This is an optimization exercise on Yosys and OpenROAD, whose aim is small area, not a production implementation. Only simulation tests tie the RTL to the original design; equivalence was not proved. Some runs may be left out. An edit can pass the tests and still lose a function that they never use. The clock port is modelled as an ideal driver; clocking choices that lean on that would not hold on a real chip.

==> design.v <==
module bcd_to_seg(
    input [3:0] bcd,
    output reg [7:0] seg
    );
    always @ (bcd) begin
        case(bcd)
            4'h0: seg = 8'hC0;
            4'h1: seg = 8'hF9;
            4'h2: seg = 8'hA4;
            4'h3: seg = 8'hB0;
            4'h4: seg = 8'h99;
            4'h5: seg = 8'h92;
            4'h6: seg = 8'h82;
            4'h7: seg = 8'hF8;
            4'h8: seg = 8'h80;
            4'h9: seg = 8'h90;
            4'hA: seg = 8'h88;
            4'hB: seg = 8'h83;
            4'hC: seg = 8'hC6;
            4'hD: seg = 8'hA1;
            4'hE: seg = 8'h7F; 
            4'hF: seg = 8'hFF; 
            default: seg = 8'hC0;
        endcase
    end
endmodule
module btn_debounce #(parameter DIV = 100)(
    clk,
    reset,
    i_btn,
    o_btn
    );
    input clk;
    input reset;
    input i_btn;
    output o_btn;
    reg [7:0] q_reg;
    reg [7:0] q_next;
    reg r_edge_detect;
    wire btn_debounce;
    reg [$clog2(DIV)-1:0] counter_reg;
    reg [$clog2(DIV)-1:0] counter_next;
    reg r_1khz;
    always @(posedge clk, posedge reset) begin
        if (reset) begin
            counter_reg <= 0;
            r_1khz <= 0;
        end
        else begin
            if(counter_reg == DIV - 1)begin  
                counter_reg <= 0;
                r_1khz <= 1'b1;
            end 
            else begin  
                counter_reg <= counter_reg + 1;
                r_1khz <= 1'b0;
            end
        end
    end
    always @(posedge clk, posedge reset) begin
        if(reset)begin
            q_reg <= 0;
        end
        else if(r_1khz) begin  
            q_reg <= q_next;
        end
    end
    always @(i_btn, r_1khz, q_reg) begin  
        q_next =  {i_btn, q_reg[7:1]};  
    end
    assign btn_debounce = &q_reg;
    always @(posedge clk, posedge reset) begin
        if(reset) begin
            r_edge_detect <= 0;
        end
        else begin
            r_edge_detect <= btn_debounce;
        end
    end
    assign o_btn = btn_debounce & (~r_edge_detect);
endmodule
module clk_div_100 (
    input clk,
    input reset,
    input run,
    input clear,
    output o_clk
);
    parameter FCOUNT = 1;  
    localparam CW = (FCOUNT > 1) ? $clog2(FCOUNT) : 1;
    reg [CW-1:0] count_reg, count_next;
    reg clk_reg, clk_next; 
    assign o_clk = clk_reg; 
    always @(posedge clk, posedge reset) begin
        if(reset) begin
            count_reg <= 0;
            clk_reg <= 0;
        end
        else begin
            count_reg <= count_next;
            clk_reg <= clk_next;
        end
    end
    always @(*) begin
        count_next = count_reg;
        clk_next = 0;
        if(run) begin
            if(count_reg == (FCOUNT - 1)) begin
                count_next = 0;
                clk_next = 1'b1;
            end
            else begin
                count_next = count_reg + 1;
                clk_next = 1'b0;
            end
        end
        else if(clear) begin
            count_next = 0;
            clk_next = 0;
        end
    end
endmodule
module clk_divider_fnd #(parameter FCOUNT = 4)(  
    input clk,
    input reset,
    output o_clk
    );
    reg [$clog2(FCOUNT):0] r_counter;
    reg r_o_clk;
    assign o_clk = r_o_clk;
    always @(posedge clk, posedge reset) 
    begin
        if(reset)
        begin
            r_counter <= 0;
            r_o_clk <= 0;
        end
        else
        begin
            if(r_counter == FCOUNT - 1) 
            begin  
                r_counter <= 0;
                r_o_clk <= 1;
            end 
            else
            begin
                r_counter <= r_counter + 1;
                r_o_clk <= 0;  
            end
        end
    end
endmodule
module counter_8(
    input clk,
    input reset,
    input en,
    output [2:0] o_sel
    );
    reg [2:0] r_counter;
    always @(posedge clk, posedge reset) begin
        if(reset)
        begin
            r_counter <= 3'b000;
        end
        else if(en)
        begin
            r_counter <= r_counter + 3'b001;
        end
    end
    assign o_sel = r_counter;
endmodule
module decoder_3x8(
    input [2:0] btn,
    output reg [3:0] seg_comm
    );
    always @(btn)begin
        case(btn)
            3'b000: seg_comm = 4'b1110;
            3'b001: seg_comm = 4'b1101;
            3'b010: seg_comm = 4'b1011;
            3'b011: seg_comm = 4'b0111;
            3'b100: seg_comm = 4'b1110;
            3'b101: seg_comm = 4'b1101;
            3'b110: seg_comm = 4'b1011;
            3'b111: seg_comm = 4'b0111;
            default: seg_comm = 4'b1111;
        endcase
    end
endmodule
module digit_split #(parameter BIT_WIDTH = 7)(
    input [BIT_WIDTH-1:0] bcd,
    output [3:0] digit_1,
    output [3:0] digit_10
    );
    assign digit_1 = bcd % 10;
    assign digit_10 = bcd / 10 % 10;
endmodule
module mux_4x1(
    input [1:0] selection,
    input [3:0] digit_1,
    input [3:0] digit_10,
    input [3:0] digit_100,
    input [3:0] digit_1000,
    output [3:0] bcd
    );
    reg [3:0] r_bcd;
    assign bcd = r_bcd;
    always @(selection, digit_1, digit_10, digit_100, digit_1000) begin
        case (selection)
            3'b000: r_bcd = digit_1;
            3'b001: r_bcd = digit_10;
            3'b010: r_bcd = digit_100;
            3'b011: r_bcd = digit_1000;
            default: r_bcd = 4'bxxxx;
        endcase
    end
endmodule
module mux_8x1(
    input [2:0] selection,
    input [3:0] digit_1,
    input [3:0] digit_10,
    input [3:0] digit_100,
    input [3:0] digit_1000,
    input [3:0] x4,
    input [3:0] x5,
    input [3:0] x6,
    input [3:0] x7,
    output [3:0] bcd
    );
    reg [3:0] r_bcd;
    assign bcd = r_bcd;
    always @(*) begin
        case (selection)
            3'b000: r_bcd = digit_1;
            3'b001: r_bcd = digit_10;
            3'b010: r_bcd = digit_100;
            3'b011: r_bcd = digit_1000;
            3'b100: r_bcd = x4;
            3'b101: r_bcd = x5;
            3'b110: r_bcd = x6;
            3'b111: r_bcd = x7;
            default: r_bcd = 4'hf;
        endcase
    end
endmodule
module fnd_control(
    input clk,
    input reset,
    input sw_mode,
    input [6:0] msec,
    input [5:0] sec,
    input [5:0] min,
    input [4:0] hour,
    output [3:0] fnd_comm,
    output [7:0] fnd_font
    );
    wire w_clk_200hz;
    wire [3:0] w_digit_msec_1;
    wire [3:0] w_digit_msec_10;
    wire [3:0] w_digit_sec_1;
    wire [3:0] w_digit_sec_10;
    wire [3:0] w_digit_min_1;
    wire [3:0] w_digit_min_10;
    wire [3:0] w_digit_hour_1;
    wire [3:0] w_digit_hour_10;
    wire [2:0] w_sel;
    wire [3:0] w_bcd;
    wire [3:0] w_min_hour;
    wire [3:0] w_msec_sec;
    wire [3:0] w_dot;
    clk_divider_fnd U_clk_div_200hz(
        .clk(clk),
        .reset(reset),
        .o_clk(w_clk_200hz)
    );
    counter_8 U_counter_8(
        .clk(clk),
        .en(w_clk_200hz),
        .reset(reset),
        .o_sel(w_sel)
    );
    decoder_3x8 U_dec(
        .btn(w_sel),
        .seg_comm(fnd_comm)
    );
    digit_split #(.BIT_WIDTH(7))
    U_digit_split_msec(
        .bcd(msec), 
        .digit_1(w_digit_msec_1),
        .digit_10(w_digit_msec_10)
    );
    digit_split #(.BIT_WIDTH(6))
    U_digit_split_sec(
        .bcd(sec), 
        .digit_1(w_digit_sec_1),
        .digit_10(w_digit_sec_10)
    );
    digit_split #(.BIT_WIDTH(6))
    U_digit_split_min(
        .bcd(min), 
        .digit_1(w_digit_min_1),
        .digit_10(w_digit_min_10)
    );
    digit_split #(.BIT_WIDTH(5))
    U_digit_split_hour(
        .bcd(hour), 
        .digit_1(w_digit_hour_1),
        .digit_10(w_digit_hour_10)
    ); 
    assign w_dot = (w_digit_msec_10<5)? 4'hE : 4'hf;
    mux_8x1 U_mux_8x1_min_hour(
        .selection(w_sel),
        .digit_1(w_digit_min_1), 
        .digit_10(w_digit_min_10), 
        .digit_100(w_digit_hour_1), 
        .digit_1000(w_digit_hour_10), 
        .x4(4'hf),
        .x5(4'hf),
        .x6(w_dot),
        .x7(4'hf),
        .bcd(w_min_hour)
    );
    mux_8x1 U_mux_8x1_msec_sec(
        .selection(w_sel),
        .digit_1(w_digit_msec_1), 
        .digit_10(w_digit_msec_10), 
        .digit_100(w_digit_sec_1), 
        .digit_1000(w_digit_sec_10), 
        .x4(4'hf),
        .x5(4'hf),
        .x6(w_dot),
        .x7(4'hf),
        .bcd(w_msec_sec)
    );
    assign w_bcd = sw_mode ? w_min_hour : w_msec_sec;
    bcd_to_seg U_btc(
        .bcd(w_bcd),
        .seg(fnd_font)
    );
endmodule
module time_counter #(
    parameter TICK_COUNT = 100, 
    parameter BIT_WIDTH = 7)
    (
    input clk,
    input reset,
    input tick,
    input clear,
    input add,
    output [BIT_WIDTH-1:0] o_time,
    output o_tick
);
    reg [$clog2(TICK_COUNT)-1:0] count_reg;
    reg [$clog2(TICK_COUNT)-1:0] count_next;
    reg tick_reg;
    reg tick_next;
    assign o_time = count_reg;
    assign o_tick = tick_reg;
    always @(posedge clk, posedge reset) begin
        if(reset) begin
            count_reg <= 0;
            tick_reg <= 0;
        end
        else begin
            count_reg <= count_next;
            tick_reg <= tick_next;
        end
    end
    always @(*) begin
        count_next = count_reg;
        tick_next = 0;
        if (clear) begin
            count_next = 0;
        end
        else if(tick) begin
            if(count_reg == TICK_COUNT - 1) begin
                count_next = 0;
                tick_next = 1;
            end
            else begin
                count_next = count_reg + 1;
                tick_next = 0;
            end
        end
        else if(add) begin
            if(count_reg == TICK_COUNT - 1) begin
                count_next = 0;
                tick_next = 1;
            end
            else begin
                count_next = count_reg + 1;
                tick_next = 0;
            end
        end
    end
endmodule
module stopwatch_DP(
    input clk,
    input reset,
    input run,
    input clear,
    input [2:0] add,
    output [6:0] msec,
    output [5:0] sec,
    output [5:0] min,
    output [4:0] hour
    );
    wire w_clk_100hz;
    wire w_msec_tick;
    wire w_sec_tick;
    wire w_min_tick;
    time_counter #(
        .TICK_COUNT(100), 
        .BIT_WIDTH (7)
    ) U_Time_Msec(
        .clk(clk),
        .reset(reset),
        .tick(w_clk_100hz),
        .clear(clear),
        .add(1'b0),
        .o_time(msec),
        .o_tick(w_msec_tick)
    );
    time_counter #(
        .TICK_COUNT(60), 
        .BIT_WIDTH (6)
    ) U_Time_Sec(
        .clk(clk),
        .reset(reset),
        .tick(w_msec_tick),
        .clear(clear),
        .add(add[0]),
        .o_time(sec),
        .o_tick(w_sec_tick)
    );
    time_counter #(
        .TICK_COUNT(60), 
        .BIT_WIDTH (6)
    ) U_Time_Min(
        .clk(clk),
        .reset(reset),
        .tick(w_sec_tick),
        .clear(clear),
        .add(add[1]),
        .o_time(min),
        .o_tick(w_min_tick)
    );
    time_counter #(
        .TICK_COUNT(24), 
        .BIT_WIDTH (5)
    ) U_Time_Hour(
        .clk(clk),
        .reset(reset),
        .tick(w_min_tick),
        .clear(clear),
        .add(add[2]),
        .o_time(hour),
        .o_tick()
    );
    clk_div_100 U_Clk_Div(
        .clk(clk),
        .reset(reset),
        .run(run),
        .clear(clear),
        .o_clk(w_clk_100hz)
    );
endmodule
module stopwatch_cu(
    input clk,
    input reset,
    input cs,
    input i_btn_run,
    input i_btn_clear,
    output reg o_run,
    output reg o_clear,
    output [2:0] o_add
    );
    parameter STOP = 2'b00;
    parameter RUN = 2'b01;
    parameter CLEAR = 2'b10;
    reg [1:0] state;
    reg [1:0] next;
    assign o_add = 3'b000;
    always @(posedge clk, posedge reset) begin
        if(reset) begin
            state <= STOP;
        end
        else if(cs) begin
            state <= next;
        end
    end
    always @(*) begin
        next = state;
        case (state)
            STOP: begin
                if(i_btn_run) next = RUN;
                else if (i_btn_clear) next = CLEAR;
            end
            RUN: begin
                if(i_btn_run) next = STOP;
            end
            CLEAR: begin
                next = STOP; 
            end
        endcase
    end
    always @(*) begin
        o_run = 0;
        o_clear = 0;
        case (state)
            STOP: begin
                o_run = 0;
                o_clear = 0;
            end 
            RUN: begin
                o_run = 1;
                o_clear = 0;
            end
            CLEAR: begin
                o_clear = 1;
            end
        endcase
    end
endmodule
module watch_cu(
    input clk,
    input reset,
    input cs,
    input [2:0] i_btn_add,
    output o_run,
    output o_clear,
    output  [2:0] o_add
    );
    reg [2:0] r_add;
    assign o_run = 1'b1;
    assign o_clear = 1'b0;
    assign o_add = r_add;
    always @(posedge clk, posedge reset) begin
        if(reset) begin
            r_add <= 0;
        end
        else if(cs)begin
            r_add <= i_btn_add;
        end
        else begin
            r_add <= 0;
        end
    end
endmodule
module sw_mode_wt_st (
    input i_sw_mode,
    input [6:0] stw_msec,
    input [5:0] stw_sec, 
    input [5:0] stw_min,
    input [4:0] stw_hour,
    input [6:0] wt_msec,
    input [5:0] wt_sec, 
    input [5:0] wt_min,
    input [4:0] wt_hour,
    output [6:0] w_msec,
    output [5:0] w_sec, 
    output [5:0] w_min,
    output [4:0] w_hour
);
    assign w_msec = i_sw_mode ? wt_msec : stw_msec;
    assign w_sec = i_sw_mode ? wt_sec : stw_sec;
    assign w_min = i_sw_mode ? wt_min : stw_min;
    assign w_hour = i_sw_mode ? wt_hour + 5'd12 : stw_hour;
endmodule
module top_stopwatch(
    input clk,
    input reset,
    input i_btn_run,
    input i_btn_clear,
    input [1:0] i_btn_add,
    input [1:0] i_sw_mode,
    output [3:0] fnd_comm,
    output [7:0] fnd_font,
    output [3:0] led
    );
    wire w_run, w_clear, w_o_run, w_o_clear;
    wire [6:0] stw_msec;
    wire [5:0] stw_sec, stw_min;
    wire [4:0] stw_hour;
    wire [6:0] wt_msec;
    wire [5:0] wt_sec, wt_min;
    wire [4:0] wt_hour;
    wire [6:0] w_msec;
    wire [5:0] w_sec, w_min;
    wire [4:0] w_hour;
    wire [2:0] w_st_add;
    wire w_wt_clear;
    wire w_wt_run;
    wire [1:0] w_add;
    wire [2:0] w_o_add;
    btn_debounce U_Btn_RUN(
        .clk(clk),
        .reset(reset),
        .i_btn(i_btn_run),
        .o_btn(w_run)
    );
    btn_debounce U_Btn_CLEAR(
        .clk(clk),
        .reset(reset),
        .i_btn(i_btn_clear),
        .o_btn(w_clear)
    );
    stopwatch_cu U_StopWatch_Control_Unit(
        .clk(clk),
        .reset(reset),
        .cs(~i_sw_mode[1]),
        .i_btn_run(w_run),
        .i_btn_clear(w_clear),
        .o_run(w_o_run),
        .o_clear(w_o_clear),
        .o_add(w_st_add)
    );
    stopwatch_DP U_StopWatch_DP(
        .clk(clk),
        .reset(reset),
        .run(w_o_run),
        .clear(w_o_clear),
        .add(w_st_add),
        .msec(stw_msec),
        .sec(stw_sec),
        .min(stw_min),
        .hour(stw_hour)
    );
    btn_debounce U_Btn_ADD0( 
        .clk(clk),
        .reset(reset),
        .i_btn(i_btn_add[0]),
        .o_btn(w_add[0])
    );
    btn_debounce U_Btn_ADD1( 
        .clk(clk),
        .reset(reset),
        .i_btn(i_btn_add[1]),
        .o_btn(w_add[1])
    );
    watch_cu U_Watch_Control_Unit(
        .clk(clk),
        .reset(reset),
        .cs(i_sw_mode[1]),
        .i_btn_add({w_clear, w_add}),
        .o_run(w_wt_run),
        .o_clear(w_wt_clear),
        .o_add(w_o_add)
    );
    stopwatch_DP U_Watch_DP(
        .clk(clk),
        .reset(reset),
        .run(w_wt_run),
        .clear(w_wt_clear),
        .add(w_o_add),
        .msec(wt_msec),
        .sec(wt_sec),
        .min(wt_min),
        .hour(wt_hour)
    );
    sw_mode_wt_st U_sw_mode_wt_st(
        .i_sw_mode(i_sw_mode[1]),
        .stw_msec(stw_msec),
        .stw_sec(stw_sec), 
        .stw_min(stw_min),
        .stw_hour(stw_hour),
        .wt_msec(wt_msec),
        .wt_sec(wt_sec), 
        .wt_min(wt_min),
        .wt_hour(wt_hour),
        .w_msec(w_msec),
        .w_sec(w_sec), 
        .w_min(w_min),
        .w_hour(w_hour)
    );
    fnd_control U_Fnd_Cntrl(
        .clk(clk),
        .reset(reset),
        .sw_mode(i_sw_mode[0]), 
        .msec(w_msec),
        .sec(w_sec),
        .min(w_min),
        .hour(w_hour),
        .fnd_comm(fnd_comm),
        .fnd_font(fnd_font)
    );
    assign led = (i_sw_mode == 2'b00) ? 4'b0001 : (i_sw_mode == 2'b01) ? 4'b0010 : (i_sw_mode == 2'b10) ? 4'b0100 : 4'b1000;
endmodule
==> run.sh <==
#!/bin/bash
# synth_recipe.tcl (not shown) runs the flow's synth.tcl, then flattens the netlist and writes it again
# the make line also repeats each setting of config.mk as NAME=value (left out here)
make -C /OpenROAD-flow-scripts/flow DESIGN_CONFIG=/design/flow/config.mk WORK_HOME=/design/flow/orfs CLKGATE_MAP_FILE= SYNTH_SCRIPT=/design/flow/synth_recipe.tcl finish
==> config.mk <==
export PLATFORM = sky130hd
export DESIGN_NAME = top_stopwatch
export DESIGN_NICKNAME = top_stopwatch
export VERILOG_FILES = /design/flow/design.v
export SDC_FILE = /design/flow/constraint.sdc
export NUM_CORES = 4
export LEC_CHECK = 0
export CAP_MARGIN = 20
export CORE_MARGIN = 2
export CORE_UTILIZATION = 40
export SLEW_MARGIN = 20
==> constraint.sdc <==
create_clock -name core_clock -period 12.0 [get_ports {clk}]
set_input_delay 2.4000 -clock core_clock [delete_from_list [all_inputs] [get_ports {clk}]]
set_output_delay 2.4000 -clock core_clock [all_outputs]
set_load 0.01 [all_outputs]
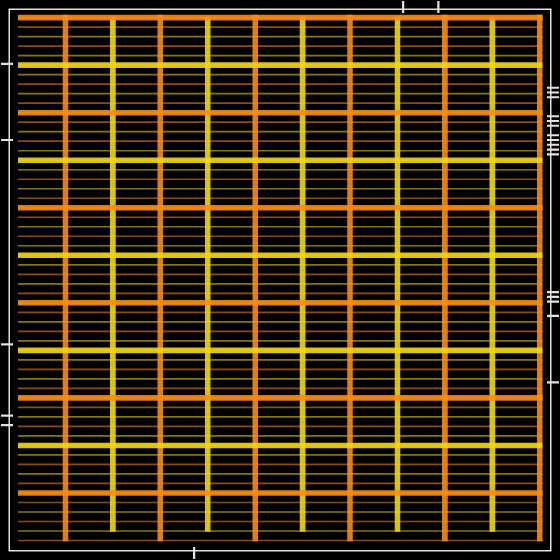
Figure 1: run 1, floorplan with the power grid.
Pins as bars on the die edge.
| color | net |
|---|---|
| orange | VSS |
| yellow | VDD |
met1 rails: 56
met5 straps: 11
rows: 55

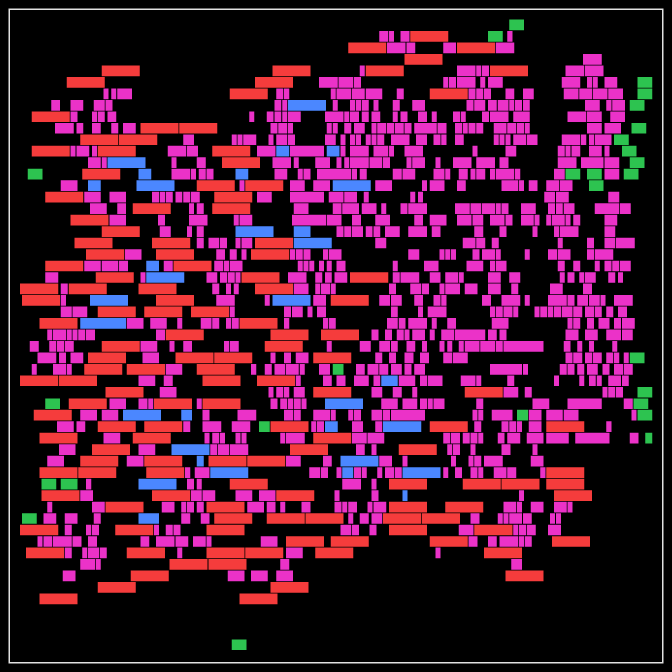
Figure 2: run 1, cells colored by class.
| color | class | cells | share of their area |
|---|---|---|---|
| blue | clock drivers and dummy loads | 32 | 6.0% |
| magenta | all other logic | 800 | 56% |
| green | other buffers and delay cells | 27 | 2.7% |
| red | flip-flops | 136 | 35% |

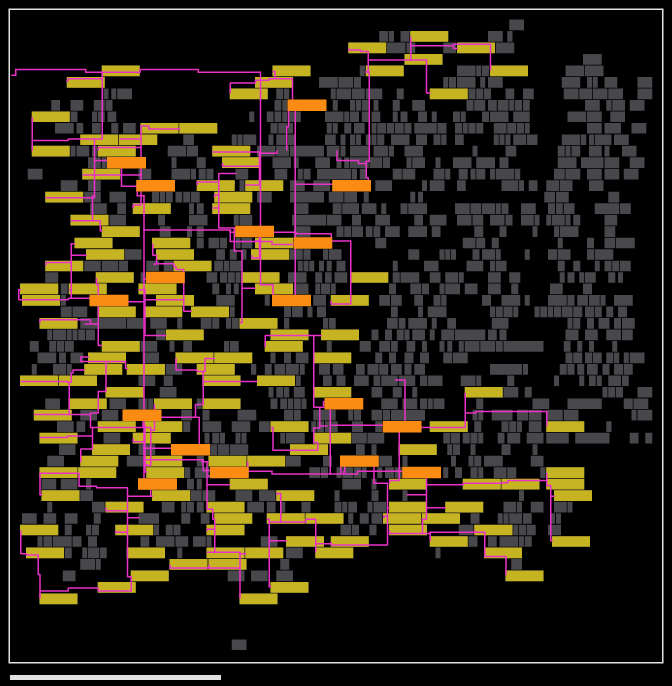
Figure 3: run 1, clock distribution.
The bar under the picture is 50 um long.
[yellow] flip-flops | count: 136
[orange] cells driving clock nets | count: 17
[magenta] clock wires | length: 1840 um
flops lie: spread over the die

==> qor.yml, run 1 <==
outcome:
  status: "timing/DRC/antenna clean"
grt:
  grt_busiest_layer: "met2"
  use_met2_pct: 27.2
  grt_pass1_vias: 6816
  grt.total_usage_pct: 16.7
drt:
  antenna_left: 0
  wl_per_cell_um: 15.1
  vias_per_cell: 5.62
  drtIter0Drc: 459
  vias: 7188
  top_layer: "met4"
cells_and_area:
  n_clock_buffer: 19
  utilization_pct: 44.7
  area.sequential_sq_um: 3400
  inverters_excl_clock: 44
  buffers: 27
  design.seq.count: 136
  stdcell_area_sq_um: 10000
  fin_nets: 1038
  layout.nonclk_buf_share_pct: 2.58
  final_cells: 1280
  multi_input_area_share_pct: 52.5
timing:
  fmax_mhz: 91.8
  tightest_slew_ns: 0.903
  finClkSkew_ns: 0.00954
  hold_ws_ns: 0.401
  rsz0062_at_grt: "false"
  finalMaxSlewViolations: 0
  setup_viol: 0
  setup_ws_ns: 1.10
floorplan:
  die_w_um: 155
  coreArea_sq_um: 22400
  row_count: 55
  start_util_pct: 40.4
synthesis:
  yosys_most_used_dff: "dfrtp_1"
  yosys-top-cells-area: "dfrtp_1 38%, ha_1 6.6%, mux2_2 5.6%"
  yosysTopAreaCellShare_pct: 37.6
  synth_edf_count: 0
  syn_inst: 975
  ys_ff_latch: 136
  synth_cell_type_count: 86
  synth.most_common_cell: "dfrtp_1"
cts:
  cts_buffers: 17
  cts.path.max_buffers: 2
  postCtsSetupRepairBufs: 0
  hold_buffers: 0
  cts_resized: 0
  clk_latency_ns: 0.42
min_path:
  min_path_type: "reg2reg"
  holdPathEnd: "U_Watch_Control_Unit.r_add[0]"
run:
  cap_violations: 0
critical_path:
  cp_num_buf_inv: 3
  cp.required_ns: 9.60
  path_max_fanout: 33
  path_class: "in2out"
  reg2regPathDepth: 6
  r2r_start: "U_Btn_CLEAR.q_reg[7]"
  path_delay_family: "simple AND/OR/NAND/NOR gates"
  max_stage_delay_ns: 0.60
  worstPathCellList: "buf_2 -> mux2_2 -> nor2_1 -> inv_1 -> ha_1 -> nand2b_1 -> a21oi_1 -> nor3_1 -> nor4_1 -> ha_1 -> o21ai_0 -> and3b_4 -> nor3_4 -> ha_1 -> nand2_1 -> a311oi_1 -> o21ai_2 -> nand2_1 -> mux2_1 -> mux2_2 -> clkdlybuf4s50_1"
place:
  io_buffers: 23
  gp_congestion: 0.886
  placed_cells: 1248
  hpwl_um: 13900
[run 1: logic make-up (layout without fill, tap and decap cells)]
group                    count (synthesis)  count (layout)  synth area share (%)
flip-flops                             136             136                  37.6
XOR/XNOR                                27              27                  2.61
AND/OR/NAND/NOR                        356             356                  19.4
AO/OA/AOI/OAI                          233             233                  17.7
multiplexers                            90              90                  11.7
other                                    1               1                0.0414
buffers and inverters                   83             103                  4.27
adder cells (fa/ha/maj)                 49              49                  6.74
[run 1: cells in the final DEF (no fill, tap or decap), types with 8 or more instances in the layout]
cell / Yosys / final
nand3_1: 37 / 37
nand2b_1: 11 / 11
o22ai_1: 9 / 9
nor3_1: 30 / 30
xnor2_1: 18 / 18
o21ai_0: 57 / 57
a21oi_1: 50 / 50
a31oi_1: 8 / 8
dfrtp_1: 136 / 136
nor3b_1: 9 / 9
nand2_1: 76 / 76
mux2_2: 45 / 45
clkbuf_16: 0 / 17
o211ai_1: 8 / 8
mux2i_1: 34 / 34
nand4_1: 23 / 23
nor2b_1: 16 / 16
a21o_1: 13 / 13
ha_1: 48 / 48
and3_1: 9 / 9
inv_1: 38 / 37
nor2_1: 104 / 104
a211oi_1: 11 / 11
clkdlybuf4s50_1: 0 / 22
xor2_1: 9 / 9
Figure 4. Signal wires by layer (run 1).
Only two layers are drawn.
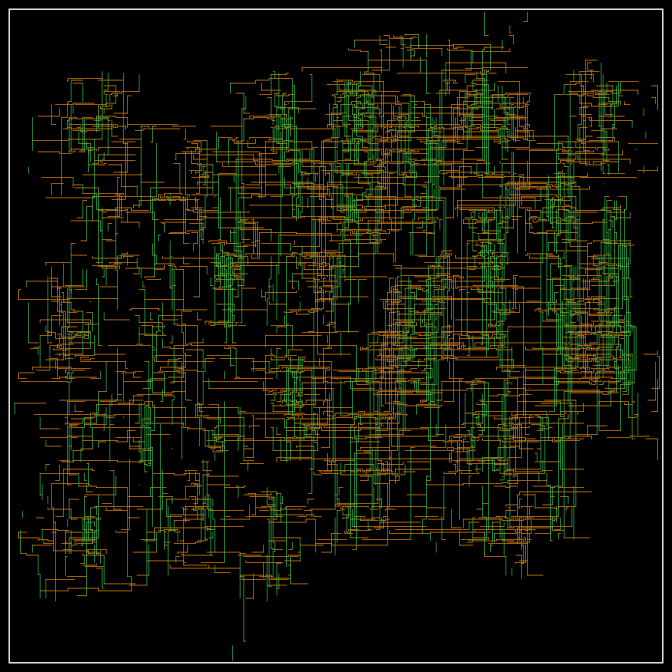

==> run 2: a larger rewrite; changed files in full <==
==> design.v <==
module btn_debounce (
    input  clk,
    input  reset,
    input  i_tick,
    input  i_btn,
    output o_new
);
    reg [3:0] q;
    reg g;
    always @(*) begin
        case (q)
            4'b0011, 4'b1101: g = 1'b0;
            default:          g = 1'b1;
        endcase
    end
    always @(posedge clk, posedge reset) begin
        if (reset)
            q <= 4'b0000;
        else if (i_tick)
            q <= i_btn ? {q[2:0], g} : 4'b0000;
    end
    assign o_new = (q == 4'b0111);
endmodule
module top_stopwatch(
    input clk,
    input reset,
    input i_btn_run,
    input i_btn_clear,
    input [1:0] i_btn_add,
    input [1:0] i_sw_mode,
    output [3:0] fnd_comm,
    output [7:0] fnd_font,
    output [3:0] led
    );
    reg       started;
    reg [3:0] wt_ms1, wt_ms10;
    reg       wt_c1;                        
    wire ms99 = wt_ms10[3] & wt_ms10[0] & wt_ms1[3] & wt_ms1[0];
    always @(posedge clk, posedge reset) begin
        if (reset) begin
            started <= 1'b0;
            wt_ms1  <= 4'd0;
            wt_ms10 <= 4'd0;
            wt_c1   <= 1'b0;
        end else begin
            started <= 1'b1;
            wt_c1   <= ms99;
            if (started) begin
                if (wt_ms1 == 4'd9) begin
                    wt_ms1  <= 4'd0;
                    wt_ms10 <= (wt_ms10 == 4'd9) ? 4'd0 : wt_ms10 + 4'd1;
                end else
                    wt_ms1 <= wt_ms1 + 4'd1;
            end
        end
    end
    wire new_run, new_clear, new_add0, new_add1;
    btn_debounce U_Btn_RUN  (.clk(clk), .reset(reset), .i_tick(ms99), .i_btn(i_btn_run),    .o_new(new_run));
    btn_debounce U_Btn_CLEAR(.clk(clk), .reset(reset), .i_tick(ms99), .i_btn(i_btn_clear),  .o_new(new_clear));
    btn_debounce U_Btn_ADD0 (.clk(clk), .reset(reset), .i_tick(ms99), .i_btn(i_btn_add[0]), .o_new(new_add0));
    btn_debounce U_Btn_ADD1 (.clk(clk), .reset(reset), .i_tick(ms99), .i_btn(i_btn_add[1]), .o_new(new_add1));
    wire p_run   = new_run   & wt_c1;
    wire p_clear = new_clear & wt_c1;
    reg st_run, st_clr, run_d;
    always @(posedge clk, posedge reset) begin
        if (reset) begin
            st_run <= 1'b0;
            st_clr <= 1'b0;
            run_d  <= 1'b0;
        end else begin
            run_d <= st_run;
            if (!i_sw_mode[1]) begin
                st_run <= st_run ? !p_run : (!st_clr & p_run);
                st_clr <= !st_run & !st_clr & !p_run & p_clear;
            end
        end
    end
    reg [3:0] sw_ms1, sw_ms10, sw_s1, sw_m1, sw_h1;
    reg [2:0] sw_s10, sw_m10;
    reg [1:0] sw_h10;
    reg       sw_c1, sw_c2, sw_c3;
    wire sw_ms_last = (sw_ms10 == 4'd9) & (sw_ms1 == 4'd9);
    wire sw_s_last  = (sw_s10 == 3'd5) & (sw_s1 == 4'd9);
    wire sw_m_last  = (sw_m10 == 3'd5) & (sw_m1 == 4'd9);
    wire sw_h_last  = (sw_h10 == 2'd2) & (sw_h1 == 4'd3);
    always @(posedge clk, posedge reset) begin
        if (reset) begin
            sw_ms1 <= 0; sw_ms10 <= 0; sw_s1 <= 0; sw_s10 <= 0;
            sw_m1 <= 0; sw_m10 <= 0; sw_h1 <= 0; sw_h10 <= 0;
            sw_c1 <= 0; sw_c2 <= 0; sw_c3 <= 0;
        end else begin
            sw_c1 <= run_d & sw_ms_last;
            sw_c2 <= sw_c1 & sw_s_last;
            sw_c3 <= sw_c2 & sw_m_last;
            if (st_clr) begin
                sw_ms1 <= 0; sw_ms10 <= 0; sw_s1 <= 0; sw_s10 <= 0;
                sw_m1 <= 0; sw_m10 <= 0; sw_h1 <= 0; sw_h10 <= 0;
            end else begin
                if (run_d) begin
                    if (sw_ms1 == 4'd9) begin
                        sw_ms1  <= 0;
                        sw_ms10 <= (sw_ms10 == 4'd9) ? 4'd0 : sw_ms10 + 4'd1;
                    end else
                        sw_ms1 <= sw_ms1 + 4'd1;
                end
                if (sw_c1) begin
                    if (sw_s1 == 4'd9) begin
                        sw_s1  <= 0;
                        sw_s10 <= (sw_s10 == 3'd5) ? 3'd0 : sw_s10 + 3'd1;
                    end else
                        sw_s1 <= sw_s1 + 4'd1;
                end
                if (sw_c2) begin
                    if (sw_m1 == 4'd9) begin
                        sw_m1  <= 0;
                        sw_m10 <= (sw_m10 == 3'd5) ? 3'd0 : sw_m10 + 3'd1;
                    end else
                        sw_m1 <= sw_m1 + 4'd1;
                end
                if (sw_c3) begin
                    if (sw_h_last) begin
                        sw_h1 <= 0; sw_h10 <= 0;
                    end else if (sw_h1 == 4'd9) begin
                        sw_h1  <= 0;
                        sw_h10 <= sw_h10 + 2'd1;
                    end else
                        sw_h1 <= sw_h1 + 4'd1;
                end
            end
        end
    end
    reg       add_win;                      
    reg [3:0] wt_s1, wt_m1, wt_h1;
    reg [2:0] wt_s10, wt_m10;
    reg [1:0] wt_h10;
    reg       wt_c2, wt_c3;
    wire wt_s_inc = wt_c1 | (add_win & new_add0);
    wire wt_m_inc = wt_c2 | (add_win & new_add1);
    wire wt_h_inc = wt_c3 | (add_win & new_clear);
    wire wt_s_last = (wt_s10 == 3'd5) & (wt_s1 == 4'd9);
    wire wt_m_last = (wt_m10 == 3'd5) & (wt_m1 == 4'd9);
    always @(posedge clk, posedge reset) begin
        if (reset) begin
            add_win <= 0;
            wt_s1 <= 0; wt_s10 <= 0; wt_m1 <= 0; wt_m10 <= 0;
            wt_h1 <= 4'd2; wt_h10 <= 2'd1;
            wt_c2 <= 0; wt_c3 <= 0;
        end else begin
            add_win <= wt_c1 & i_sw_mode[1];
            wt_c2 <= wt_s_inc & wt_s_last;
            wt_c3 <= wt_m_inc & wt_m_last;
            if (wt_s_inc) begin
                if (wt_s1 == 4'd9) begin
                    wt_s1  <= 0;
                    wt_s10 <= (wt_s10 == 3'd5) ? 3'd0 : wt_s10 + 3'd1;
                end else
                    wt_s1 <= wt_s1 + 4'd1;
            end
            if (wt_m_inc) begin
                if (wt_m1 == 4'd9) begin
                    wt_m1  <= 0;
                    wt_m10 <= (wt_m10 == 3'd5) ? 3'd0 : wt_m10 + 3'd1;
                end else
                    wt_m1 <= wt_m1 + 4'd1;
            end
            if (wt_h_inc) begin
                if (wt_h10 == 2'd0 && wt_h1 == 4'd3) begin
                    wt_h1 <= 4'd2; wt_h10 <= 2'd1;
                end else if (wt_h10 == 2'd3 && wt_h1 == 4'd1) begin
                    wt_h1 <= 4'd0; wt_h10 <= 2'd0;
                end else if (wt_h1 == 4'd9) begin
                    wt_h1  <= 0;
                    wt_h10 <= wt_h10 + 2'd1;
                end else
                    wt_h1 <= wt_h1 + 4'd1;
            end
        end
    end
    reg [2:0] sel;
    wire scan_tick = wt_ms1[0] & (wt_ms1[1] ^ wt_ms10[0]);
    always @(posedge clk, posedge reset) begin
        if (reset)
            sel <= 3'd0;
        else if (scan_tick)
            sel <= sel + 3'd1;
    end
    assign fnd_comm = ~(4'b0001 << sel[1:0]);
    wire [3:0] ms10 = i_sw_mode[1] ? wt_ms10 : sw_ms10;
    reg  [3:0] digit;
    always @(*) begin
        case ({i_sw_mode[1], i_sw_mode[0], sel[1:0]})
            4'b0000: digit = sw_ms1;
            4'b0001: digit = sw_ms10;
            4'b0010: digit = sw_s1;
            4'b0011: digit = {1'b0, sw_s10};
            4'b0100: digit = sw_m1;
            4'b0101: digit = {1'b0, sw_m10};
            4'b0110: digit = sw_h1;
            4'b0111: digit = {2'b00, sw_h10};
            4'b1000: digit = wt_ms1;
            4'b1001: digit = wt_ms10;
            4'b1010: digit = wt_s1;
            4'b1011: digit = {1'b0, wt_s10};
            4'b1100: digit = wt_m1;
            4'b1101: digit = {1'b0, wt_m10};
            4'b1110: digit = wt_h1;
            default: digit = {2'b00, wt_h10};
        endcase
    end
    reg [7:0] seg;
    always @(*) begin
        case (digit)
            4'd0: seg = 8'hC0;
            4'd1: seg = 8'hF9;
            4'd2: seg = 8'hA4;
            4'd3: seg = 8'hB0;
            4'd4: seg = 8'h99;
            4'd5: seg = 8'h92;
            4'd6: seg = 8'h82;
            4'd7: seg = 8'hF8;
            4'd8: seg = 8'h80;
            default: seg = 8'h90;
        endcase
    end
    wire dot = (sel[1:0] == 2'b10) & ~ms10[3] & ~(ms10[2] & (ms10[1] | ms10[0]));
    assign fnd_font = sel[2] ? {~dot, 7'h7F} : seg;
    assign led = 4'b0001 << i_sw_mode;
endmodule
==> config.mk <==
export PLATFORM = sky130hd
export DESIGN_NAME = top_stopwatch
export DESIGN_NICKNAME = top_stopwatch
export VERILOG_FILES = /design/flow/design.v
export SDC_FILE = /design/flow/constraint.sdc
export NUM_CORES = 4
export LEC_CHECK = 0
export CAP_MARGIN = 20
export CORE_MARGIN = 2
export CORE_UTILIZATION = 60
export CTS_BUF_LIST = sky130_fd_sc_hd__clkbuf_4 sky130_fd_sc_hd__clkbuf_8
export CTS_CLUSTER_SIZE = 12
export SLEW_MARGIN = 20
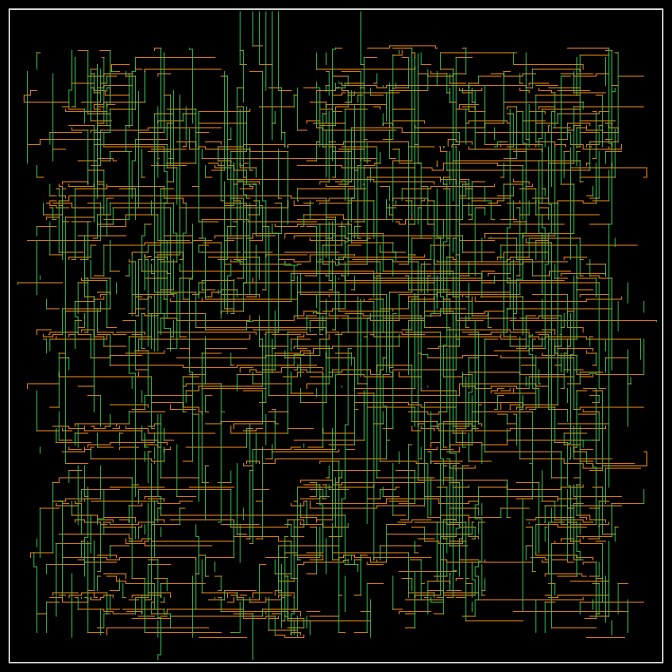
Figure 5: run 2, signal wires by layer.
Only two layers are drawn.
| color | layer | wire length |
|---|---|---|
| orange | met1 | 5030 um |
| green | met2 | 5130 um |

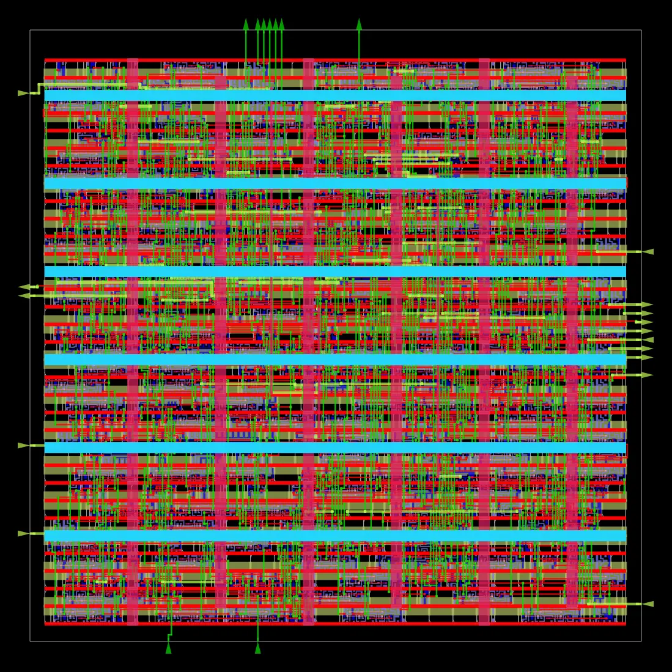
Figure 6: run 2, the whole layout, all layers.
WL final: 10700 um
post-route insts no fill: 674
Die Area: 8920 sq um
Die X: 94.4 um

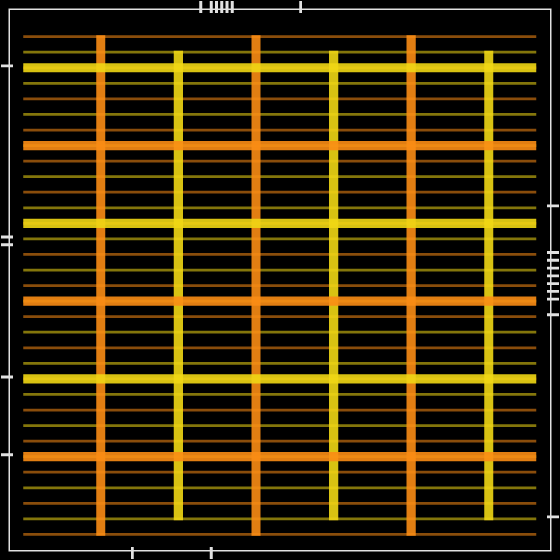
Figure 7: run 2, floorplan with the power grid.
Pins as bars on the die edge.
| color | net |
|---|---|
| yellow | VDD |
| orange | VSS |
rows: 32
met4 straps: 6
signal pins: 24
met1 rails: 33

==> qor.yml, run 2 <==
timing:
  rsz0062_at_grt: "false"
  fmax_mhz: 121  # +31%
  min_period_ns: 8.30
  setup_viol: 0  # unchanged
  hold_ws_ns: 0.447  # +0.0456 ns
  finalMaxSlewViolations: 0  # unchanged
  tightest_slew_ns: 0.968  # +0.0646 ns
  period_share_pct: 69.2
  setup_ws_ns: 3.70  # +2.60 ns
  finClkSkew_ns: 0.00890  # -0.000637 ns
drt:
  vias: 3966  # -45%
  route.met3.wl_um: 464
  antenna_left: 0  # unchanged
  vias_per_cell: 5.88  # +4.8%
  routed-wl-met2_um: 5130
  wl_per_cell_um: 15.9  # +5.8%
  drtIter0Drc: 229  # -50%
  top_layer: "met4"
  drc: 0
cells_and_area:
  fillers: 644
  utilization_pct: 69.2  # +24 points
  layout_commonest_cell: "nand2_1"
  antenna_cells: 0
  stdcell_area_sq_um: 5400  # -46%
  fin_nets: 598  # -42%
  most-common-layout-cells: "89 x nand2_1, 84 x dfrtp_1, 49 x o21ai_0"
  drive_above_1_share_pct: 6.47
place:
  placed_area_sq_um: 5180
  gp_congestion: 0.837  # -5.6%
  hpwl_um: 7650  # -45%
  io_buffers: 23  # unchanged
  placed_cells: 657  # -47%
  place_ws_ns: 3.74
grt:
  use_met2_pct: 42.4  # +15 points
  grt_pass1_wl_um: 18000
  grt_busiest_layer: "met2"
  grt.total_usage_pct: 26.1  # +9.5 points
  antenna_found_initial: 0
  overflow: 0
  grt_pass1_vias: 3668  # -46%
critical_path:
  worstPathCellList: "clkdlybuf4s50_1 -> mux2_4 -> a22oi_2 -> a21oi_2 -> a2111oi_4 -> ha_1 -> and2_1 -> o31ai_1 -> clkdlybuf4s50_1"
  cp-start-kind: "primary input"
  path_class: "in2out"
  path_max_fanout: 26  # -21%
  max_stage_delay_ns: 1.08  # +0.48 ns
  cp-end-kind: "output port"
  worst_path_most_repeated_cell: "clkdlybuf4s50_1"
  path_delay_family: "buffers and inverters"
  cp_num_buf_inv: 2  # -1
  cp.arrival_ns: 5.90
  cp.required_ns: 9.60  # about the same
  cp_slowest_cell: "clkdlybuf4s50_1"
synthesis:
  yosysTopAreaCellShare_pct: 42.8  # +5.3 points
  syn_avg_cell_area_sq_um: 8.95
  syn_area_sq_um: 4910
  seq_area_frac_synth_pct: 43.9
  yosys-top-cells-area: "dfrtp_1 43%, nand2_1 6.8%, ha_1 5.9%"
  synth_cell_type_count: 63  # -27%
  synth_edf_count: 0  # unchanged
  synthTopCellsByCount: "89 x nand2_1, 84 x dfrtp_1, 49 x o21ai_0"
  synth.most_common_cell: "nand2_1"
  ys_ff_latch: 86  # -37%
  synthArstFlopShare_pct: 100
  yosys_most_used_dff: "dfrtp_1"
  syn_inst: 548  # -44%
cts:
  cts.path.max_buffers: 2  # unchanged
  cts_resized: 0  # unchanged
  clk_latency_ns: 0.35  # -0.07 ns
  clk_root_buffer_cell: "clkbuf_8"
  postCtsSetupRepairBufs: 0  # unchanged
  cts_tree: "yes"
  ctsHtreeMaxLevel: 3
  cts_buffers: 9  # -8
  hold_buffers: 0  # unchanged
  cts.sinks: 86
outcome:
  status: "timing/DRC/antenna clean"
floorplan:
  row_count: 32  # -42%
  start_util_pct: 62.8  # +22 points
  coreArea_sq_um: 7810  # -65%
run:
  cap_violations: 0  # unchanged
min_path:
  min_path_type: "reg2reg"
## run 2: kinds of logic after synthesis
kind of cell	synth area share, %
AOI/OAI and AO/OA	17.8
xor gates and xnor gates	2.68
adders and majority gates	5.87
buffers and inverters	4.49
DFF	43.9
muxes	2.68
other	0.0764
and+or+nand+nor	22.5
## run 2: final cells by class
cell class | instances | area, sq um | share of cell area [%]
tap | 102 | 128 | 2.36
sequential | 86 | 2150 | 39.9
inverter | 32 | 121 | 2.25
multi-input combinational | 412 | 2530 | 46.8
clock inverter | 6 | 67.6 | 1.25
clock buffer | 10 | 138 | 2.55
timing repair buffer | 26 | 264 | 4.89
## run 2: final timing paths
| check | start | end | cells after the start |
|---|---|---|---|
| worst max-delay path | i_sw_mode[0] | fnd_font[3] | 9 |
| worst min-delay path | st_run | run_d | 0 |
| worst max register to register | st_clr | sw_h10[0] | 5 |
| worst min register to register | st_run | run_d | 0 |
| max in group asynchronous | reset | sw_ms10[0] | 3 |
| min in group asynchronous | reset | sw_h1[0] | 3 |
--- run 3 (diff from run 2) ---
--- a/config.mk
+++ b/config.mk
@@ -8,6 +8,7 @@
 export CAP_MARGIN = 20
 export CORE_MARGIN = 2
 export CORE_UTILIZATION = 60
-export CTS_BUF_LIST = sky130_fd_sc_hd__clkbuf_4 sky130_fd_sc_hd__clkbuf_8
-export CTS_CLUSTER_SIZE = 12
+export CTS_BUF_LIST = sky130_fd_sc_hd__clkbuf_8
+export CTS_CLUSTER_DIAMETER = 60
+export CTS_CLUSTER_SIZE = 20
 export SLEW_MARGIN = 20
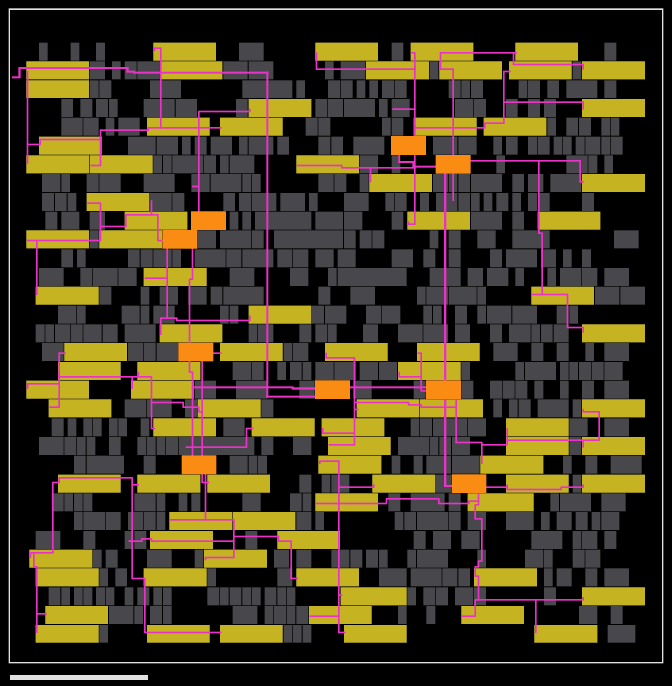
Figure 8: run 3, clock distribution.
The bar under the picture is 20 um long.
[magenta] clock wires | length: 1050 um
[yellow] flip-flops | count: 86
[orange] cells driving clock nets | count: 9
flops lie: spread over the die
routed clock nets: 10

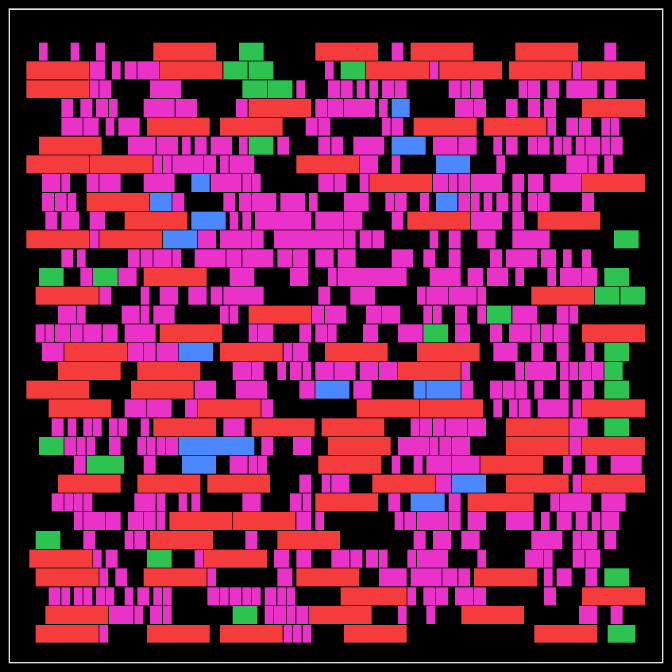
Figure 9: run 3, cells colored by class.
| color | class | cells | share of their area |
|---|---|---|---|
| green | other buffers and delay cells | 26 | 5.0% |
| blue | clock drivers and dummy loads | 16 | 3.9% |
| red | flip-flops | 86 | 41% |
| magenta | all other logic | 444 | 50% |

==> qor.yml, run 3 <==
synthesis:
  yosys_most_used_dff: "dfrtp_1"
  syn_area_sq_um: 4910  # unchanged
  synth.most_common_cell: "nand2_1"
place:
  gp_congestion: 0.837  # unchanged
  io_buffers: 23  # unchanged
  placed_area_sq_um: 5180  # unchanged
cts:
  cts.sinks: 86  # unchanged
  clk_root_buffer_cell: "clkbuf_8"
  cts_resized: 0  # unchanged
critical_path:
  cp.arrival_ns: 5.90  # about the same
  worstPathCellList: "clkdlybuf4s50_1 -> mux2_4 -> a22oi_2 -> a21oi_2 -> a2111oi_4 -> ha_1 -> and2_1 -> o31ai_1 -> clkdlybuf4s50_1"
  path_max_fanout: 26  # unchanged
  cp-end-kind: "output port"
  max_stage_delay_ns: 1.08  # about the same
  path_delay_family: "buffers and inverters"
  cp-start-kind: "primary input"
timing:
  period_share_pct: 69.2  # unchanged
  setup_viol: 0  # unchanged
  tightest_slew_ns: 0.968  # unchanged
  min_period_ns: 8.30  # unchanged
drt:
  drc: 0  # unchanged
  drtIter0Drc: 229  # unchanged
  top_layer: "met4"
  routed-wl-met2_um: 5130  # unchanged
  route.met3.wl_um: 464  # unchanged
grt:
  grt.total_usage_pct: 26.1  # unchanged
  grt_pass1_wl_um: 18000  # unchanged
  antenna_found_initial: 0  # unchanged
  grt_busiest_layer: "met2"
  use_met2_pct: 42.4  # unchanged
floorplan:
  coreArea_sq_um: 7810  # unchanged
  start_util_pct: 62.8  # unchanged
  die_area_sq_um: 8920  # unchanged
  row_count: 32  # unchanged
  die_w_um: 94.4  # unchanged
cells_and_area:
  stdcell_area_sq_um: 5400  # unchanged
  layout_commonest_cell: "nand2_1"
  drive_above_1_share_pct: 6.47  # unchanged
  fillers: 644  # unchanged
min_path:
  min_path_type: "reg2reg"
outcome:
  status: "timing/DRC/antenna clean"
run 3: cell counts in the layout (fill, tap and decap cells not counted):
No cell type changed its count.
run 3: cell type report:
cell class / count / share of cell area, %
multi-input cells: 412 / 46.8
flip-flops and latches: 86 / 39.9
repair buffers: 26 / 4.89
clock buffers: 10 / 2.55
well taps: 102 / 2.36
inverters: 32 / 2.25
clock inverters: 6 / 1.25
run 3: final timing paths:
check,from,end,cells past startpoint
max in group asynchronous,reset,sw_ms10[0],3
setup / recovery,i_sw_mode[0],fnd_font[3],9
hold / removal,st_run,run_d,0
setup reg to reg,st_clr,sw_h10[0],5
min in group asynchronous,reset,sw_h1[0],3
hold reg to reg,st_run,run_d,0
run 3: worst reg2reg max path, stage by stage, from the launching register on:
cell and delay (ns):
dfrtp_1 0.99, nor2_1 0.19, o21ai_0 0.23, nor2b_1 0.32, nand3_1 0.12, o21ai_0 0.08
run 3: cells by family after synthesis:
kind of cell	Yosys count	synth area share, %
flip-flops	86	43.9
XOR/XNOR	15	2.68
AO/OA/AOI/OAI	134	17.8
adder cells (fa/ha/maj)	23	5.87
AND/OR/NAND/NOR	228	22.5
buffers and inverters	50	4.49
other	1	0.0764
multiplexers	11	2.68
--- run 4 (diff from run 3) ---
--- a/config.mk
+++ b/config.mk
@@ -7,8 +7,5 @@
 export LEC_CHECK = 0
 export CAP_MARGIN = 20
 export CORE_MARGIN = 2
-export CORE_UTILIZATION = 60
-export CTS_BUF_LIST = sky130_fd_sc_hd__clkbuf_8
-export CTS_CLUSTER_DIAMETER = 60
-export CTS_CLUSTER_SIZE = 20
+export CORE_UTILIZATION = 40
 export SLEW_MARGIN = 20
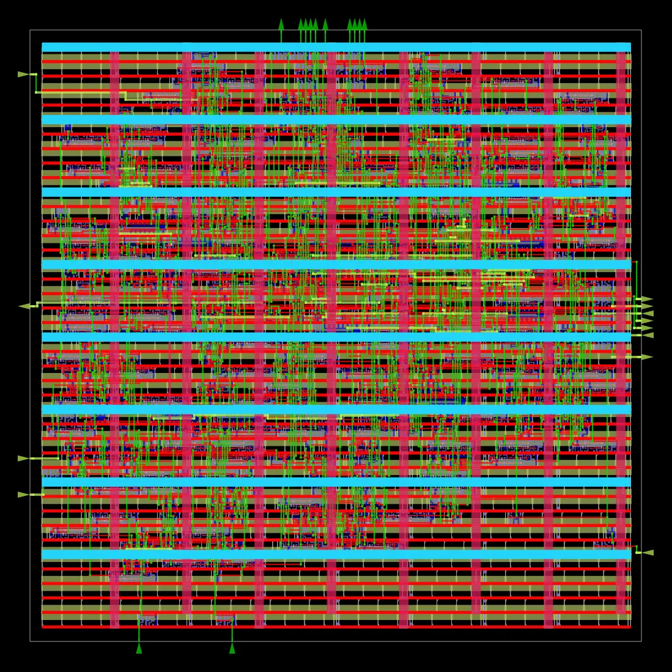
Figure 10: run 4, the whole layout, all layers.
post-layout util: 46.0%
post-route insts no fill: 720
I/O pin cnt: 24
WL final: 11100 um
Die X: 115 um

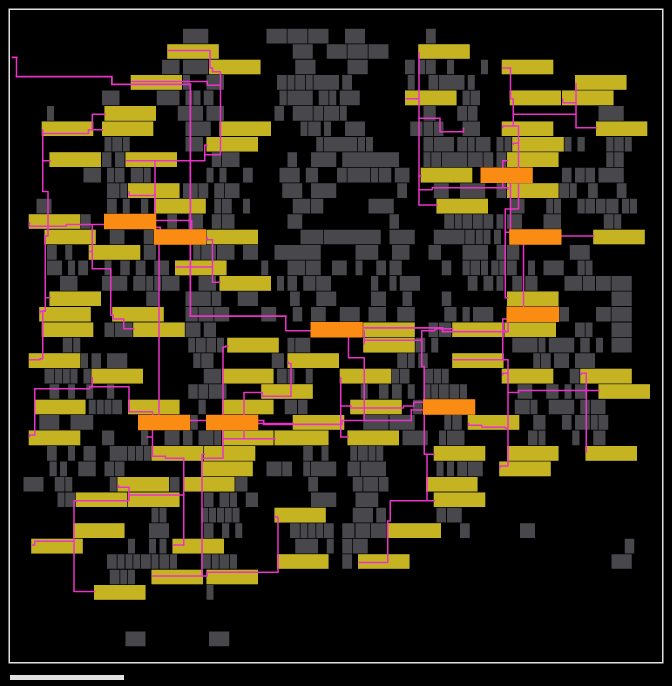
Figure 11: run 4, clock distribution.
The bar under the picture is 20 um long.
[yellow] flip-flops | count: 86
[orange] cells driving clock nets | count: 9
[magenta] clock wires | length: 1100 um
routed clock nets: 10

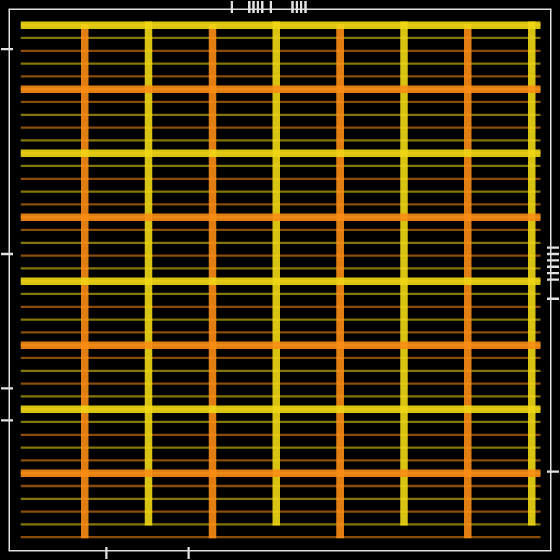
Figure 12: run 4, floorplan with the power grid.
Pins as bars on the die edge.
| color | net |
|---|---|
| yellow | VDD |
| orange | VSS |
rows: 40
met1 rails: 41
met4 straps: 8

==> qor.yml, run 4 <==
outcome:
  status: "timing/DRC/antenna clean"
place:
  gp_congestion: 0.827  # -1.2%
  io_buffers: 23  # unchanged
  placed_area_sq_um: 5240  # +1.2%
cells_and_area:
  layout_commonest_cell: "nand2_1"
  num-multi-input-gates: 412  # unchanged
  clock_area_share_pct: 4.83  # +1.0 points
  n_clock_buffer: 11  # +1
  layout.nonclk_buf_share_pct: 4.78  # -0.10 points
  sh_seq_area_pct: 39.0  # -0.85 points
  inverters_excl_clock: 32  # unchanged
  design.seq.count: 86  # unchanged
  buffers: 27  # +3.8%
  fillers: 1178  # +83%
  drive_above_1_share_pct: 6.28  # -0.19 points
  dominant_cells: "multi-input gates"
  stdcell_area_sq_um: 5520  # +2.2%
  multi_input_area_share_pct: 45.8  # -1.0 points
critical_path:
  cp.arrival_ns: 5.42  # -0.48 ns
  reg2reg_to: "sw_h10[1]"
  cp-start-kind: "primary input"
  path_max_fanout: 26  # unchanged
  path_delay_family: "buffers and inverters"
  cp-end-kind: "output port"
  r2r_start: "st_clr"
  max_stage_delay_ns: 0.58  # -0.50 ns
  worstPathCellList: "clkdlybuf4s50_1 -> buf_4 -> mux2_4 -> a22oi_2 -> a21oi_2 -> a2111oi_4 -> ha_1 -> and2_1 -> o31ai_1 -> clkdlybuf4s50_1"
  reg2regPathDepth: 5  # unchanged
  worst_path_most_repeated_cell: "clkdlybuf4s50_1"
timing:
  setup_viol: 0  # unchanged
  tightest_slew_ns: 0.958  # -0.0101 ns
  min_period_ns: 7.82  # -0.473 ns
  rsz0062_at_grt: "false"
  period_share_pct: 65.2  # -3.9 points
floorplan:
  coreArea_sq_um: 12000  # +54%
  row_count: 40  # +25%
  start_util_pct: 40.8  # -22 points
  die_area_sq_um: 13200  # +48%
  tap_cells: 147  # +44%
synthesis:
  syn_area_sq_um: 4910  # unchanged
  synth.most_common_cell: "nand2_1"
  yosys_most_used_dff: "dfrtp_1"
  synth_cell_type_count: 63
cts:
  cts_resized: 0  # unchanged
  clk_root_buffer_cell: "clkbuf_16"
  cts.sinks: 86  # unchanged
drt:
  drc: 0  # unchanged
  route.met3.wl_um: 476  # +2.6%
  routed-wl-met2_um: 5370  # +4.7%
  top_layer: "met4"
  drtIter0Drc: 190  # -17%
grt:
  grt_pass1_wl_um: 18600  # +3.5%
  antenna_found_initial: 0  # unchanged
  grt_busiest_layer: "met2"
  grt.total_usage_pct: 17.9  # -8.2 points
min_path:
  holdPathEnd: "run_d"
  min_path_cells: 0  # unchanged
  min_path_type: "reg2reg"
  min_from: "st_run"
==> run 4: cell counts after synthesis <==
No cell type changed its count.
==> run 4: stage by stage <==
step | instances | util (%)
final | 720 | 46.0
after global routing | 720 | 46.0
after CTS | 719 | 45.9
after detailed placement | 703 | 43.7
after global placement | 703 | 43.7
after floorplan | 548 | -
==> run 4: logic make-up (layout without fill, tap and decap cells) <==
group,Yosys count,after routing,share of synthesized area [%]
and+or+nand+nor,228,228,22.5
AOI/OAI and AO/OA,134,134,17.8
DFF,86,86,43.9
buffers and inverters,50,75,4.49
adders and majority gates,23,23,5.87
xor gates and xnor gates,15,15,2.68
muxes,11,11,2.68
other,1,1,0.0764
==> run 4: worst max-delay path by stage <==
stage | start | end | cells after the start
4_1_cts | i_sw_mode[0] | fnd_font[3] | 10
3_3_place_gp | i_sw_mode[0] | fnd_font[3] | 10
6_report | i_sw_mode[0] | fnd_font[3] | 10
2_1_floorplan | i_sw_mode[0] | fnd_font[3] | 8
5_1_grt | i_sw_mode[0] | fnd_font[3] | 10
3_5_place_dp | i_sw_mode[0] | fnd_font[3] | 10
Figure 13. Signal wires by layer (run 4).
Only two layers are drawn.
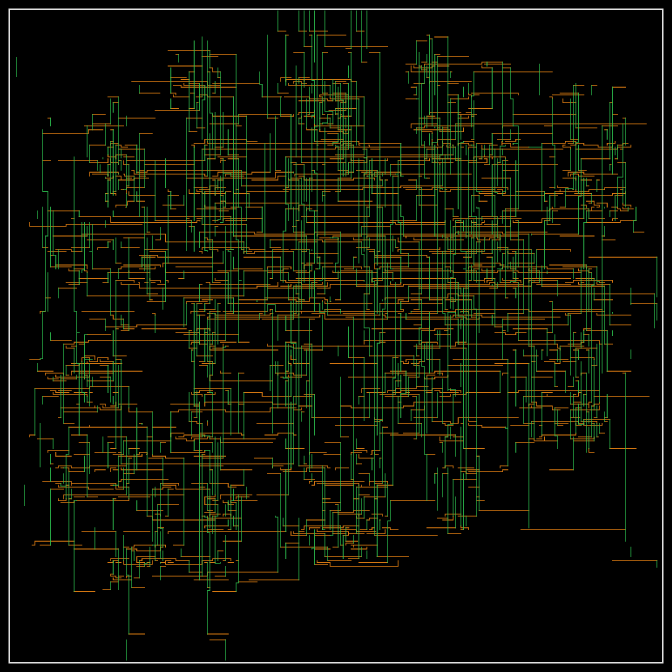

==> run 5: a larger rewrite; changed files in full <==
removed: run.sh
==> design.v <==
module btn_debounce (
    input  clk,
    input  reset,
    input  i_tick,
    input  i_btn,
    output o_new
);
    reg [3:0] q;
    reg g;
    always @(*) begin
        case (q)
            4'b0011, 4'b1101: g = 1'b0;
            default:          g = 1'b1;
        endcase
    end
    always @(posedge clk, posedge reset) begin
        if (reset)
            q <= 4'b0000;
        else if (i_tick)
            q <= i_btn ? {q[2:0], g} : 4'b0000;
    end
    assign o_new = (q == 4'b0111);
endmodule
module top_stopwatch(
    input clk,
    input reset,
    input i_btn_run,
    input i_btn_clear,
    input [1:0] i_btn_add,
    input [1:0] i_sw_mode,
    output [3:0] fnd_comm,
    output [7:0] fnd_font,
    output [3:0] led
    );
    reg       started;
    reg [6:0] wt_ms;
    reg       wt_c1;                        
    wire ms99 = wt_ms[6] & wt_ms[5] & wt_ms[1] & wt_ms[0];    
    always @(posedge clk, posedge reset) begin
        if (reset) begin
            started <= 1'b0;
            wt_ms   <= 7'd0;
            wt_c1   <= 1'b0;
        end else begin
            started <= 1'b1;
            wt_c1   <= ms99;
            if (started)
                wt_ms <= ms99 ? 7'd0 : wt_ms + 7'd1;
        end
    end
    wire new_run, new_clear, new_add0, new_add1;
    btn_debounce U_Btn_RUN  (.clk(clk), .reset(reset), .i_tick(ms99), .i_btn(i_btn_run),    .o_new(new_run));
    btn_debounce U_Btn_CLEAR(.clk(clk), .reset(reset), .i_tick(ms99), .i_btn(i_btn_clear),  .o_new(new_clear));
    btn_debounce U_Btn_ADD0 (.clk(clk), .reset(reset), .i_tick(ms99), .i_btn(i_btn_add[0]), .o_new(new_add0));
    btn_debounce U_Btn_ADD1 (.clk(clk), .reset(reset), .i_tick(ms99), .i_btn(i_btn_add[1]), .o_new(new_add1));
    wire p_run   = new_run   & wt_c1;
    wire p_clear = new_clear & wt_c1;
    reg st_run, st_clr, run_d;
    always @(posedge clk, posedge reset) begin
        if (reset) begin
            st_run <= 1'b0;
            st_clr <= 1'b0;
            run_d  <= 1'b0;
        end else begin
            run_d <= st_run;
            if (!i_sw_mode[1]) begin
                st_run <= st_run ? !p_run : (!st_clr & p_run);
                st_clr <= !st_run & !st_clr & !p_run & p_clear;
            end
        end
    end
    reg [6:0] sw_ms;
    reg [5:0] sw_s, sw_m;
    reg [4:0] sw_h;
    reg       sw_c1, sw_c2, sw_c3;
    wire sw_ms_last = sw_ms[6] & sw_ms[5] & sw_ms[1] & sw_ms[0];            
    wire sw_s_last  = sw_s[5] & sw_s[4] & sw_s[3] & sw_s[1] & sw_s[0];      
    wire sw_m_last  = sw_m[5] & sw_m[4] & sw_m[3] & sw_m[1] & sw_m[0];      
    wire sw_h_last  = sw_h[4] & sw_h[2] & sw_h[1] & sw_h[0];                
    always @(posedge clk, posedge reset) begin
        if (reset) begin
            sw_ms <= 0; sw_s <= 0; sw_m <= 0; sw_h <= 0;
            sw_c1 <= 0; sw_c2 <= 0; sw_c3 <= 0;
        end else begin
            sw_c1 <= run_d & sw_ms_last;
            sw_c2 <= sw_c1 & sw_s_last;
            sw_c3 <= sw_c2 & sw_m_last;
            if (st_clr) begin
                sw_ms <= 0; sw_s <= 0; sw_m <= 0; sw_h <= 0;
            end else begin
                if (run_d) sw_ms <= sw_ms_last ? 7'd0 : sw_ms + 7'd1;
                if (sw_c1) sw_s  <= sw_s_last  ? 6'd0 : sw_s + 6'd1;
                if (sw_c2) sw_m  <= sw_m_last  ? 6'd0 : sw_m + 6'd1;
                if (sw_c3) sw_h  <= sw_h_last  ? 5'd0 : sw_h + 5'd1;
            end
        end
    end
    reg       add_win;                      
    reg [5:0] wt_s, wt_m;
    reg [4:0] wt_h;
    reg       wt_c2, wt_c3;
    wire wt_s_inc = wt_c1 | (add_win & new_add0);
    wire wt_m_inc = wt_c2 | (add_win & new_add1);
    wire wt_h_inc = wt_c3 | (add_win & new_clear);
    wire wt_s_last = wt_s[5] & wt_s[4] & wt_s[3] & wt_s[1] & wt_s[0];
    wire wt_m_last = wt_m[5] & wt_m[4] & wt_m[3] & wt_m[1] & wt_m[0];
    wire wt_h_last = ~wt_h[4] & ~wt_h[2] & wt_h[1] & wt_h[0];           
    always @(posedge clk, posedge reset) begin
        if (reset) begin
            add_win <= 0;
            wt_s <= 0; wt_m <= 0; wt_h <= 5'd12;
            wt_c2 <= 0; wt_c3 <= 0;
        end else begin
            add_win <= wt_c1 & i_sw_mode[1];
            wt_c2 <= wt_s_inc & wt_s_last;
            wt_c3 <= wt_m_inc & wt_m_last;
            if (wt_s_inc) wt_s <= wt_s_last ? 6'd0 : wt_s + 6'd1;
            if (wt_m_inc) wt_m <= wt_m_last ? 6'd0 : wt_m + 6'd1;
            if (wt_h_inc) wt_h <= wt_h_last ? 5'd12 : wt_h + 5'd1;
        end
    end
    reg [2:0] sel;
    wire scan_tick = wt_ms[1] & wt_ms[0];
    always @(posedge clk, posedge reset) begin
        if (reset)
            sel <= 3'd0;
        else if (scan_tick)
            sel <= sel + 3'd1;
    end
    assign fnd_comm = ~(4'b0001 << sel[1:0]);
    wire [6:0] ms = i_sw_mode[1] ? wt_ms : sw_ms;
    reg  [6:0] val;
    always @(*) begin
        case ({i_sw_mode[1], i_sw_mode[0], sel[1]})
            3'b000: val = sw_ms;
            3'b001: val = {1'b0, sw_s};
            3'b010: val = {1'b0, sw_m};
            3'b011: val = {2'b00, sw_h};
            3'b100: val = wt_ms;
            3'b101: val = {1'b0, wt_s};
            3'b110: val = {1'b0, wt_m};
            default: val = {2'b00, wt_h};
        endcase
    end
    wire [3:0] digit = sel[0] ? val / 7'd10 : val % 7'd10;
    reg [7:0] seg;
    always @(*) begin
        case (digit)
            4'd0: seg = 8'hC0;
            4'd1: seg = 8'hF9;
            4'd2: seg = 8'hA4;
            4'd3: seg = 8'hB0;
            4'd4: seg = 8'h99;
            4'd5: seg = 8'h92;
            4'd6: seg = 8'h82;
            4'd7: seg = 8'hF8;
            4'd8: seg = 8'h80;
            default: seg = 8'h90;
        endcase
    end
    wire ms_lt50 = ~ms[6] & ~(ms[5] & ms[4] & (ms[3] | ms[2] | ms[1]));
    wire dot = (sel[1:0] == 2'b10) & ms_lt50;
    assign fnd_font = sel[2] ? {~dot, 7'h7F} : seg;
    assign led = 4'b0001 << i_sw_mode;
endmodule
==> flow/run.sh <==
#!/bin/bash
# Own layout flow: the standard flow (standard.sh) with
#  - the standard synthesis script, but ABC run with an area-oriented script
#    (flow/area.abc) instead of ORFS's speed script; registers are untouched;
#  - port buffers of the smallest buffer (buf_1) instead of the default;
#  - clock tree built from clkbuf_8 clusters, without dummy loads.
# Each tool's output goes to a log file in the work folder.
set -euo pipefail
W=$(pwd)
F=$W/flow

{ sed "s#@ABC_SCRIPT@#$F/area.abc#" "$F/abc_override.tcl"; cat "$W/synth_recipe.tcl"; } > "$W/own_synth.tcl"

EXTRA="SYNTH_SCRIPT=$W/own_synth.tcl"
EXTRA="$EXTRA 'BUFFER_PORTS_ARGS=-buffer_cell sky130_fd_sc_hd__buf_1'"
EXTRA="$EXTRA 'CTS_ARGS=$(cat "$F/cts_args.txt")'"
sed "s#SYNTH_SCRIPT=[^ ]*#$EXTRA#" "$W/standard.sh" > "$W/own_standard.sh"

bash "$W/own_standard.sh" synth > "$W/log_synth.txt" 2>&1
bash "$W/own_standard.sh" finish > "$W/log_layout.txt" 2>&1
==> flow/abc_override.tcl <==
# Run ABC with an area-oriented script in place of the one ORFS chose.
proc abc {args} {
  set i [lsearch -exact $args -script]
  if {$i >= 0} {
    set args [lreplace $args [expr {$i + 1}] [expr {$i + 1}] {@ABC_SCRIPT@}]
  }
  yosys abc {*}$args
}
==> flow/area.abc <==
strash
ifraig
scorr
dc2
dretime
strash
&get -n
&dch -f
&nf -R 1000
&put
strash
&get -n
&dch -f
&nf -R 1000
&put
==> flow/cts_args.txt <==
-sink_clustering_enable -repair_clock_nets -dont_use_dummy_load -buf_list sky130_fd_sc_hd__clkbuf_8 -sink_clustering_size 20 -sink_clustering_max_diameter 60
==> standard.sh <==
#!/bin/bash
# synth_recipe.tcl (not shown) runs the flow's synth.tcl, then flattens the netlist and writes it again
# the make line also repeats each setting of config.mk as NAME=value (left out here)
make -C /OpenROAD-flow-scripts/flow DESIGN_CONFIG=/design/flow/config.mk WORK_HOME=/design/flow/orfs CLKGATE_MAP_FILE= SYNTH_SCRIPT=/design/flow/synth_recipe.tcl "${@:-finish}"
==> config.mk <==
export PLATFORM = sky130hd
export DESIGN_NAME = top_stopwatch
export DESIGN_NICKNAME = top_stopwatch
export VERILOG_FILES = /design/flow/design.v
export SDC_FILE = /design/flow/constraint.sdc
export NUM_CORES = 4
export LEC_CHECK = 0
export CAP_MARGIN = 20
export CORE_MARGIN = 2
export CORE_UTILIZATION = 60
export SLEW_MARGIN = 20
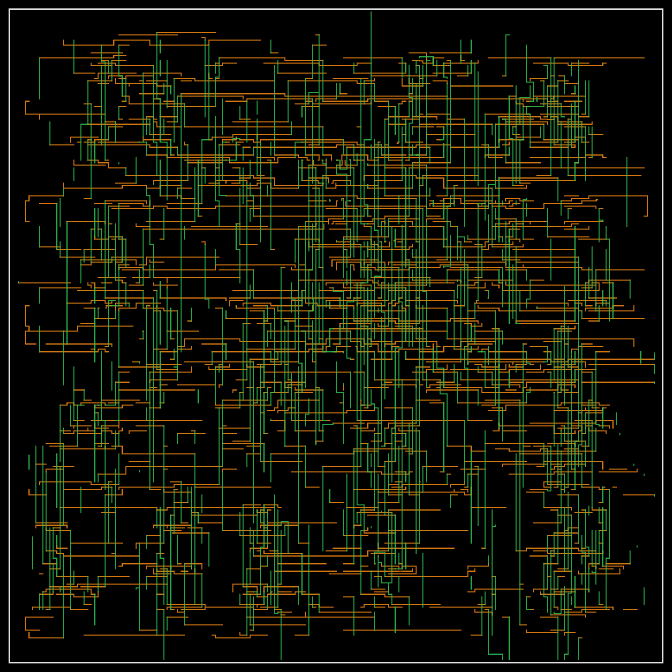
Figure 14: run 5, signal wires by layer.
Only two layers are drawn.
| color | layer | wire length |
|---|---|---|
| green | met2 | 4090 um |
| orange | met1 | 4300 um |

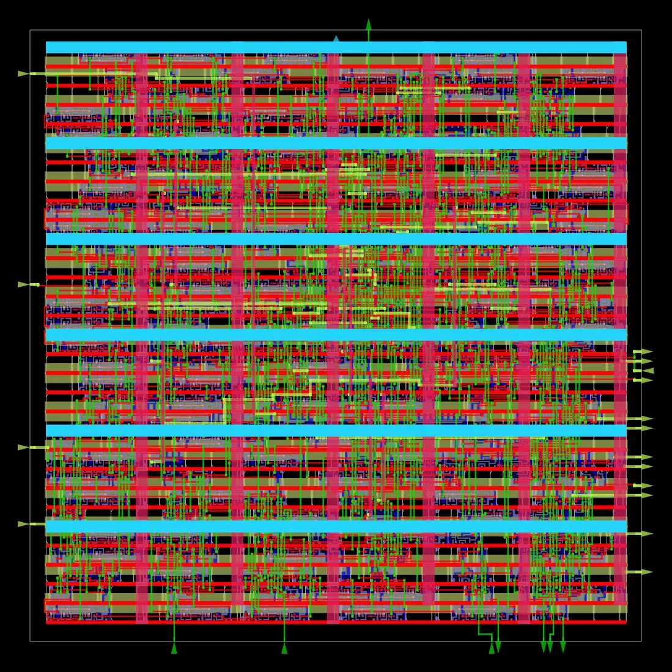
Figure 15: run 5, the whole layout, all layers.
Die Y: 86.8 um
post-route insts no fill: 527
cell area after layout: 4460 sq um
Die X: 86.8 um
Rows: 30

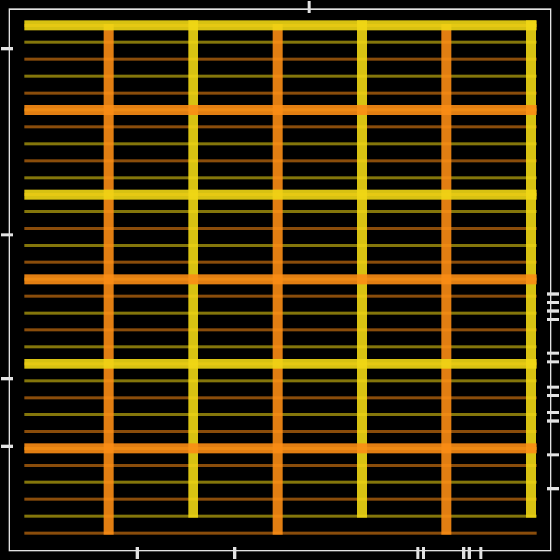
Figure 16: run 5, floorplan with the power grid.
Pins as bars on the die edge.
| color | net |
|---|---|
| yellow | VDD |
| orange | VSS |
rows: 30
signal pins: 24
met5 straps: 6
met4 straps: 6
met1 rails: 31

==> qor.yml, run 5 <==
synthesis:
  synth_top_family_by_area: "compound AO/OA/AOI/OAI gates"
  syn_inst: 413
  syn_avg_cell_area_sq_um: 9.96
  yosysTopAreaCell: "dfrtp_1"
  synth-simple-area-share_pct: 19.0  # -3.6 points
  ys.warnings.count: 2
  synth_cell_type_count: 47  # -25%
  synth-compound-area-share_pct: 19.5  # +1.7 points
  synth.most_common_cell: "dfrtp_1"
  seq_area_frac_synth_pct: 47.5
  muxShareOfSynthArea_pct: 3.16  # +0.49 points
  syn_area_sq_um: 4110  # -16%
  synthAdderAreaFrac_pct: 5.17  # -0.69 points
  synth-xor-area-share_pct: 4.26  # +1.6 points
  synth_nets: 438
  synth_edf_count: 0
  synthArstFlopShare_pct: 100
  yosys_most_used_dff: "dfrtp_1"
critical_path:
  worstPathCellList: "buf_1 -> nor2b_1 -> and2_0 -> a221o_1 -> a221oi_1 -> o2bb2ai_1 -> o21ai_0 -> clkinv_1 -> nand2_1 -> a21oi_1 -> xnor2_1 -> and2_0 -> o21ai_0 -> xor2_1 -> ha_1 -> o21ai_0 -> nor2_1 -> xor2_1 -> mux2i_1 -> clkinv_1 -> ha_1 -> a21oi_1 -> or2_0 -> buf_1"
  cp-start-kind: "primary input"
  crit_cells: 24  # +14
  cp.arrival_ns: 7.42  # +2.00 ns
  path_class: "in2out"
  r2r_start: "wt_ms[1]"
  reg2reg_to: "wt_ms[5]"
  reg2regPathDepth: 5  # unchanged
  path_max_fanout: 14  # -46%
  cp-end-kind: "output port"
  crit_path_start: "i_sw_mode[1]"
  worst_path_most_repeated_cell: "o21ai_0"
  max_stage_delay_ns: 0.39  # -0.19 ns
  path_delay_family: "compound AO/OA/AOI/OAI gates"
  cp.required_ns: 9.60
  cp_num_buf_inv: 4
place:
  placed_area_sq_um: 4310  # -18%
  gp_congestion: 0.899  # +8.7%
  io_buffers: 23  # unchanged
  placed_cells: 517  # -26%
  place_ws_ns: 2.27
  hpwl_um: 6620
timing:
  setup_viol: 0  # unchanged
  min_period_ns: 9.82  # +1.99 ns
  finClkSkew_ns: 0.0246
  tightest_slew_ns: 0.668  # -0.289 ns
  finalHoldViolCount: 0
  finalSetupTns_ns: 0
  period_share_pct: 81.8  # +17 points
  hold_ws_ns: 0.406
  rsz0062_at_grt: "false"
  setup_ws_ns: 2.18
  relSlewSlack_pct: 55.3
drt:
  dr.pass1.iters: 5
  antenna_left: 0
  wl_per_cell_um: 17.1
  wirelength_um: 9010  # -19%
  drc: 0  # unchanged
  drtIter0Drc: 281  # +48%
cells_and_area:
  antenna_cells: 0
  reg_top3: "sw_ms: 7 flops, wt_ms: 7 flops"
  fillers: 525  # -55%
  drive_above_1_share_pct: 3.13  # -3.2 points
  most-common-layout-cells: "76 x dfrtp_1, 42 x nor2_1, 32 x a21oi_1"
  fin_nets: 474
  layout_commonest_cell: "dfrtp_1"
  utilization_pct: 66.4  # +20 points
cts:
  path_clk_slew_ns: 0.06
  cts_resized: 0  # unchanged
  cts.path.max_buffers: 2
  clk_latency_ns: 0.35
  postCtsSetupRepairBufs: 0
  clk_root_buffer_cell: "clkbuf_8"
  hold_buffers: 0
  cts.sinks: 78  # -9.3%
  cts_buffers: 9
min_path:
  min_path_cells: 0  # unchanged
  min_from: "st_run"
  holdPathEnd: "run_d"
  min_path_type: "reg2reg"
grt:
  grt_pass1_wl_um: 14900  # -20%
  overflow: 0
  grt.total_usage_pct: 25.8  # +7.9 points
  antenna_found_initial: 0  # unchanged
  grt_start_max_net_pins: 79
floorplan:
  start_util_pct: 61.2  # +20 points
  coreArea_sq_um: 6720  # -44%
  io_pins: 24  # unchanged
  die_area_sq_um: 7530  # -43%
outcome:
  status: "timing/DRC/antenna clean"
[run 5: cell count changes after synthesis, moves of 13 or more]
cell | previous run | this run
a22o_1 | 2 | 19
and2_0 | 0 | 20
clkinv_1 | 0 | 15
inv_1 | 31 | 0
nand2_1 | 89 | 25
nand3_1 | 23 | 10
o21ai_0 | 49 | 17
[run 5: metal layers]
| layer | vias to the layer above | wire length, um | global-route usage, % |
|---|---|---|---|
| met4 | 0 | 203 | 10.9 |
| li1 | 1607 | - | - |
| met1 | 1642 | 4300 | 37.7 |
| met3 | 18 | 418 | 4.19 |
| met5 | - | 0 | 0 |
| met2 | 91 | 4090 | 38.0 |
[run 5: how the worst max path moves through the flow]
stage	slack, ns	end
6_report	2.18	fnd_font[3]
5_1_grt	1.56	fnd_font[6]
4_1_cts	2.24	fnd_font[3]
3_5_place_dp	2.27	fnd_font[3]
3_3_place_gp	2.59	fnd_font[3]
2_1_floorplan	3.27	fnd_font[3]
[run 5: area by class of cell]
type	instances	area (sq um)	area share, %
Multi-Input combinational cell	320	2100	47.2
Tap cell	80	100	2.25
Inverter	15	56.3	1.26
Sequential cell	78	1950	43.8
Timing Repair Buffer	25	121	2.72
Clock buffer	9	124	2.78
Figure 17. Cells colored by class (run 5).
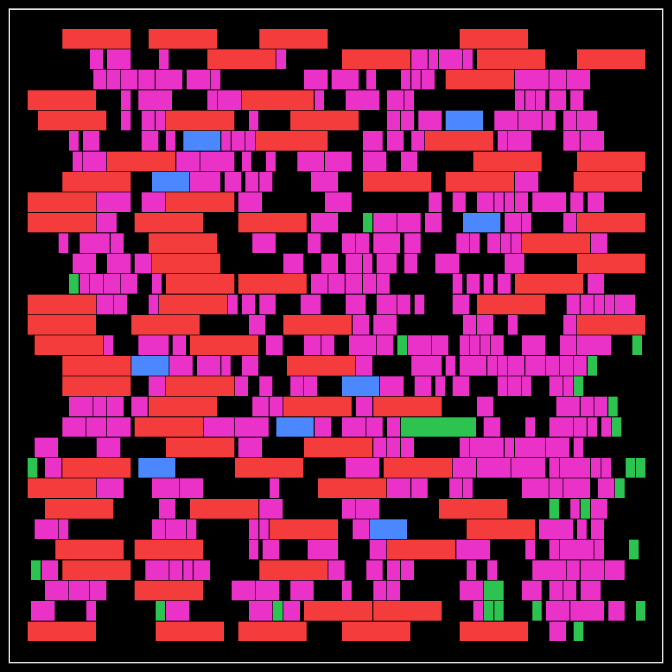

--- run 6 (changed files replaced; the others as in run 5) ---
removed: flow/area.abc
==> design.v <==
module btn_debounce (
    input  clk,
    input  reset,
    input  i_tick,
    input  i_btn,
    output o_new
);
    reg [3:0] q;
    wire g = ~((~q[3] & ~q[2] & q[1] & q[0]) | (q[3] & q[2] & ~q[1]));
    wire step = i_tick & i_btn;
    always @(posedge clk, posedge reset) begin
        if (reset)
            q <= 4'b0000;
        else
            q <= ({4{step}} & {q[2:0], g}) | ({4{~i_tick}} & q);
    end
    assign o_new = ~q[3] & q[2] & q[1] & q[0];
endmodule
module top_stopwatch(
    input clk,
    input reset,
    input i_btn_run,
    input i_btn_clear,
    input [1:0] i_btn_add,
    input [1:0] i_sw_mode,
    output [3:0] fnd_comm,
    output [7:0] fnd_font,
    output [3:0] led
    );
    wire [6:0] wt_ms, sw_ms;
    wire [5:0] wt_s, wt_m, sw_s, sw_m;
    wire [4:0] wt_h, sw_h;
    wire ms99, wt_c1, st_clr, run_d, add_win;
    wire new_run, new_clear, new_add0, new_add1;
    timebase U_tb (.clk(clk), .reset(reset), .i_mode1(i_sw_mode[1]), .o_ms(wt_ms), .o_ms99(ms99), .o_c1(wt_c1), .o_add_win(add_win));
    btn_debounce U_Btn_RUN  (.clk(clk), .reset(reset), .i_tick(ms99), .i_btn(i_btn_run),    .o_new(new_run));
    btn_debounce U_Btn_CLEAR(.clk(clk), .reset(reset), .i_tick(ms99), .i_btn(i_btn_clear),  .o_new(new_clear));
    btn_debounce U_Btn_ADD0 (.clk(clk), .reset(reset), .i_tick(ms99), .i_btn(i_btn_add[0]), .o_new(new_add0));
    btn_debounce U_Btn_ADD1 (.clk(clk), .reset(reset), .i_tick(ms99), .i_btn(i_btn_add[1]), .o_new(new_add1));
    sw_ctl U_swc (.clk(clk), .reset(reset), .i_cs(~i_sw_mode[1]), .i_run(new_run & wt_c1), .i_clear(new_clear & wt_c1),
                  .o_clr(st_clr), .o_run_d(run_d));
    sw_cnt U_swn (.clk(clk), .reset(reset), .i_clr(st_clr), .i_tick(run_d), .o_ms(sw_ms), .o_s(sw_s), .o_m(sw_m), .o_h(sw_h));
    wt_cnt U_wtn (.clk(clk), .reset(reset), .i_c1(wt_c1), .i_add0(add_win & new_add0), .i_add1(add_win & new_add1),
                  .i_add2(add_win & new_clear), .o_s(wt_s), .o_m(wt_m), .o_h(wt_h));
    display U_disp (.clk(clk), .reset(reset), .i_mode(i_sw_mode), .i_scan(wt_ms[1] & wt_ms[0]),
                    .wt_ms(wt_ms), .wt_s(wt_s), .wt_m(wt_m), .wt_h(wt_h),
                    .sw_ms(sw_ms), .sw_s(sw_s), .sw_m(sw_m), .sw_h(sw_h),
                    .fnd_comm(fnd_comm), .fnd_font(fnd_font), .led(led));
endmodule
module timebase (
    input clk, input reset, input i_mode1,
    output reg [6:0] o_ms, output o_ms99, output reg o_c1, output reg o_add_win
);
    assign o_ms99 = o_ms[6] & o_ms[5] & o_ms[1] & o_ms[0];             
    wire   wrap   = o_ms[6] & o_ms[5] & (o_ms[2] | (o_ms[1] & o_ms[0]));  
    always @(posedge clk, posedge reset) begin
        if (reset) begin
            o_ms <= 7'd100;
            o_c1 <= 1'b0;
            o_add_win <= 1'b0;
        end else begin
            o_c1 <= o_ms99;                  
            o_add_win <= o_c1 & i_mode1;     
            o_ms <= wrap ? 7'd0 : o_ms + 7'd1;
        end
    end
endmodule
module sw_ctl (
    input clk, input reset, input i_cs, input i_run, input i_clear,
    output reg o_clr, output reg o_run_d
);
    reg st_run;
    always @(posedge clk, posedge reset) begin
        if (reset) begin
            st_run <= 1'b0;
            o_clr <= 1'b0;
            o_run_d <= 1'b0;
        end else begin
            o_run_d <= st_run;
            if (i_cs) begin
                st_run <= st_run ? !i_run : (!o_clr & i_run);
                o_clr <= !st_run & !o_clr & !i_run & i_clear;
            end
        end
    end
endmodule
module sw_cnt (
    input clk, input reset, input i_clr, input i_tick,
    output reg [6:0] o_ms, output reg [5:0] o_s, output reg [5:0] o_m, output reg [4:0] o_h
);
    reg c1, c2, c3;
    wire ms_last = o_ms[6] & o_ms[5] & o_ms[1] & o_ms[0];        
    wire s_last  = o_s[5] & o_s[4] & o_s[3] & o_s[1] & o_s[0];   
    wire m_last  = o_m[5] & o_m[4] & o_m[3] & o_m[1] & o_m[0];   
    wire h_last  = o_h[4] & o_h[2] & o_h[1] & o_h[0];            
    always @(posedge clk, posedge reset) begin
        if (reset) begin
            o_ms <= 0; o_s <= 0; o_m <= 0; o_h <= 0;
            c1 <= 0; c2 <= 0; c3 <= 0;
        end else begin
            c1 <= i_tick & ms_last;
            c2 <= c1 & s_last;
            c3 <= c2 & m_last;
            if (i_clr) begin
                o_ms <= 0; o_s <= 0; o_m <= 0; o_h <= 0;
            end else begin
                if (i_tick) o_ms <= ms_last ? 7'd0 : o_ms + 7'd1;
                if (c1) o_s <= s_last ? 6'd0 : o_s + 6'd1;
                if (c2) o_m <= m_last ? 6'd0 : o_m + 6'd1;
                if (c3) o_h <= h_last ? 5'd0 : o_h + 5'd1;
            end
        end
    end
endmodule
module wt_cnt (
    input clk, input reset, input i_c1, input i_add0, input i_add1, input i_add2,
    output reg [5:0] o_s, output reg [5:0] o_m, output reg [4:0] o_h
);
    reg c2, c3;
    wire s_inc = i_c1 | i_add0;
    wire m_inc = c2 | i_add1;
    wire h_inc = c3 | i_add2;
    wire s_last = o_s[5] & o_s[4] & o_s[3] & o_s[1] & o_s[0];
    wire m_last = o_m[5] & o_m[4] & o_m[3] & o_m[1] & o_m[0];
    wire h_last = ~o_h[4] & ~o_h[2] & o_h[1] & o_h[0];           
    always @(posedge clk, posedge reset) begin
        if (reset) begin
            o_s <= 0; o_m <= 0; o_h <= 5'd12;
            c2 <= 0; c3 <= 0;
        end else begin
            c2 <= s_inc & s_last;
            c3 <= m_inc & m_last;
            if (s_inc) o_s <= s_last ? 6'd0 : o_s + 6'd1;
            if (m_inc) o_m <= m_last ? 6'd0 : o_m + 6'd1;
            if (h_inc) o_h <= h_last ? 5'd12 : o_h + 5'd1;
        end
    end
endmodule
module display (
    input clk, input reset, input [1:0] i_mode, input i_scan,
    input [6:0] wt_ms, input [5:0] wt_s, input [5:0] wt_m, input [4:0] wt_h,
    input [6:0] sw_ms, input [5:0] sw_s, input [5:0] sw_m, input [4:0] sw_h,
    output [3:0] fnd_comm, output [7:0] fnd_font, output [3:0] led
);
    reg [2:0] sel;
    always @(posedge clk, posedge reset) begin
        if (reset)
            sel <= 3'd0;
        else if (i_scan)
            sel <= sel + 3'd1;
    end
    assign fnd_comm = ~(4'b0001 << sel[1:0]);
    wire [6:0] ms = i_mode[1] ? wt_ms : sw_ms;
    reg  [6:0] val;
    always @(*) begin
        case ({i_mode, sel[1]})
            3'b000: val = sw_ms;
            3'b001: val = {1'b0, sw_s};
            3'b010: val = {1'b0, sw_m};
            3'b011: val = {2'b00, sw_h};
            3'b100: val = wt_ms;
            3'b101: val = {1'b0, wt_s};
            3'b110: val = {1'b0, wt_m};
            default: val = {2'b00, wt_h};
        endcase
    end
    wire [3:0] digit = sel[0] ? val / 7'd10 : val % 7'd10;
    reg [7:0] seg;
    always @(*) begin
        case (digit)
            4'd0: seg = 8'hC0;
            4'd1: seg = 8'hF9;
            4'd2: seg = 8'hA4;
            4'd3: seg = 8'hB0;
            4'd4: seg = 8'h99;
            4'd5: seg = 8'h92;
            4'd6: seg = 8'h82;
            4'd7: seg = 8'hF8;
            4'd8: seg = 8'h80;
            default: seg = 8'h90;
        endcase
    end
    wire ms_lt50 = ~ms[6] & ~(ms[5] & ms[4] & (ms[3] | ms[2] | ms[1]));
    wire dot = (sel[1:0] == 2'b10) & ms_lt50;
    assign fnd_font = sel[2] ? {~dot, 7'h7F} : seg;
    assign led = 4'b0001 << i_mode;
endmodule
==> flow/run.sh <==
#!/bin/bash
# Own layout flow: the standard flow (standard.sh) with
#  - the standard synthesis script, but ABC run with area-oriented scripts
#    (flow/abc_*.abc) instead of ORFS's speed script: each is tried in its own
#    folder and the one giving the smallest cell area is kept; the registers
#    are the standard synthesis's, ABC maps only the logic between them;
#  - port buffers of the smallest buffer (buf_1) instead of the default;
#  - clock tree options from flow/cts_args.txt (no dummy loads).
# Each tool's output goes to a log file in the work folder.
set -euo pipefail
W=$(pwd)
F=$W/flow

make_variant() {   # $1 = abc script, $2 = work home, $3 = output script name
  { sed "s#@ABC_SCRIPT@#$1#" "$F/abc_override.tcl"; cat "$W/synth_recipe.tcl"; } > "$W/$3.tcl"
  local extra="SYNTH_SCRIPT=$W/$3.tcl"
  extra="$extra 'BUFFER_PORTS_ARGS=-buffer_cell sky130_fd_sc_hd__buf_1'"
  extra="$extra 'CTS_ARGS=$(cat "$F/cts_args.txt")'"
  sed -e "s#SYNTH_SCRIPT=[^ ]*#$extra#" -e "s#WORK_HOME=[^ ]*#WORK_HOME=$2#" "$W/standard.sh" > "$W/$3.sh"
}

# try each ABC script
best=""; best_area=""
pids=()
for s in "$F"/abc_*.abc; do
  k=$(basename "$s" .abc)
  make_variant "$s" "$W/try_$k" "synth_$k"
  (bash "$W/synth_$k.sh" synth > "$W/log_synth_$k.txt" 2>&1 || true) &
  pids+=($!)
done
wait "${pids[@]}" || true
for s in "$F"/abc_*.abc; do
  k=$(basename "$s" .abc)
  st="$W/try_$k/reports/$FLOW_PLATFORM/top_stopwatch/base/synth_stat.txt"
  [[ -f $st ]] || continue
  a=$(grep "Chip area for module" "$st" | tail -1 | awk '{print $NF}')
  echo "$k $a" >> "$W/log_synth_areas.txt"
  if [[ -z $best_area ]] || awk -v a="$a" -v b="$best_area" 'BEGIN{exit !(a < b)}'; then
    best=$s; best_area=$a
  fi
done
echo "best: $best $best_area" >> "$W/log_synth_areas.txt"
[[ -n $best ]]

make_variant "$best" "$W/orfs" "own_standard"
# the kept synthesis is run again in the real work home: copy the chosen try
k=$(basename "$best" .abc)
cp -a "$W/try_$k/." "$W/orfs/"
rm -rf "$W"/try_abc_*
bash "$W/own_standard.sh" finish > "$W/log_layout.txt" 2>&1
==> flow/abc_1.abc <==
strash
&get -n
&deepsyn -T 30
&put
strash
dch -f
map -a
topo
strash
&get -n
&dch -f
&nf -R 1000
&put
==> flow/abc_2.abc <==
strash
ifraig
scorr
dc2
strash
&get -n
&deepsyn -T 30
&put
&get -n
&dch -f
&nf -R 1000
&put
==> flow/abc_3.abc <==
strash
ifraig
scorr
dc2
strash
&get -n
&deepsyn -T 20
&put
dch -f
map -a
topo
==> flow/abc_4.abc <==
strash
ifraig
scorr
dc2
dretime
strash
&get -n
&dch -f
&nf -R 1000
&put
strash
&get -n
&dch -f
&nf -R 1000
&put
==> flow/cts_args.txt <==
-sink_clustering_enable -repair_clock_nets -dont_use_dummy_load -buf_list sky130_fd_sc_hd__clkbuf_8
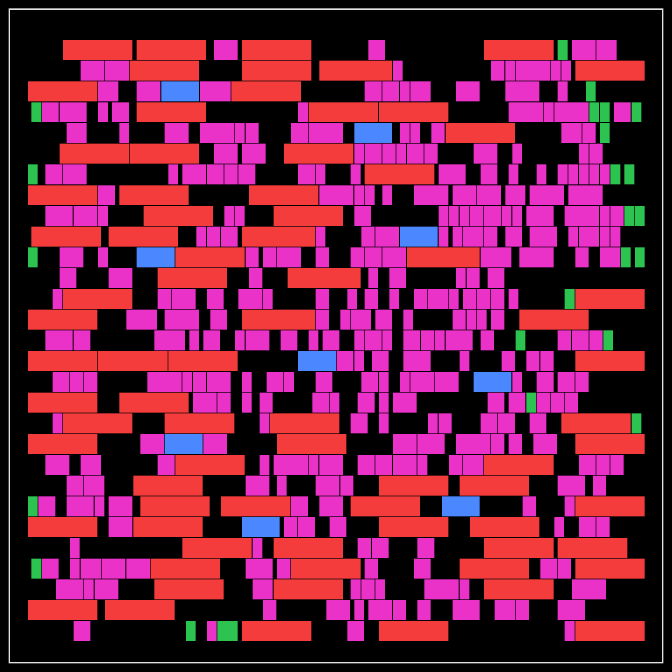
Figure 18: run 6, cells colored by class.
post-layout util: 67.3%
Seq/total area: 45.0%
Core Area: 6390 sq um
Rows: 29
cell area after layout: 4300 sq um

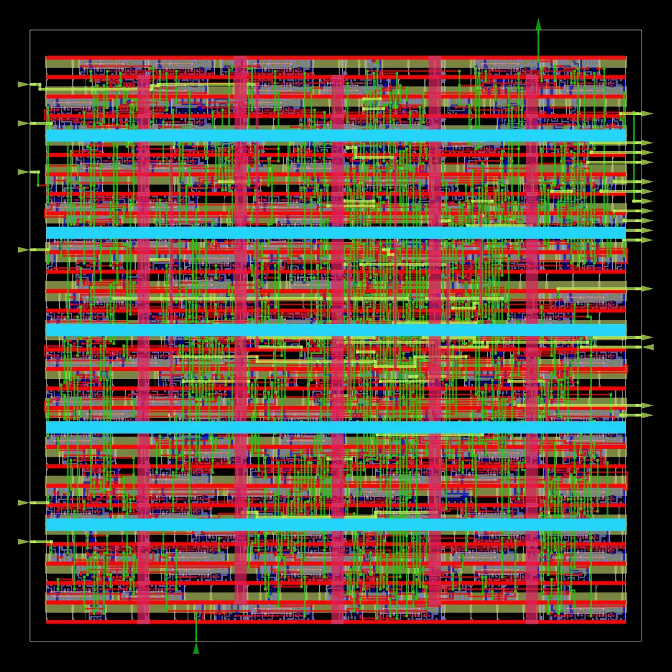
Figure 19: run 6, the whole layout, all layers.
Die Area: 7310 sq um
WL final: 8850 um
Die Y: 85.5 um

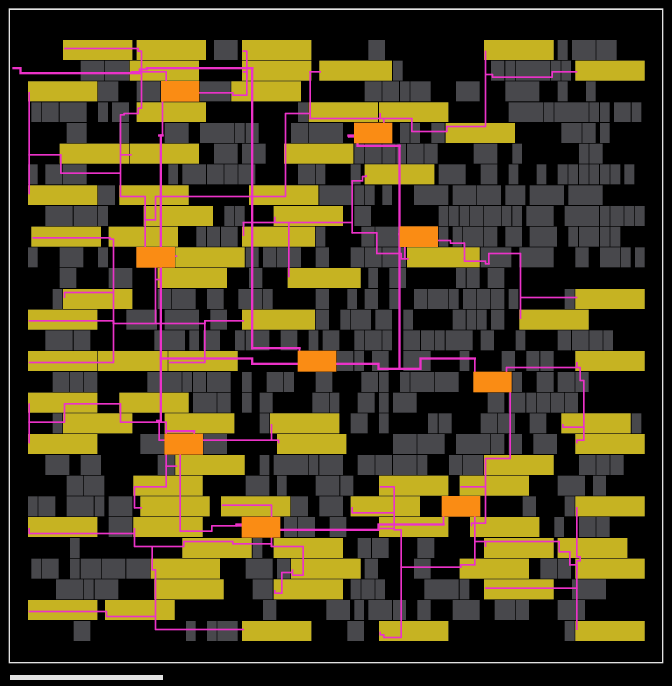
Figure 20: run 6, clock distribution.
The bar under the picture is 20 um long.
Worst-Skew Late Latency: 0.36 ns
Clock Skews: 0.0238 ns

==> qor.yml, run 6 <==
critical_path:
  cp_num_buf_inv: 4  # unchanged
  path_class: "in2out"
  path_max_fanout: 9  # -5
outcome:
  status: "timing/DRC/antenna clean"
place:
  io_buffers: 23  # unchanged
  gp_congestion: 0.929  # +3.3%
  place_ws_ns: 2.84  # +0.573 ns
grt:
  use_met2_pct: 41.5  # +3.5 points
  grt_busiest_layer: "met2"
  overflow: 0  # unchanged
  grt.total_usage_pct: 26.2  # +0.46 points
  antenna_found_initial: 0  # unchanged
  grt_pass1_wl_um: 14900  # +0.28%
  met3_usage_pct: 4.47  # +0.28 points
cells_and_area:
  final_cells: 515  # -2.3%
  drive_above_1_share_pct: 3.65  # +0.52 points
  layout_commonest_cell: "dfrtp_1"
  fin_nets: 466  # -1.7%
  most-common-layout-cells: "72 x dfrtp_1, 50 x nor2_1, 33 x a21oi_1"
synthesis:
  synth_cell_type_count: 44  # -6.4%
  syn_area_sq_um: 3980  # -3.2%
  synth.most_common_cell: "dfrtp_1"
  synth_nets: 431  # -1.6%
  synth-simple-area-share_pct: 19.6  # +0.65 points
  yosys_most_used_dff: "dfrtp_1"
  syn_avg_cell_area_sq_um: 9.83  # -1.3%
  synthArstFlopShare_pct: 100  # unchanged
  synth-compound-area-share_pct: 19.1  # -0.34 points
  syn_inst: 405  # -1.9%
  ys.warnings.count: 6  # +4
cts:
  cts.path.max_buffers: 2  # unchanged
  postCtsSetupRepairBufs: 0  # unchanged
  cts_resized: 0  # unchanged
timing:
  setup_viol: 0  # unchanged
  tightest_slew_ns: 0.954  # +0.286 ns
  min_period_ns: 9.26  # -0.558 ns
  relSlewSlack_pct: 36.4  # -19 points
  finalSetupTns_ns: 0  # unchanged
drt:
  antenna_left: 0  # unchanged
  dr.pass1.iters: 5  # unchanged
## run 6: cell types whose count changed after synthesis, sizes merged, moves of 5 or more
cell   before  now
nor2       42   50
or3         1    6
a22oi       7    0
o21ai      17    9
o22ai       2    9
a22o       19   14
and2       20    8
a32o        0    5
## run 6: final timing paths
kind / from / to / slack [ns] / depth (start not counted)
max in group asynchronous: reset / U_tb.o_ms[3] / 9.06 / 3
hold reg to reg: U_swc.st_run / U_swc.o_run_d / 0.40 / 0
min in group asynchronous: reset / U_swn.c2 / 2.31 / 3
hold / removal: U_swc.st_run / U_swc.o_run_d / 0.40 / 0
setup / recovery: i_sw_mode[1] / fnd_font[3] / 2.74 / 22
setup reg to reg: U_tb.o_ms[5] / U_Btn_ADD1.q[0] / 9.95 / 4
## run 6: cells by family after synthesis
logic type,count (synthesis)
flops,77
xor+xnor,12
fa+ha+maj,18
compound gates,110
simple gates,159
mux,10
buf+inv,19
## run 6: cell type report
type	instances	area, sq um
fill	506	2090
timing repair buffer	24	93.8
clock buffer	9	124
sequential	77	1930
multi-input combinational	309	1980
tap	77	96.3
inverter	19	71.3
Figure 21. Signal wires by layer (run 6).
Only two layers are drawn.
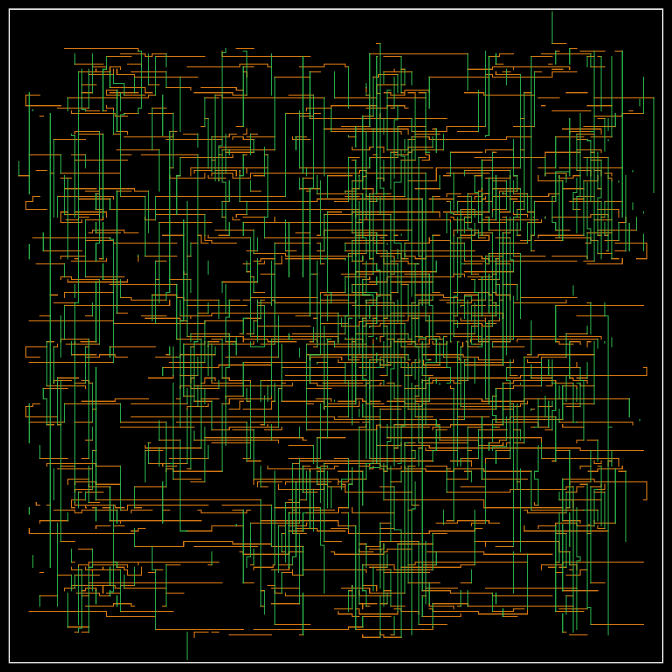

--- run 7 (diff from run 6) ---
--- a/flow/run.sh
+++ b/flow/run.sh
@@ -5,7 +5,8 @@
 #    folder and the one giving the smallest cell area is kept; the registers
 #    are the standard synthesis's, ABC maps only the logic between them;
 #  - port buffers of the smallest buffer (buf_1) instead of the default;
-#  - clock tree options from flow/cts_args.txt (no dummy loads).
+#  - clock tree options from flow/cts_args.txt (no dummy loads), and its
+#    buffers then downsized while clock pin slews stay low (flow/post_cts.tcl).
 # Each tool's output goes to a log file in the work folder.
 set -euo pipefail
 W=$(pwd)
@@ -15,7 +16,7 @@
   { sed "s#@ABC_SCRIPT@#$1#" "$F/abc_override.tcl"; cat "$W/synth_recipe.tcl"; } > "$W/$3.tcl"
   local extra="SYNTH_SCRIPT=$W/$3.tcl"
   extra="$extra 'BUFFER_PORTS_ARGS=-buffer_cell sky130_fd_sc_hd__buf_1'"
-  extra="$extra 'CTS_ARGS=$(cat "$F/cts_args.txt")'"
+  extra="$extra 'CTS_ARGS=$(cat "$F/cts_args.txt")' POST_CTS_TCL=$F/post_cts.tcl"
   sed -e "s#SYNTH_SCRIPT=[^ ]*#$extra#" -e "s#WORK_HOME=[^ ]*#WORK_HOME=$2#" "$W/standard.sh" > "$W/$3.sh"
 }
 
==> flow/abc_3.abc (replaced) <==
strash
&get -n
&deepsyn -T 30 -S 4
&put
strash
dch -f
map -a
topo
strash
&get -n
&dch -f
&nf -R 1000
&put
==> flow/abc_4.abc (replaced) <==
strash
&get -n
&deepsyn -T 30 -S 1
&put
strash
dch -f
map -a
topo
strash
&get -n
&dch -f
&nf -R 1000
&put
==> flow/post_cts.tcl (new file) <==
proc clk_pin_worst_slew {} {
  set worst 0
  foreach pin [get_pins -hierarchical */CLK] {
    foreach p {slew_max_rise slew_max_fall} {
      set s [get_property $pin $p]
      if {$s > $worst} { set worst $s }
    }
  }
  return $worst
}

proc downsize_clock_buffers {target} {
  set sizes {sky130_fd_sc_hd__clkbuf_1 sky130_fd_sc_hd__clkbuf_2 sky130_fd_sc_hd__clkbuf_4
             sky130_fd_sc_hd__clkbuf_8 sky130_fd_sc_hd__clkbuf_16}
  estimate_parasitics -placement
  foreach inst [[ord::get_db_block] getInsts] {
    set name [$inst getName]
    if {![string match "clkbuf_*" $name]} continue
    set i [lsearch -exact $sizes [[$inst getMaster] getName]]
    if {$i <= 0} continue
    for {set j [expr {$i - 1}]} {$j >= 0} {incr j -1} {
      set cur [[$inst getMaster] getName]
      replace_cell [get_cells $name] [lindex $sizes $j]
      estimate_parasitics -placement
      if {[clk_pin_worst_slew] > $target} {
        replace_cell [get_cells $name] $cur
        estimate_parasitics -placement
        break
      }
    }
  }
  puts "clock buffers downsized; worst clock pin slew [clk_pin_worst_slew] ns"
}

downsize_clock_buffers 0.1
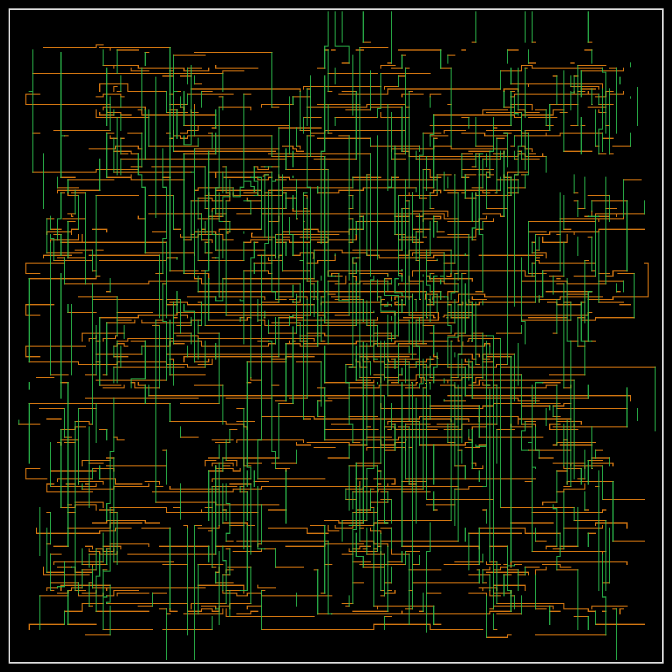
Figure 22: run 7, signal wires by layer.
Only two layers are drawn.
| color | layer | wire length |
|---|---|---|
| green | met2 | 3850 um |
| orange | met1 | 4110 um |

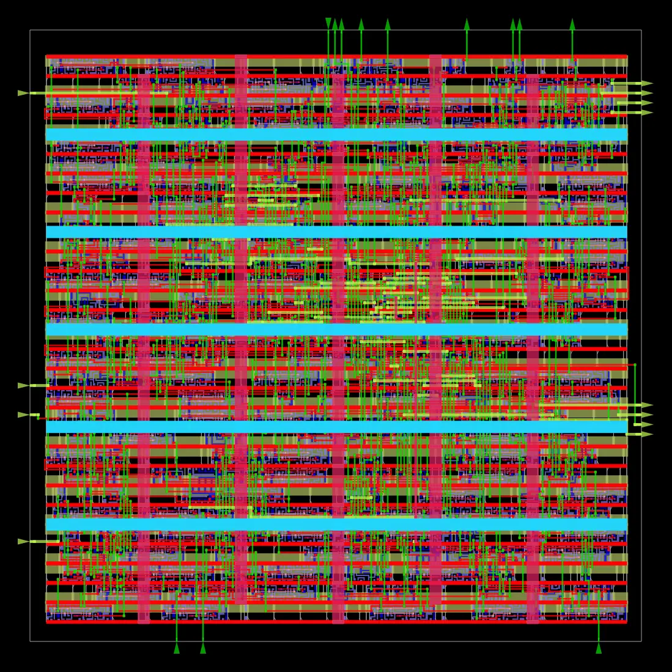
Figure 23: run 7, the whole layout, all layers.
Die Y: 85.3 um
Die Area: 7280 sq um
cell area after layout: 4260 sq um

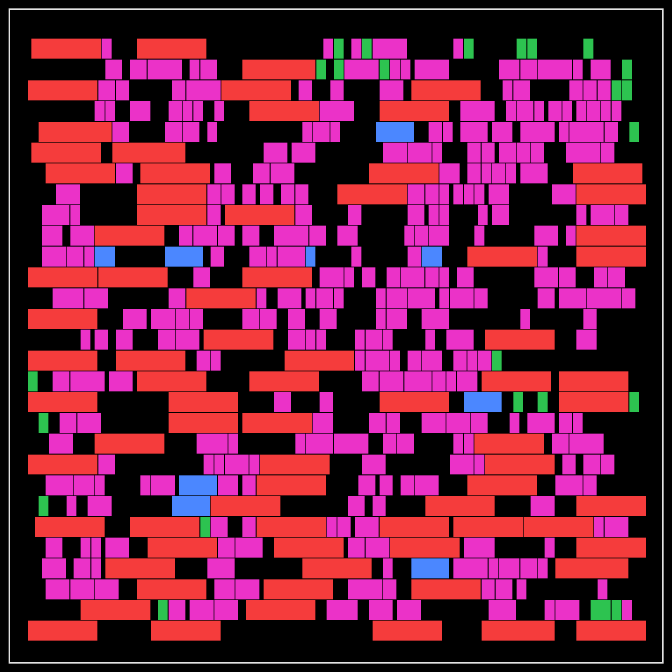
Figure 24: run 7, cells colored by class.
| color | class | cells | share of their area |
|---|---|---|---|
| red | flip-flops | 77 | 46% |
| blue | cells driving clock nets | 9 | 2.4% |
| magenta | all other logic | 319 | 49% |
| green | other buffers and delay cells | 24 | 2.3% |

==> qor.yml, run 7 <==
critical_path:
  worst_path_most_repeated_cell: "clkinv_1"
  reg2regPathDepth: 4  # unchanged
  cp_slowest_cell: "a222oi_1"
  crit_path_end: "fnd_font[4]"
  r2r_start: "U_tb.o_ms[5]"
  reg2reg_to: "U_Btn_ADD1.q[0]"
  path_max_fanout: 10  # +1
  max_stage_delay_ns: 0.39
  r2r_slack_ns: 9.98  # +0.03 ns
  crit_path_start: "i_sw_mode[1]"
  cp.arrival_ns: 6.99
  path_class: "in2out"
  cp_num_buf_inv: 7  # +3
  crit_cells: 27  # +23%
cells_and_area:
  utilization_pct: 66.7  # -0.61 points
  most-common-layout-cells: "72 x dfrtp_1, 43 x nor2_1, 33 x a21oi_1"
  final_cells: 506  # -1.7%
  fillers: 511  # +0.99%
  layout_commonest_cell: "dfrtp_1"
  drive_above_1_share_pct: 3.50  # -0.16 points
  fin_nets: 457  # -1.9%
cts:
  clk_latency_ns: 0.78  # +0.42 ns
timing:
  period_share_pct: 78.2
  min_period_ns: 9.39  # +0.127 ns
  relSlewSlack_pct: 37.0  # +0.60 points
  finClkSkew_ns: 0.0309  # +0.00715 ns
  setup_viol: 0  # unchanged
  finalSetupTns_ns: 0  # unchanged
  tightest_slew_ns: 0.945  # -0.00907 ns
  setup_ws_ns: 2.61
  hold_ws_ns: 0.398
grt:
  overflow: 0  # unchanged
  grt_pass1_wl_um: 14300  # -4.4%
  grt.total_usage_pct: 25.0  # -1.2 points
  antenna_found_initial: 0  # unchanged
place:
  place_ws_ns: 2.69  # -0.149 ns
  gp_congestion: 0.915  # -1.5%
  io_buffers: 23  # unchanged
floorplan:
  row_count: 29  # unchanged
  coreArea_sq_um: 6390  # unchanged
synthesis:
  synth_cell_type_count: 44  # unchanged
  synth.most_common_cell: "dfrtp_1"
  syn_area_sq_um: 3970  # -0.41%
  yosys-top-cells-area: "dfrtp_1 45%, ha_1 5.7%, a21oi_1 4.2%"
  syn_avg_cell_area_sq_um: 10.0  # +1.9%
  syn_inst: 396  # -2.2%
  yosysTopAreaCellShare_pct: 45.4
  synth_nets: 422  # -2.1%
  yosys_most_used_dff: "dfrtp_1"
  synthArstFlopShare_pct: 100  # unchanged
  ys.warnings.count: 6  # unchanged
  synthTopCellsByCount: "72 x dfrtp_1, 43 x nor2_1, 33 x a21oi_1"
min_path:
  min_from: "U_swc.st_run"
  min_path_cells: 0  # unchanged
  holdPathEnd: "U_swc.o_run_d"
drt:
  antenna_left: 0  # unchanged
  dr.pass1.iters: 5  # unchanged
  wirelength_um: 8450  # -4.5%
outcome:
  status: "timing/DRC/antenna clean"
run:
  cap_violations: 0
[run 7: final cells by class]
cell class / instances / area (sq um) / area share, %
Timing Repair Buffer: 24 / 93.8 / 2.20
Sequential cell: 77 / 1930 / 45.4
Clock buffer: 9 / 101 / 2.38
Tap cell: 77 / 96.3 / 2.26
Inverter: 24 / 90.1 / 2.12
Multi-Input combinational cell: 295 / 1940 / 45.6
[run 7: metal layers]
| metal | vias up | wire length [um] | global-route usage (%) | part of all wire (%) |
|---|---|---|---|---|
| met2 | 95 | 3850 | 38.1 | 46 |
| met1 | 1514 | 4110 | 37.3 | 49 |
| met3 | 6 | 449 | 4.96 | 5.3 |
| met4 | 0 | 41 | 5.77 | 0.49 |
| li1 | 1560 | - | - | - |
| met5 | - | 0 | 0 | 0 |
[run 7: cells by family (layout without fill, tap and decap cells)]
group	Yosys count	after routing	share of synthesized area (%)
multiplexers	11	11	2.90
AO/OA/AOI/OAI	117	117	20.5
AND/OR/NAND/NOR	139	139	17.7
adder cells (fa/ha/maj)	18	18	5.68
XOR/XNOR	10	10	2.21
buffers and inverters	24	57	2.27
flip-flops	77	77	48.7
Figure 25. Floorplan with the power grid (run 7).
Pins as bars on the die edge.
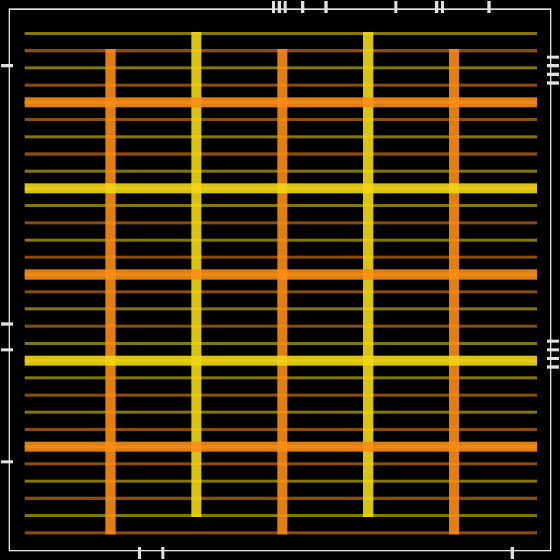

--- run 8 (diff from run 7) ---
--- a/design.v
+++ b/design.v
@@ -150,10 +150,12 @@
             sel <= sel + 3'd1;
     end
     assign fnd_comm = ~(4'b0001 << sel[1:0]);
-    wire [6:0] ms = i_mode[1] ? wt_ms : sw_ms;
+    wire k_mode0 = i_mode[0] & ~sel[2];
+    wire k_sel1  = sel[1] & ~sel[2];
+    wire k_sel0  = sel[0] | sel[2];
     reg  [6:0] val;
     always @(*) begin
-        case ({i_mode, sel[1]})
+        case ({i_mode[1], k_mode0, k_sel1})
             3'b000: val = sw_ms;
             3'b001: val = {1'b0, sw_s};
             3'b010: val = {1'b0, sw_m};
@@ -164,7 +166,7 @@
             default: val = {2'b00, wt_h};
         endcase
     end
-    wire [3:0] digit = sel[0] ? val / 7'd10 : val % 7'd10;
+    wire [3:0] digit = k_sel0 ? val / 7'd10 : val % 7'd10;
     reg [7:0] seg;
     always @(*) begin
         case (digit)
@@ -180,8 +182,7 @@
             default: seg = 8'h90;
         endcase
     end
-    wire ms_lt50 = ~ms[6] & ~(ms[5] & ms[4] & (ms[3] | ms[2] | ms[1]));
-    wire dot = (sel[1:0] == 2'b10) & ms_lt50;
+    wire dot = (sel[1:0] == 2'b10) & ~digit[3] & ~(digit[2] & (digit[1] | digit[0]));
     assign fnd_font = sel[2] ? {~dot, 7'h7F} : seg;
     assign led = 4'b0001 << i_mode;
 endmodule
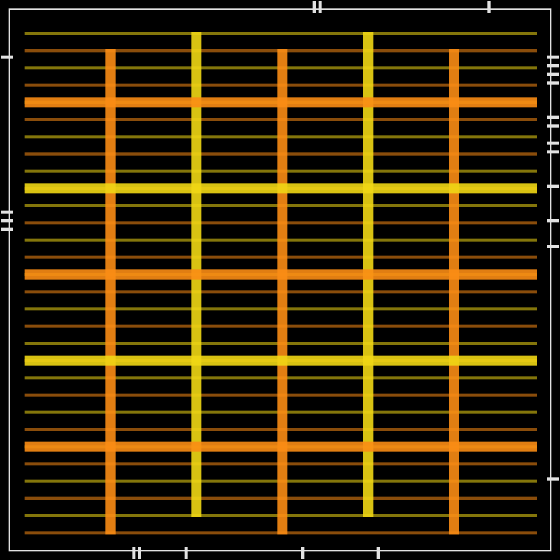
Figure 26: run 8, floorplan with the power grid.
Pins as bars on the die edge.
| color | net |
|---|---|
| orange | VSS |
| yellow | VDD |
signal pins: 24
met1 rails: 30

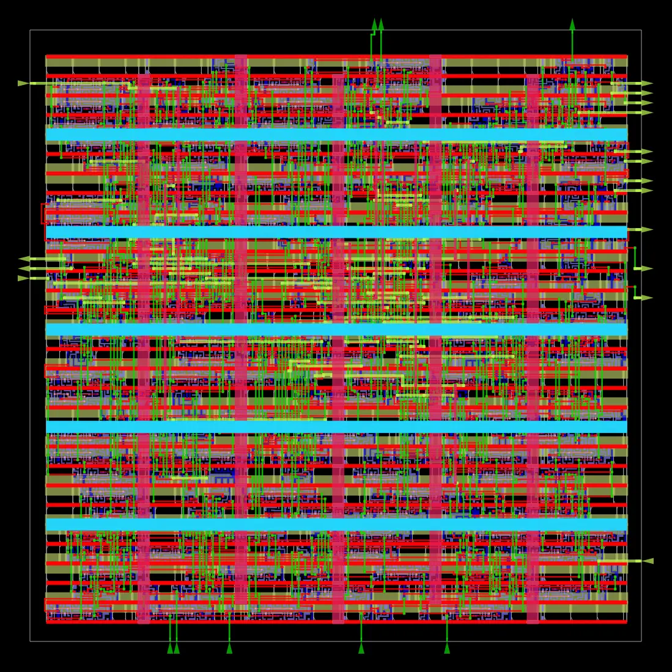
Figure 27: run 8, the whole layout, all layers.
WL final: 8260 um
cell area after layout: 4270 sq um
post-route insts no fill: 512
Die X: 85.3 um
post-layout util: 66.8%

==> qor.yml, run 8 <==
drt:
  top_layer: "met4"
  dr.pass1.iters: 7  # +2
  routed-wl-met2_um: 3590  # -6.7%
  route.met3.wl_um: 527  # +17%
  wl_met1_um: 3930  # -4.4%
  antenna_left: 0  # unchanged
  vias_per_cell: 6.28
cells_and_area:
  num-multi-input-gates: 300  # +1.7%
  design.seq.count: 77  # unchanged
  inverters_excl_clock: 24  # unchanged
  fin_nets: 463  # +1.3%
  sh_seq_area_pct: 45.3  # -0.12 points
  buffers: 25  # +4.2%
  area.sequential_sq_um: 1930  # unchanged
  clock_area_share_pct: 2.46  # +0.082 points
  drive_above_1_share_pct: 3.68  # +0.18 points
  n_clock_buffer: 9  # unchanged
  multi_input_area_share_pct: 45.5  # -0.12 points
  layout_commonest_cell: "dfrtp_1"
  most-common-layout-cells: "72 x dfrtp_1, 38 x nor2_1, 30 x nand2_1"
  layout.nonclk_buf_share_pct: 2.37  # +0.17 points
  fillers: 531  # +3.9%
  dominant_cells: "multi-input gates"
synthesis:
  synth_nets: 427  # +1.2%
  yosysTopAreaCellShare_pct: 45.4  # unchanged
  syn_area_sq_um: 3970  # unchanged
  synthArstFlopShare_pct: 100  # unchanged
  syn_inst: 401  # +1.3%
  seq_area_frac_synth_pct: 48.7
  ys.warnings.count: 6  # unchanged
  synthTopCellsByCount: "72 x dfrtp_1, 38 x nor2_1, 30 x nand2_1"
  synth_cell_type_count: 43  # -2.3%
  yosys_most_used_dff: "dfrtp_1"
  synth.most_common_cell: "dfrtp_1"
  yosys-top-cells-area: "dfrtp_1 45%, ha_1 5.7%, nor2_1 3.6%"
  syn_avg_cell_area_sq_um: 9.89  # -1.2%
timing:
  tightest_slew_ns: 0.954  # +0.00908 ns
  finClkSkew_ns: 0.0471  # +0.0162 ns
  min_period_ns: 9.72  # +0.335 ns
  period_share_pct: 81.0  # +2.8 points
  hold_ws_ns: 0.439  # +0.0411 ns
  setup_viol: 0  # unchanged
  setup_ws_ns: 2.28  # -0.335 ns
  relSlewSlack_pct: 36.4  # -0.61 points
min_path:
  min_path_cells: 0  # unchanged
  holdPathEnd: "U_swc.o_run_d"
outcome:
  status: "timing/DRC/antenna clean"
floorplan:
  die_area_sq_um: 7280  # unchanged
  row_count: 29  # unchanged
  tap_cells: 77  # unchanged
  io_pins: 24
  coreArea_sq_um: 6390  # unchanged
place:
  place_ws_ns: 2.42  # -0.272 ns
  gp_congestion: 0.876  # -4.2%
critical_path:
  max_stage_delay_ns: 0.61  # +0.22 ns
  reg2reg_to: "U_wtn.o_s[4]"
  r2r_start: "U_Btn_ADD0.q[1]"
  cp_slowest_cell: "nor3_1"
  path_class: "in2out"
  cp_num_buf_inv: 4  # -3
  r2r_slack_ns: 10.24  # +0.26 ns
  path_max_fanout: 9  # -1
  cp.arrival_ns: 7.32  # +0.33 ns
  reg2regPathDepth: 7  # +3
grt:
  grt_start_max_net_pins: 78
  antenna_found_initial: 0  # unchanged
  grt_pass1_wl_um: 13900  # -2.5%
  overflow: 0  # unchanged
cts:
  clk_latency_ns: 0.83  # +0.05 ns
run:
  cap_violations: 0  # unchanged
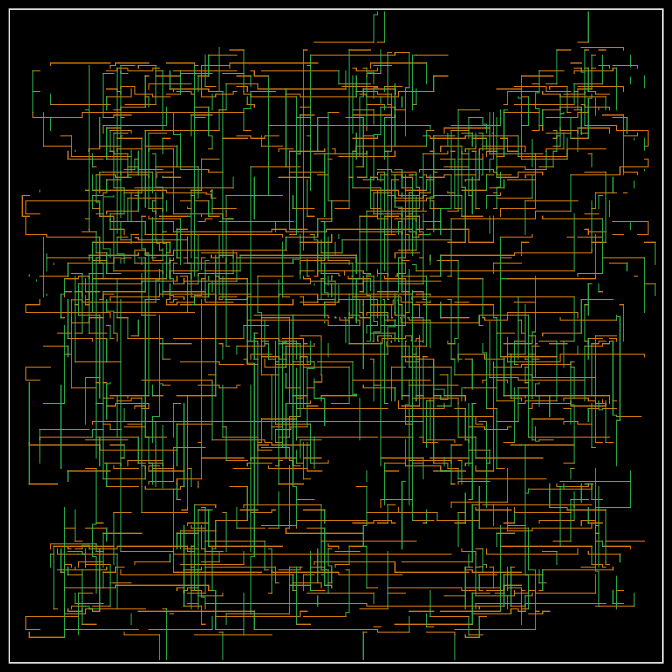
Figure 28: run 8, signal wires by layer.
Only two layers are drawn.
Via Count: 3213
GRT Total Usage: 24.2%
Routed wire per std cell: 16.1 um

## run 8: changes by cell type in the layout (fill, tap and decap cells not counted), moves of 3 or more
cell,change
nor2_1,-5
a21oi_1,-5
nand2_1,+7
o21ai_0,+3
nor3_1,+8
## run 8: how the worst max path moves through the flow
stage | cells past startpoint | endpoint | from | slack, ns
2_1_floorplan | 23 | fnd_font[4] | i_sw_mode[0] | 3.55
3_3_place_gp | 25 | fnd_font[4] | i_sw_mode[1] | 2.76
3_5_place_dp | 25 | fnd_font[4] | i_sw_mode[1] | 2.42
5_1_grt | 25 | fnd_font[4] | i_sw_mode[1] | 1.73
6_report | 25 | fnd_font[4] | i_sw_mode[1] | 2.28
## run 8: routing by layer
| metal | up-vias | GRT usage (%) |
|---|---|---|
| met2 | 116 | 36.2 |
| li1 | 1558 | - |
| met4 | 0 | 10.7 |
| met5 | - | 0 |
| met1 | 1519 | 34.2 |
| met3 | 20 | 5.16 |
## run 8: kinds of logic (layout without fill, tap and decap cells)
family,after synthesis,count (layout),share of synthesized area [%]
simple gates,154,154,19.8
compound gates,109,109,19.0
flops,77,77,48.7
buf+inv,24,58,2.27
fa+ha+maj,18,18,5.68
xor+xnor,10,10,2.21
mux,9,9,2.37
--- run 9 (diff from run 8) ---
--- a/flow/run.sh
+++ b/flow/run.sh
@@ -22,14 +22,15 @@
 
 # try each ABC script
 best=""; best_area=""
-pids=()
+# at most NUM_CORES tries at a time
+jobs_max=${NUM_CORES:-4}
 for s in "$F"/abc_*.abc; do
   k=$(basename "$s" .abc)
   make_variant "$s" "$W/try_$k" "synth_$k"
+  while (( $(jobs -rp | wc -l) >= jobs_max )); do sleep 1; done
   (bash "$W/synth_$k.sh" synth > "$W/log_synth_$k.txt" 2>&1 || true) &
-  pids+=($!)
 done
-wait "${pids[@]}" || true
+wait || true
 for s in "$F"/abc_*.abc; do
   k=$(basename "$s" .abc)
   st="$W/try_$k/reports/$FLOW_PLATFORM/top_stopwatch/base/synth_stat.txt"
==> flow/abc_5.abc (new file) <==
strash
&get -n
&deepsyn -T 30 -S 1
&put
strash
&get -n
&dch -f
&nf -R 1000 -p -a -A 4
&put
==> flow/abc_6.abc (new file) <==
strash
&get -n
&deepsyn -T 30 -S 4
&put
strash
dch -f
map -a
topo
strash
&get -n
&dch -f
&nf -R 1000 -p -C 32 -F 8
&put
==> flow/abc_7.abc (new file) <==
strash
&get -n
&deepsyn -T 30 -S 4
&put
strash
&get -n
&dch -f
&nf -R 1000 -p -a -A 4
&put
==> flow/abc_8.abc (new file) <==
strash
ifraig
scorr
dc2
strash
&get -n
&deepsyn -T 30 -S 2
&put
strash
dch -f
map -a
topo
strash
&get -n
&dch -f
&nf -R 1000 -p
&put
--- a/flow/post_cts.tcl
+++ b/flow/post_cts.tcl
@@ -32,4 +32,4 @@
   puts "clock buffers downsized; worst clock pin slew [clk_pin_worst_slew] ns"
 }
 
-downsize_clock_buffers 0.1
+downsize_clock_buffers 0.115
--- a/config.mk
+++ b/config.mk
@@ -7,5 +7,5 @@
 export LEC_CHECK = 0
 export CAP_MARGIN = 20
 export CORE_MARGIN = 2
-export CORE_UTILIZATION = 60
+export CORE_UTILIZATION = 85
 export SLEW_MARGIN = 20
==> qor.yml, run 9 <==
synthesis:
  seq_area_frac_synth_pct: 48.7  # unchanged
  synth_nets: 427  # unchanged
  yosysTopAreaCell: "dfrtp_1"
  yosys_most_used_dff: "dfrtp_1"
  muxShareOfSynthArea_pct: 2.37  # unchanged
  yosys-top-cells-area: "dfrtp_1 45%, ha_1 5.7%, nor2_1 3.6%"
  syn_area_sq_um: 3970  # unchanged
  synth-simple-area-share_pct: 19.8  # unchanged
  synthAdderAreaFrac_pct: 5.68  # unchanged
  ys_ff_latch: 77
  ys.warnings.count: 6  # unchanged
  synth_top_family_by_area: "simple AND/OR/NAND/NOR gates"
  synth_cell_type_count: 43  # unchanged
  syn_avg_cell_area_sq_um: 9.89  # unchanged
  synth-xor-area-share_pct: 2.21  # unchanged
  syn_inst: 401  # unchanged
  synthArstFlopShare_pct: 100  # unchanged
  synth_edf_count: 0
  synth-compound-area-share_pct: 19.0  # unchanged
  synth.most_common_cell: "dfrtp_1"
  synthTopCellsByCount: "72 x dfrtp_1, 38 x nor2_1, 30 x nand2_1"
  yosysTopAreaCellShare_pct: 45.4  # unchanged
floorplan:
  start_util_pct: 89.9
  fp.dieH_um: 72.3
  row_count: 24  # -17%
  die_w_um: 72.3  # -15%
outcome:
  status: "did not finish"
  lastStage: "global placement without I/O"
  tool.error: "[ERROR GPL-0301] Utilization 100.801 % exceeds 100%."
[run 9: cells by family after synthesis]
logic type / Yosys count
and+or+nand+nor: 154
buffers and inverters: 24
AOI/OAI and AO/OA: 109
muxes: 9
adders and majority gates: 18
xor gates and xnor gates: 10
DFF: 77
--- run 10 (diff from run 9) ---
--- a/config.mk
+++ b/config.mk
@@ -7,5 +7,5 @@
 export LEC_CHECK = 0
 export CAP_MARGIN = 20
 export CORE_MARGIN = 2
-export CORE_UTILIZATION = 85
+export CORE_UTILIZATION = 75
 export SLEW_MARGIN = 20
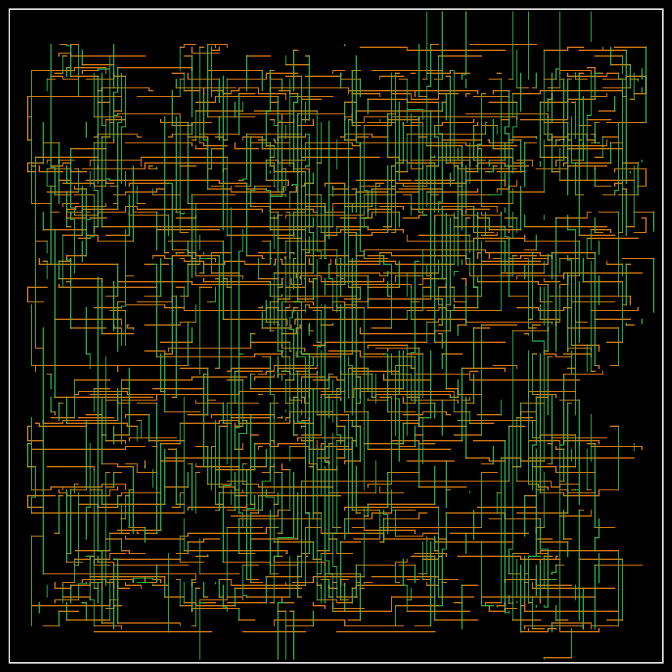
Figure 29: run 10, signal wires by layer.
Only two layers are drawn.
Routed wire per std cell: 17.2 um
WL final: 8590 um
Via Count: 3275
GRT Total Usage: 32.0%

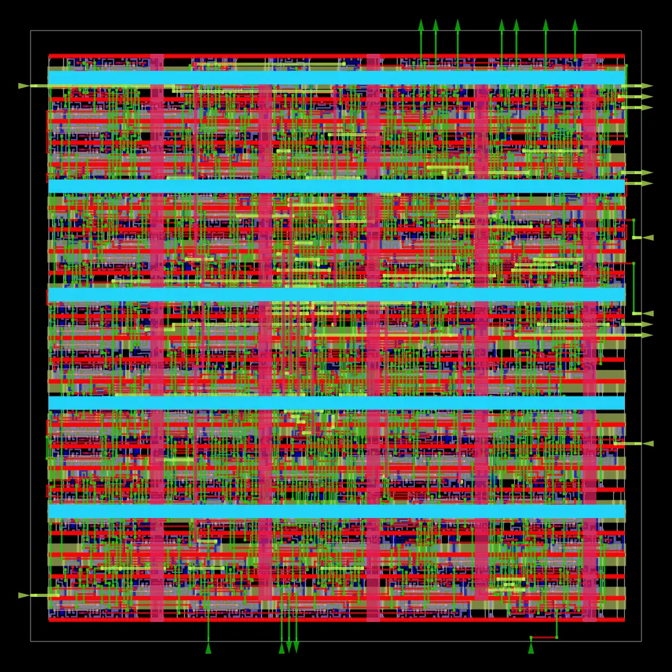
Figure 30: run 10, the whole layout, all layers.
Die Area: 5870 sq um
Rows: 26
Die X: 76.6 um
post-route insts no fill: 500
Die Y: 76.6 um

==> qor.yml, run 10 <==
critical_path:
  cp_num_buf_inv: 4
  crit_path_start: "i_sw_mode[1]"
  cp-end-kind: "output port"
  path_max_fanout: 9
  cp.arrival_ns: 7.14
  worst_path_most_repeated_cell: "nand2_1"
  r2r_start: "U_tb.o_ms[5]"
synthesis:
  yosys-top-cells-area: "dfrtp_1 46%, ha_1 5.7%, a21oi_1 3.7%"
  syn_area_sq_um: 3960  # -0.22%
  synthTopCellsByCount: "72 x dfrtp_1, 38 x nor2_1, 33 x nand2_1"
  synth.most_common_cell: "dfrtp_1"
  ys.warnings.count: 6  # unchanged
  syn_inst: 397  # -1.0%
  yosysTopAreaCell: "dfrtp_1"
  synth-simple-area-share_pct: 18.8  # -0.97 points
  ys_ff_latch: 77  # unchanged
  synth-xor-area-share_pct: 2.88  # +0.67 points
  synth_cell_type_count: 43  # unchanged
  muxShareOfSynthArea_pct: 2.37  # +0.0052 points
  synth_edf_count: 0  # unchanged
  syn_avg_cell_area_sq_um: 9.97  # +0.78%
  yosysTopAreaCellShare_pct: 45.5  # +0.10 points
  synth_nets: 423  # -0.94%
  seq_area_frac_synth_pct: 48.8  # +0.11 points
  synthArstFlopShare_pct: 100  # unchanged
  yosys_most_used_dff: "dfrtp_1"
  synthAdderAreaFrac_pct: 5.69  # +0.013 points
  synth-compound-area-share_pct: 19.4  # +0.45 points
  synth_top_family_by_area: "compound AO/OA/AOI/OAI gates"
outcome:
  status: "timing/DRC/antenna clean"
drt:
  drtIter0Drc: 329
cells_and_area:
  antenna_cells: 0
  most-common-layout-cells: "72 x dfrtp_1, 38 x nor2_1, 33 x nand2_1"
  reg_top3: "U_swn.o_ms: 7 flops, U_tb.o_ms: 7 flops"
timing:
  fmax_mhz: 105
  relSlewSlack_pct: 35.3
floorplan:
  start_util_pct: 77.5  # -12 points
cts:
  cts_tree: "yes"
min_path:
  min_from: "U_swc.st_run"
run:
  cap_violations: 0
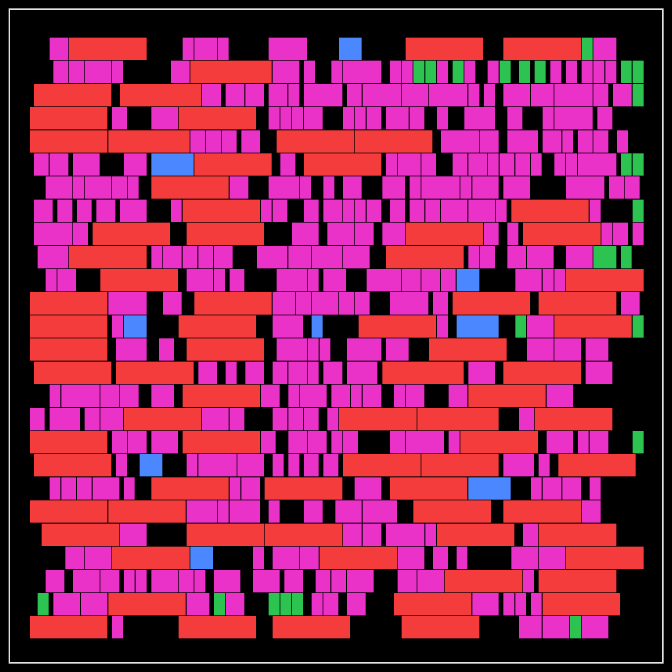
Figure 31: run 10, cells colored by class.
Core Area: 5110 sq um
Seq/total area: 45.8%
post-layout util: 82.7%
cell area after layout: 4220 sq um

-- run 10: layer usage --
layer	wire length (um)	GRT usage [%]	vias to the layer above
met3	437	5.09	19
met1	3870	45.1	1583
met2	4080	50.9	121
met5	0	0	-
li1	-	-	1552
met4	200	11.6	0
-- run 10: logic make-up (layout without fill, tap and decap cells) --
kind of cell / after synthesis / count (layout)
and+or+nand+nor: 148 / 148
AOI/OAI and AO/OA: 111 / 111
DFF: 77 / 77
buffers and inverters: 21 / 54
adders and majority gates: 18 / 18
xor gates and xnor gates: 13 / 13
muxes: 9 / 9
-- run 10: cell type report --
cell class,instances,share of cell area [%]
clock buffer,9,1.96
timing repair buffer,24,2.22
tap,70,2.07
multi-input combinational,299,46.1
inverter,21,1.87
sequential,77,45.8
-- run 10: worst register-to-register path, stage by stage, from the launching register on --
cell	delay [ns]
dfstp_2	0.60
nand4_1	0.77
nor2b_1	0.57
o311ai_0	0.22
nand2_1	0.12
-- run 10: stage by stage --
step	setup slack (ns)	cell area (sq um)	utilization (%)
after floorplan	3.62	3960	-
after global placement	2.91	4140	81.0
after global routing	1.92	4220	82.7
after detailed placement	2.62	4140	81.0
final	2.46	4220	82.7

==> afterwards: timing with drivers on the ports <==
The results above use ideal ports. As a check the final layouts listed here were re-extracted and re-timed, cells and wires unchanged. Step 1, drivers: a clkbuf_16 drives clk and a buf_2 each remaining input, both assumed. Step 2 adds t to the input delays and takes it off the output delays; t is the mean of the earliest and latest rising clock arrival at the registers after step 1. Input paths then give back, and output paths get back, about the clock's delay inside the block. Slacks: ideal ports / drivers / drivers and shift; pairs: ideal ports / drivers.
run	t, ns	setup WS [ns]	worst register clock-pin slew, ns	worst slew at a driven data input, ns
run 1	0.457	1.103 / 1.078 / 1.078	0.06 / 0.06	0.03
run 2	0.382	3.702 / 3.677 / 3.677	0.09 / 0.09	0.03
run 3	0.382	3.702 / 3.677 / 3.677	0.09 / 0.09	0.03
run 4	0.371	4.175 / 4.148 / 4.148	0.06 / 0.06	0.03
run 5	0.372	2.182 / 2.160 / 2.160	0.08 / 0.08	0.03
run 6	0.375	2.740 / 2.718 / 2.718	0.08 / 0.08	0.04
run 7	0.793	2.613 / 2.580 / 2.580	0.09 / 0.09	0.03
run 8	0.839	2.277 / 2.255 / 2.255	0.09 / 0.10	0.03
run 10	0.774	2.461 / 2.435 / 2.435	0.10 / 0.10	0.03
After both steps setup and hold are still met in every run listed. For run 7, which loses most, drivers alone change the setup slack by -0.033 ns; drivers and shift together by -0.033 ns.
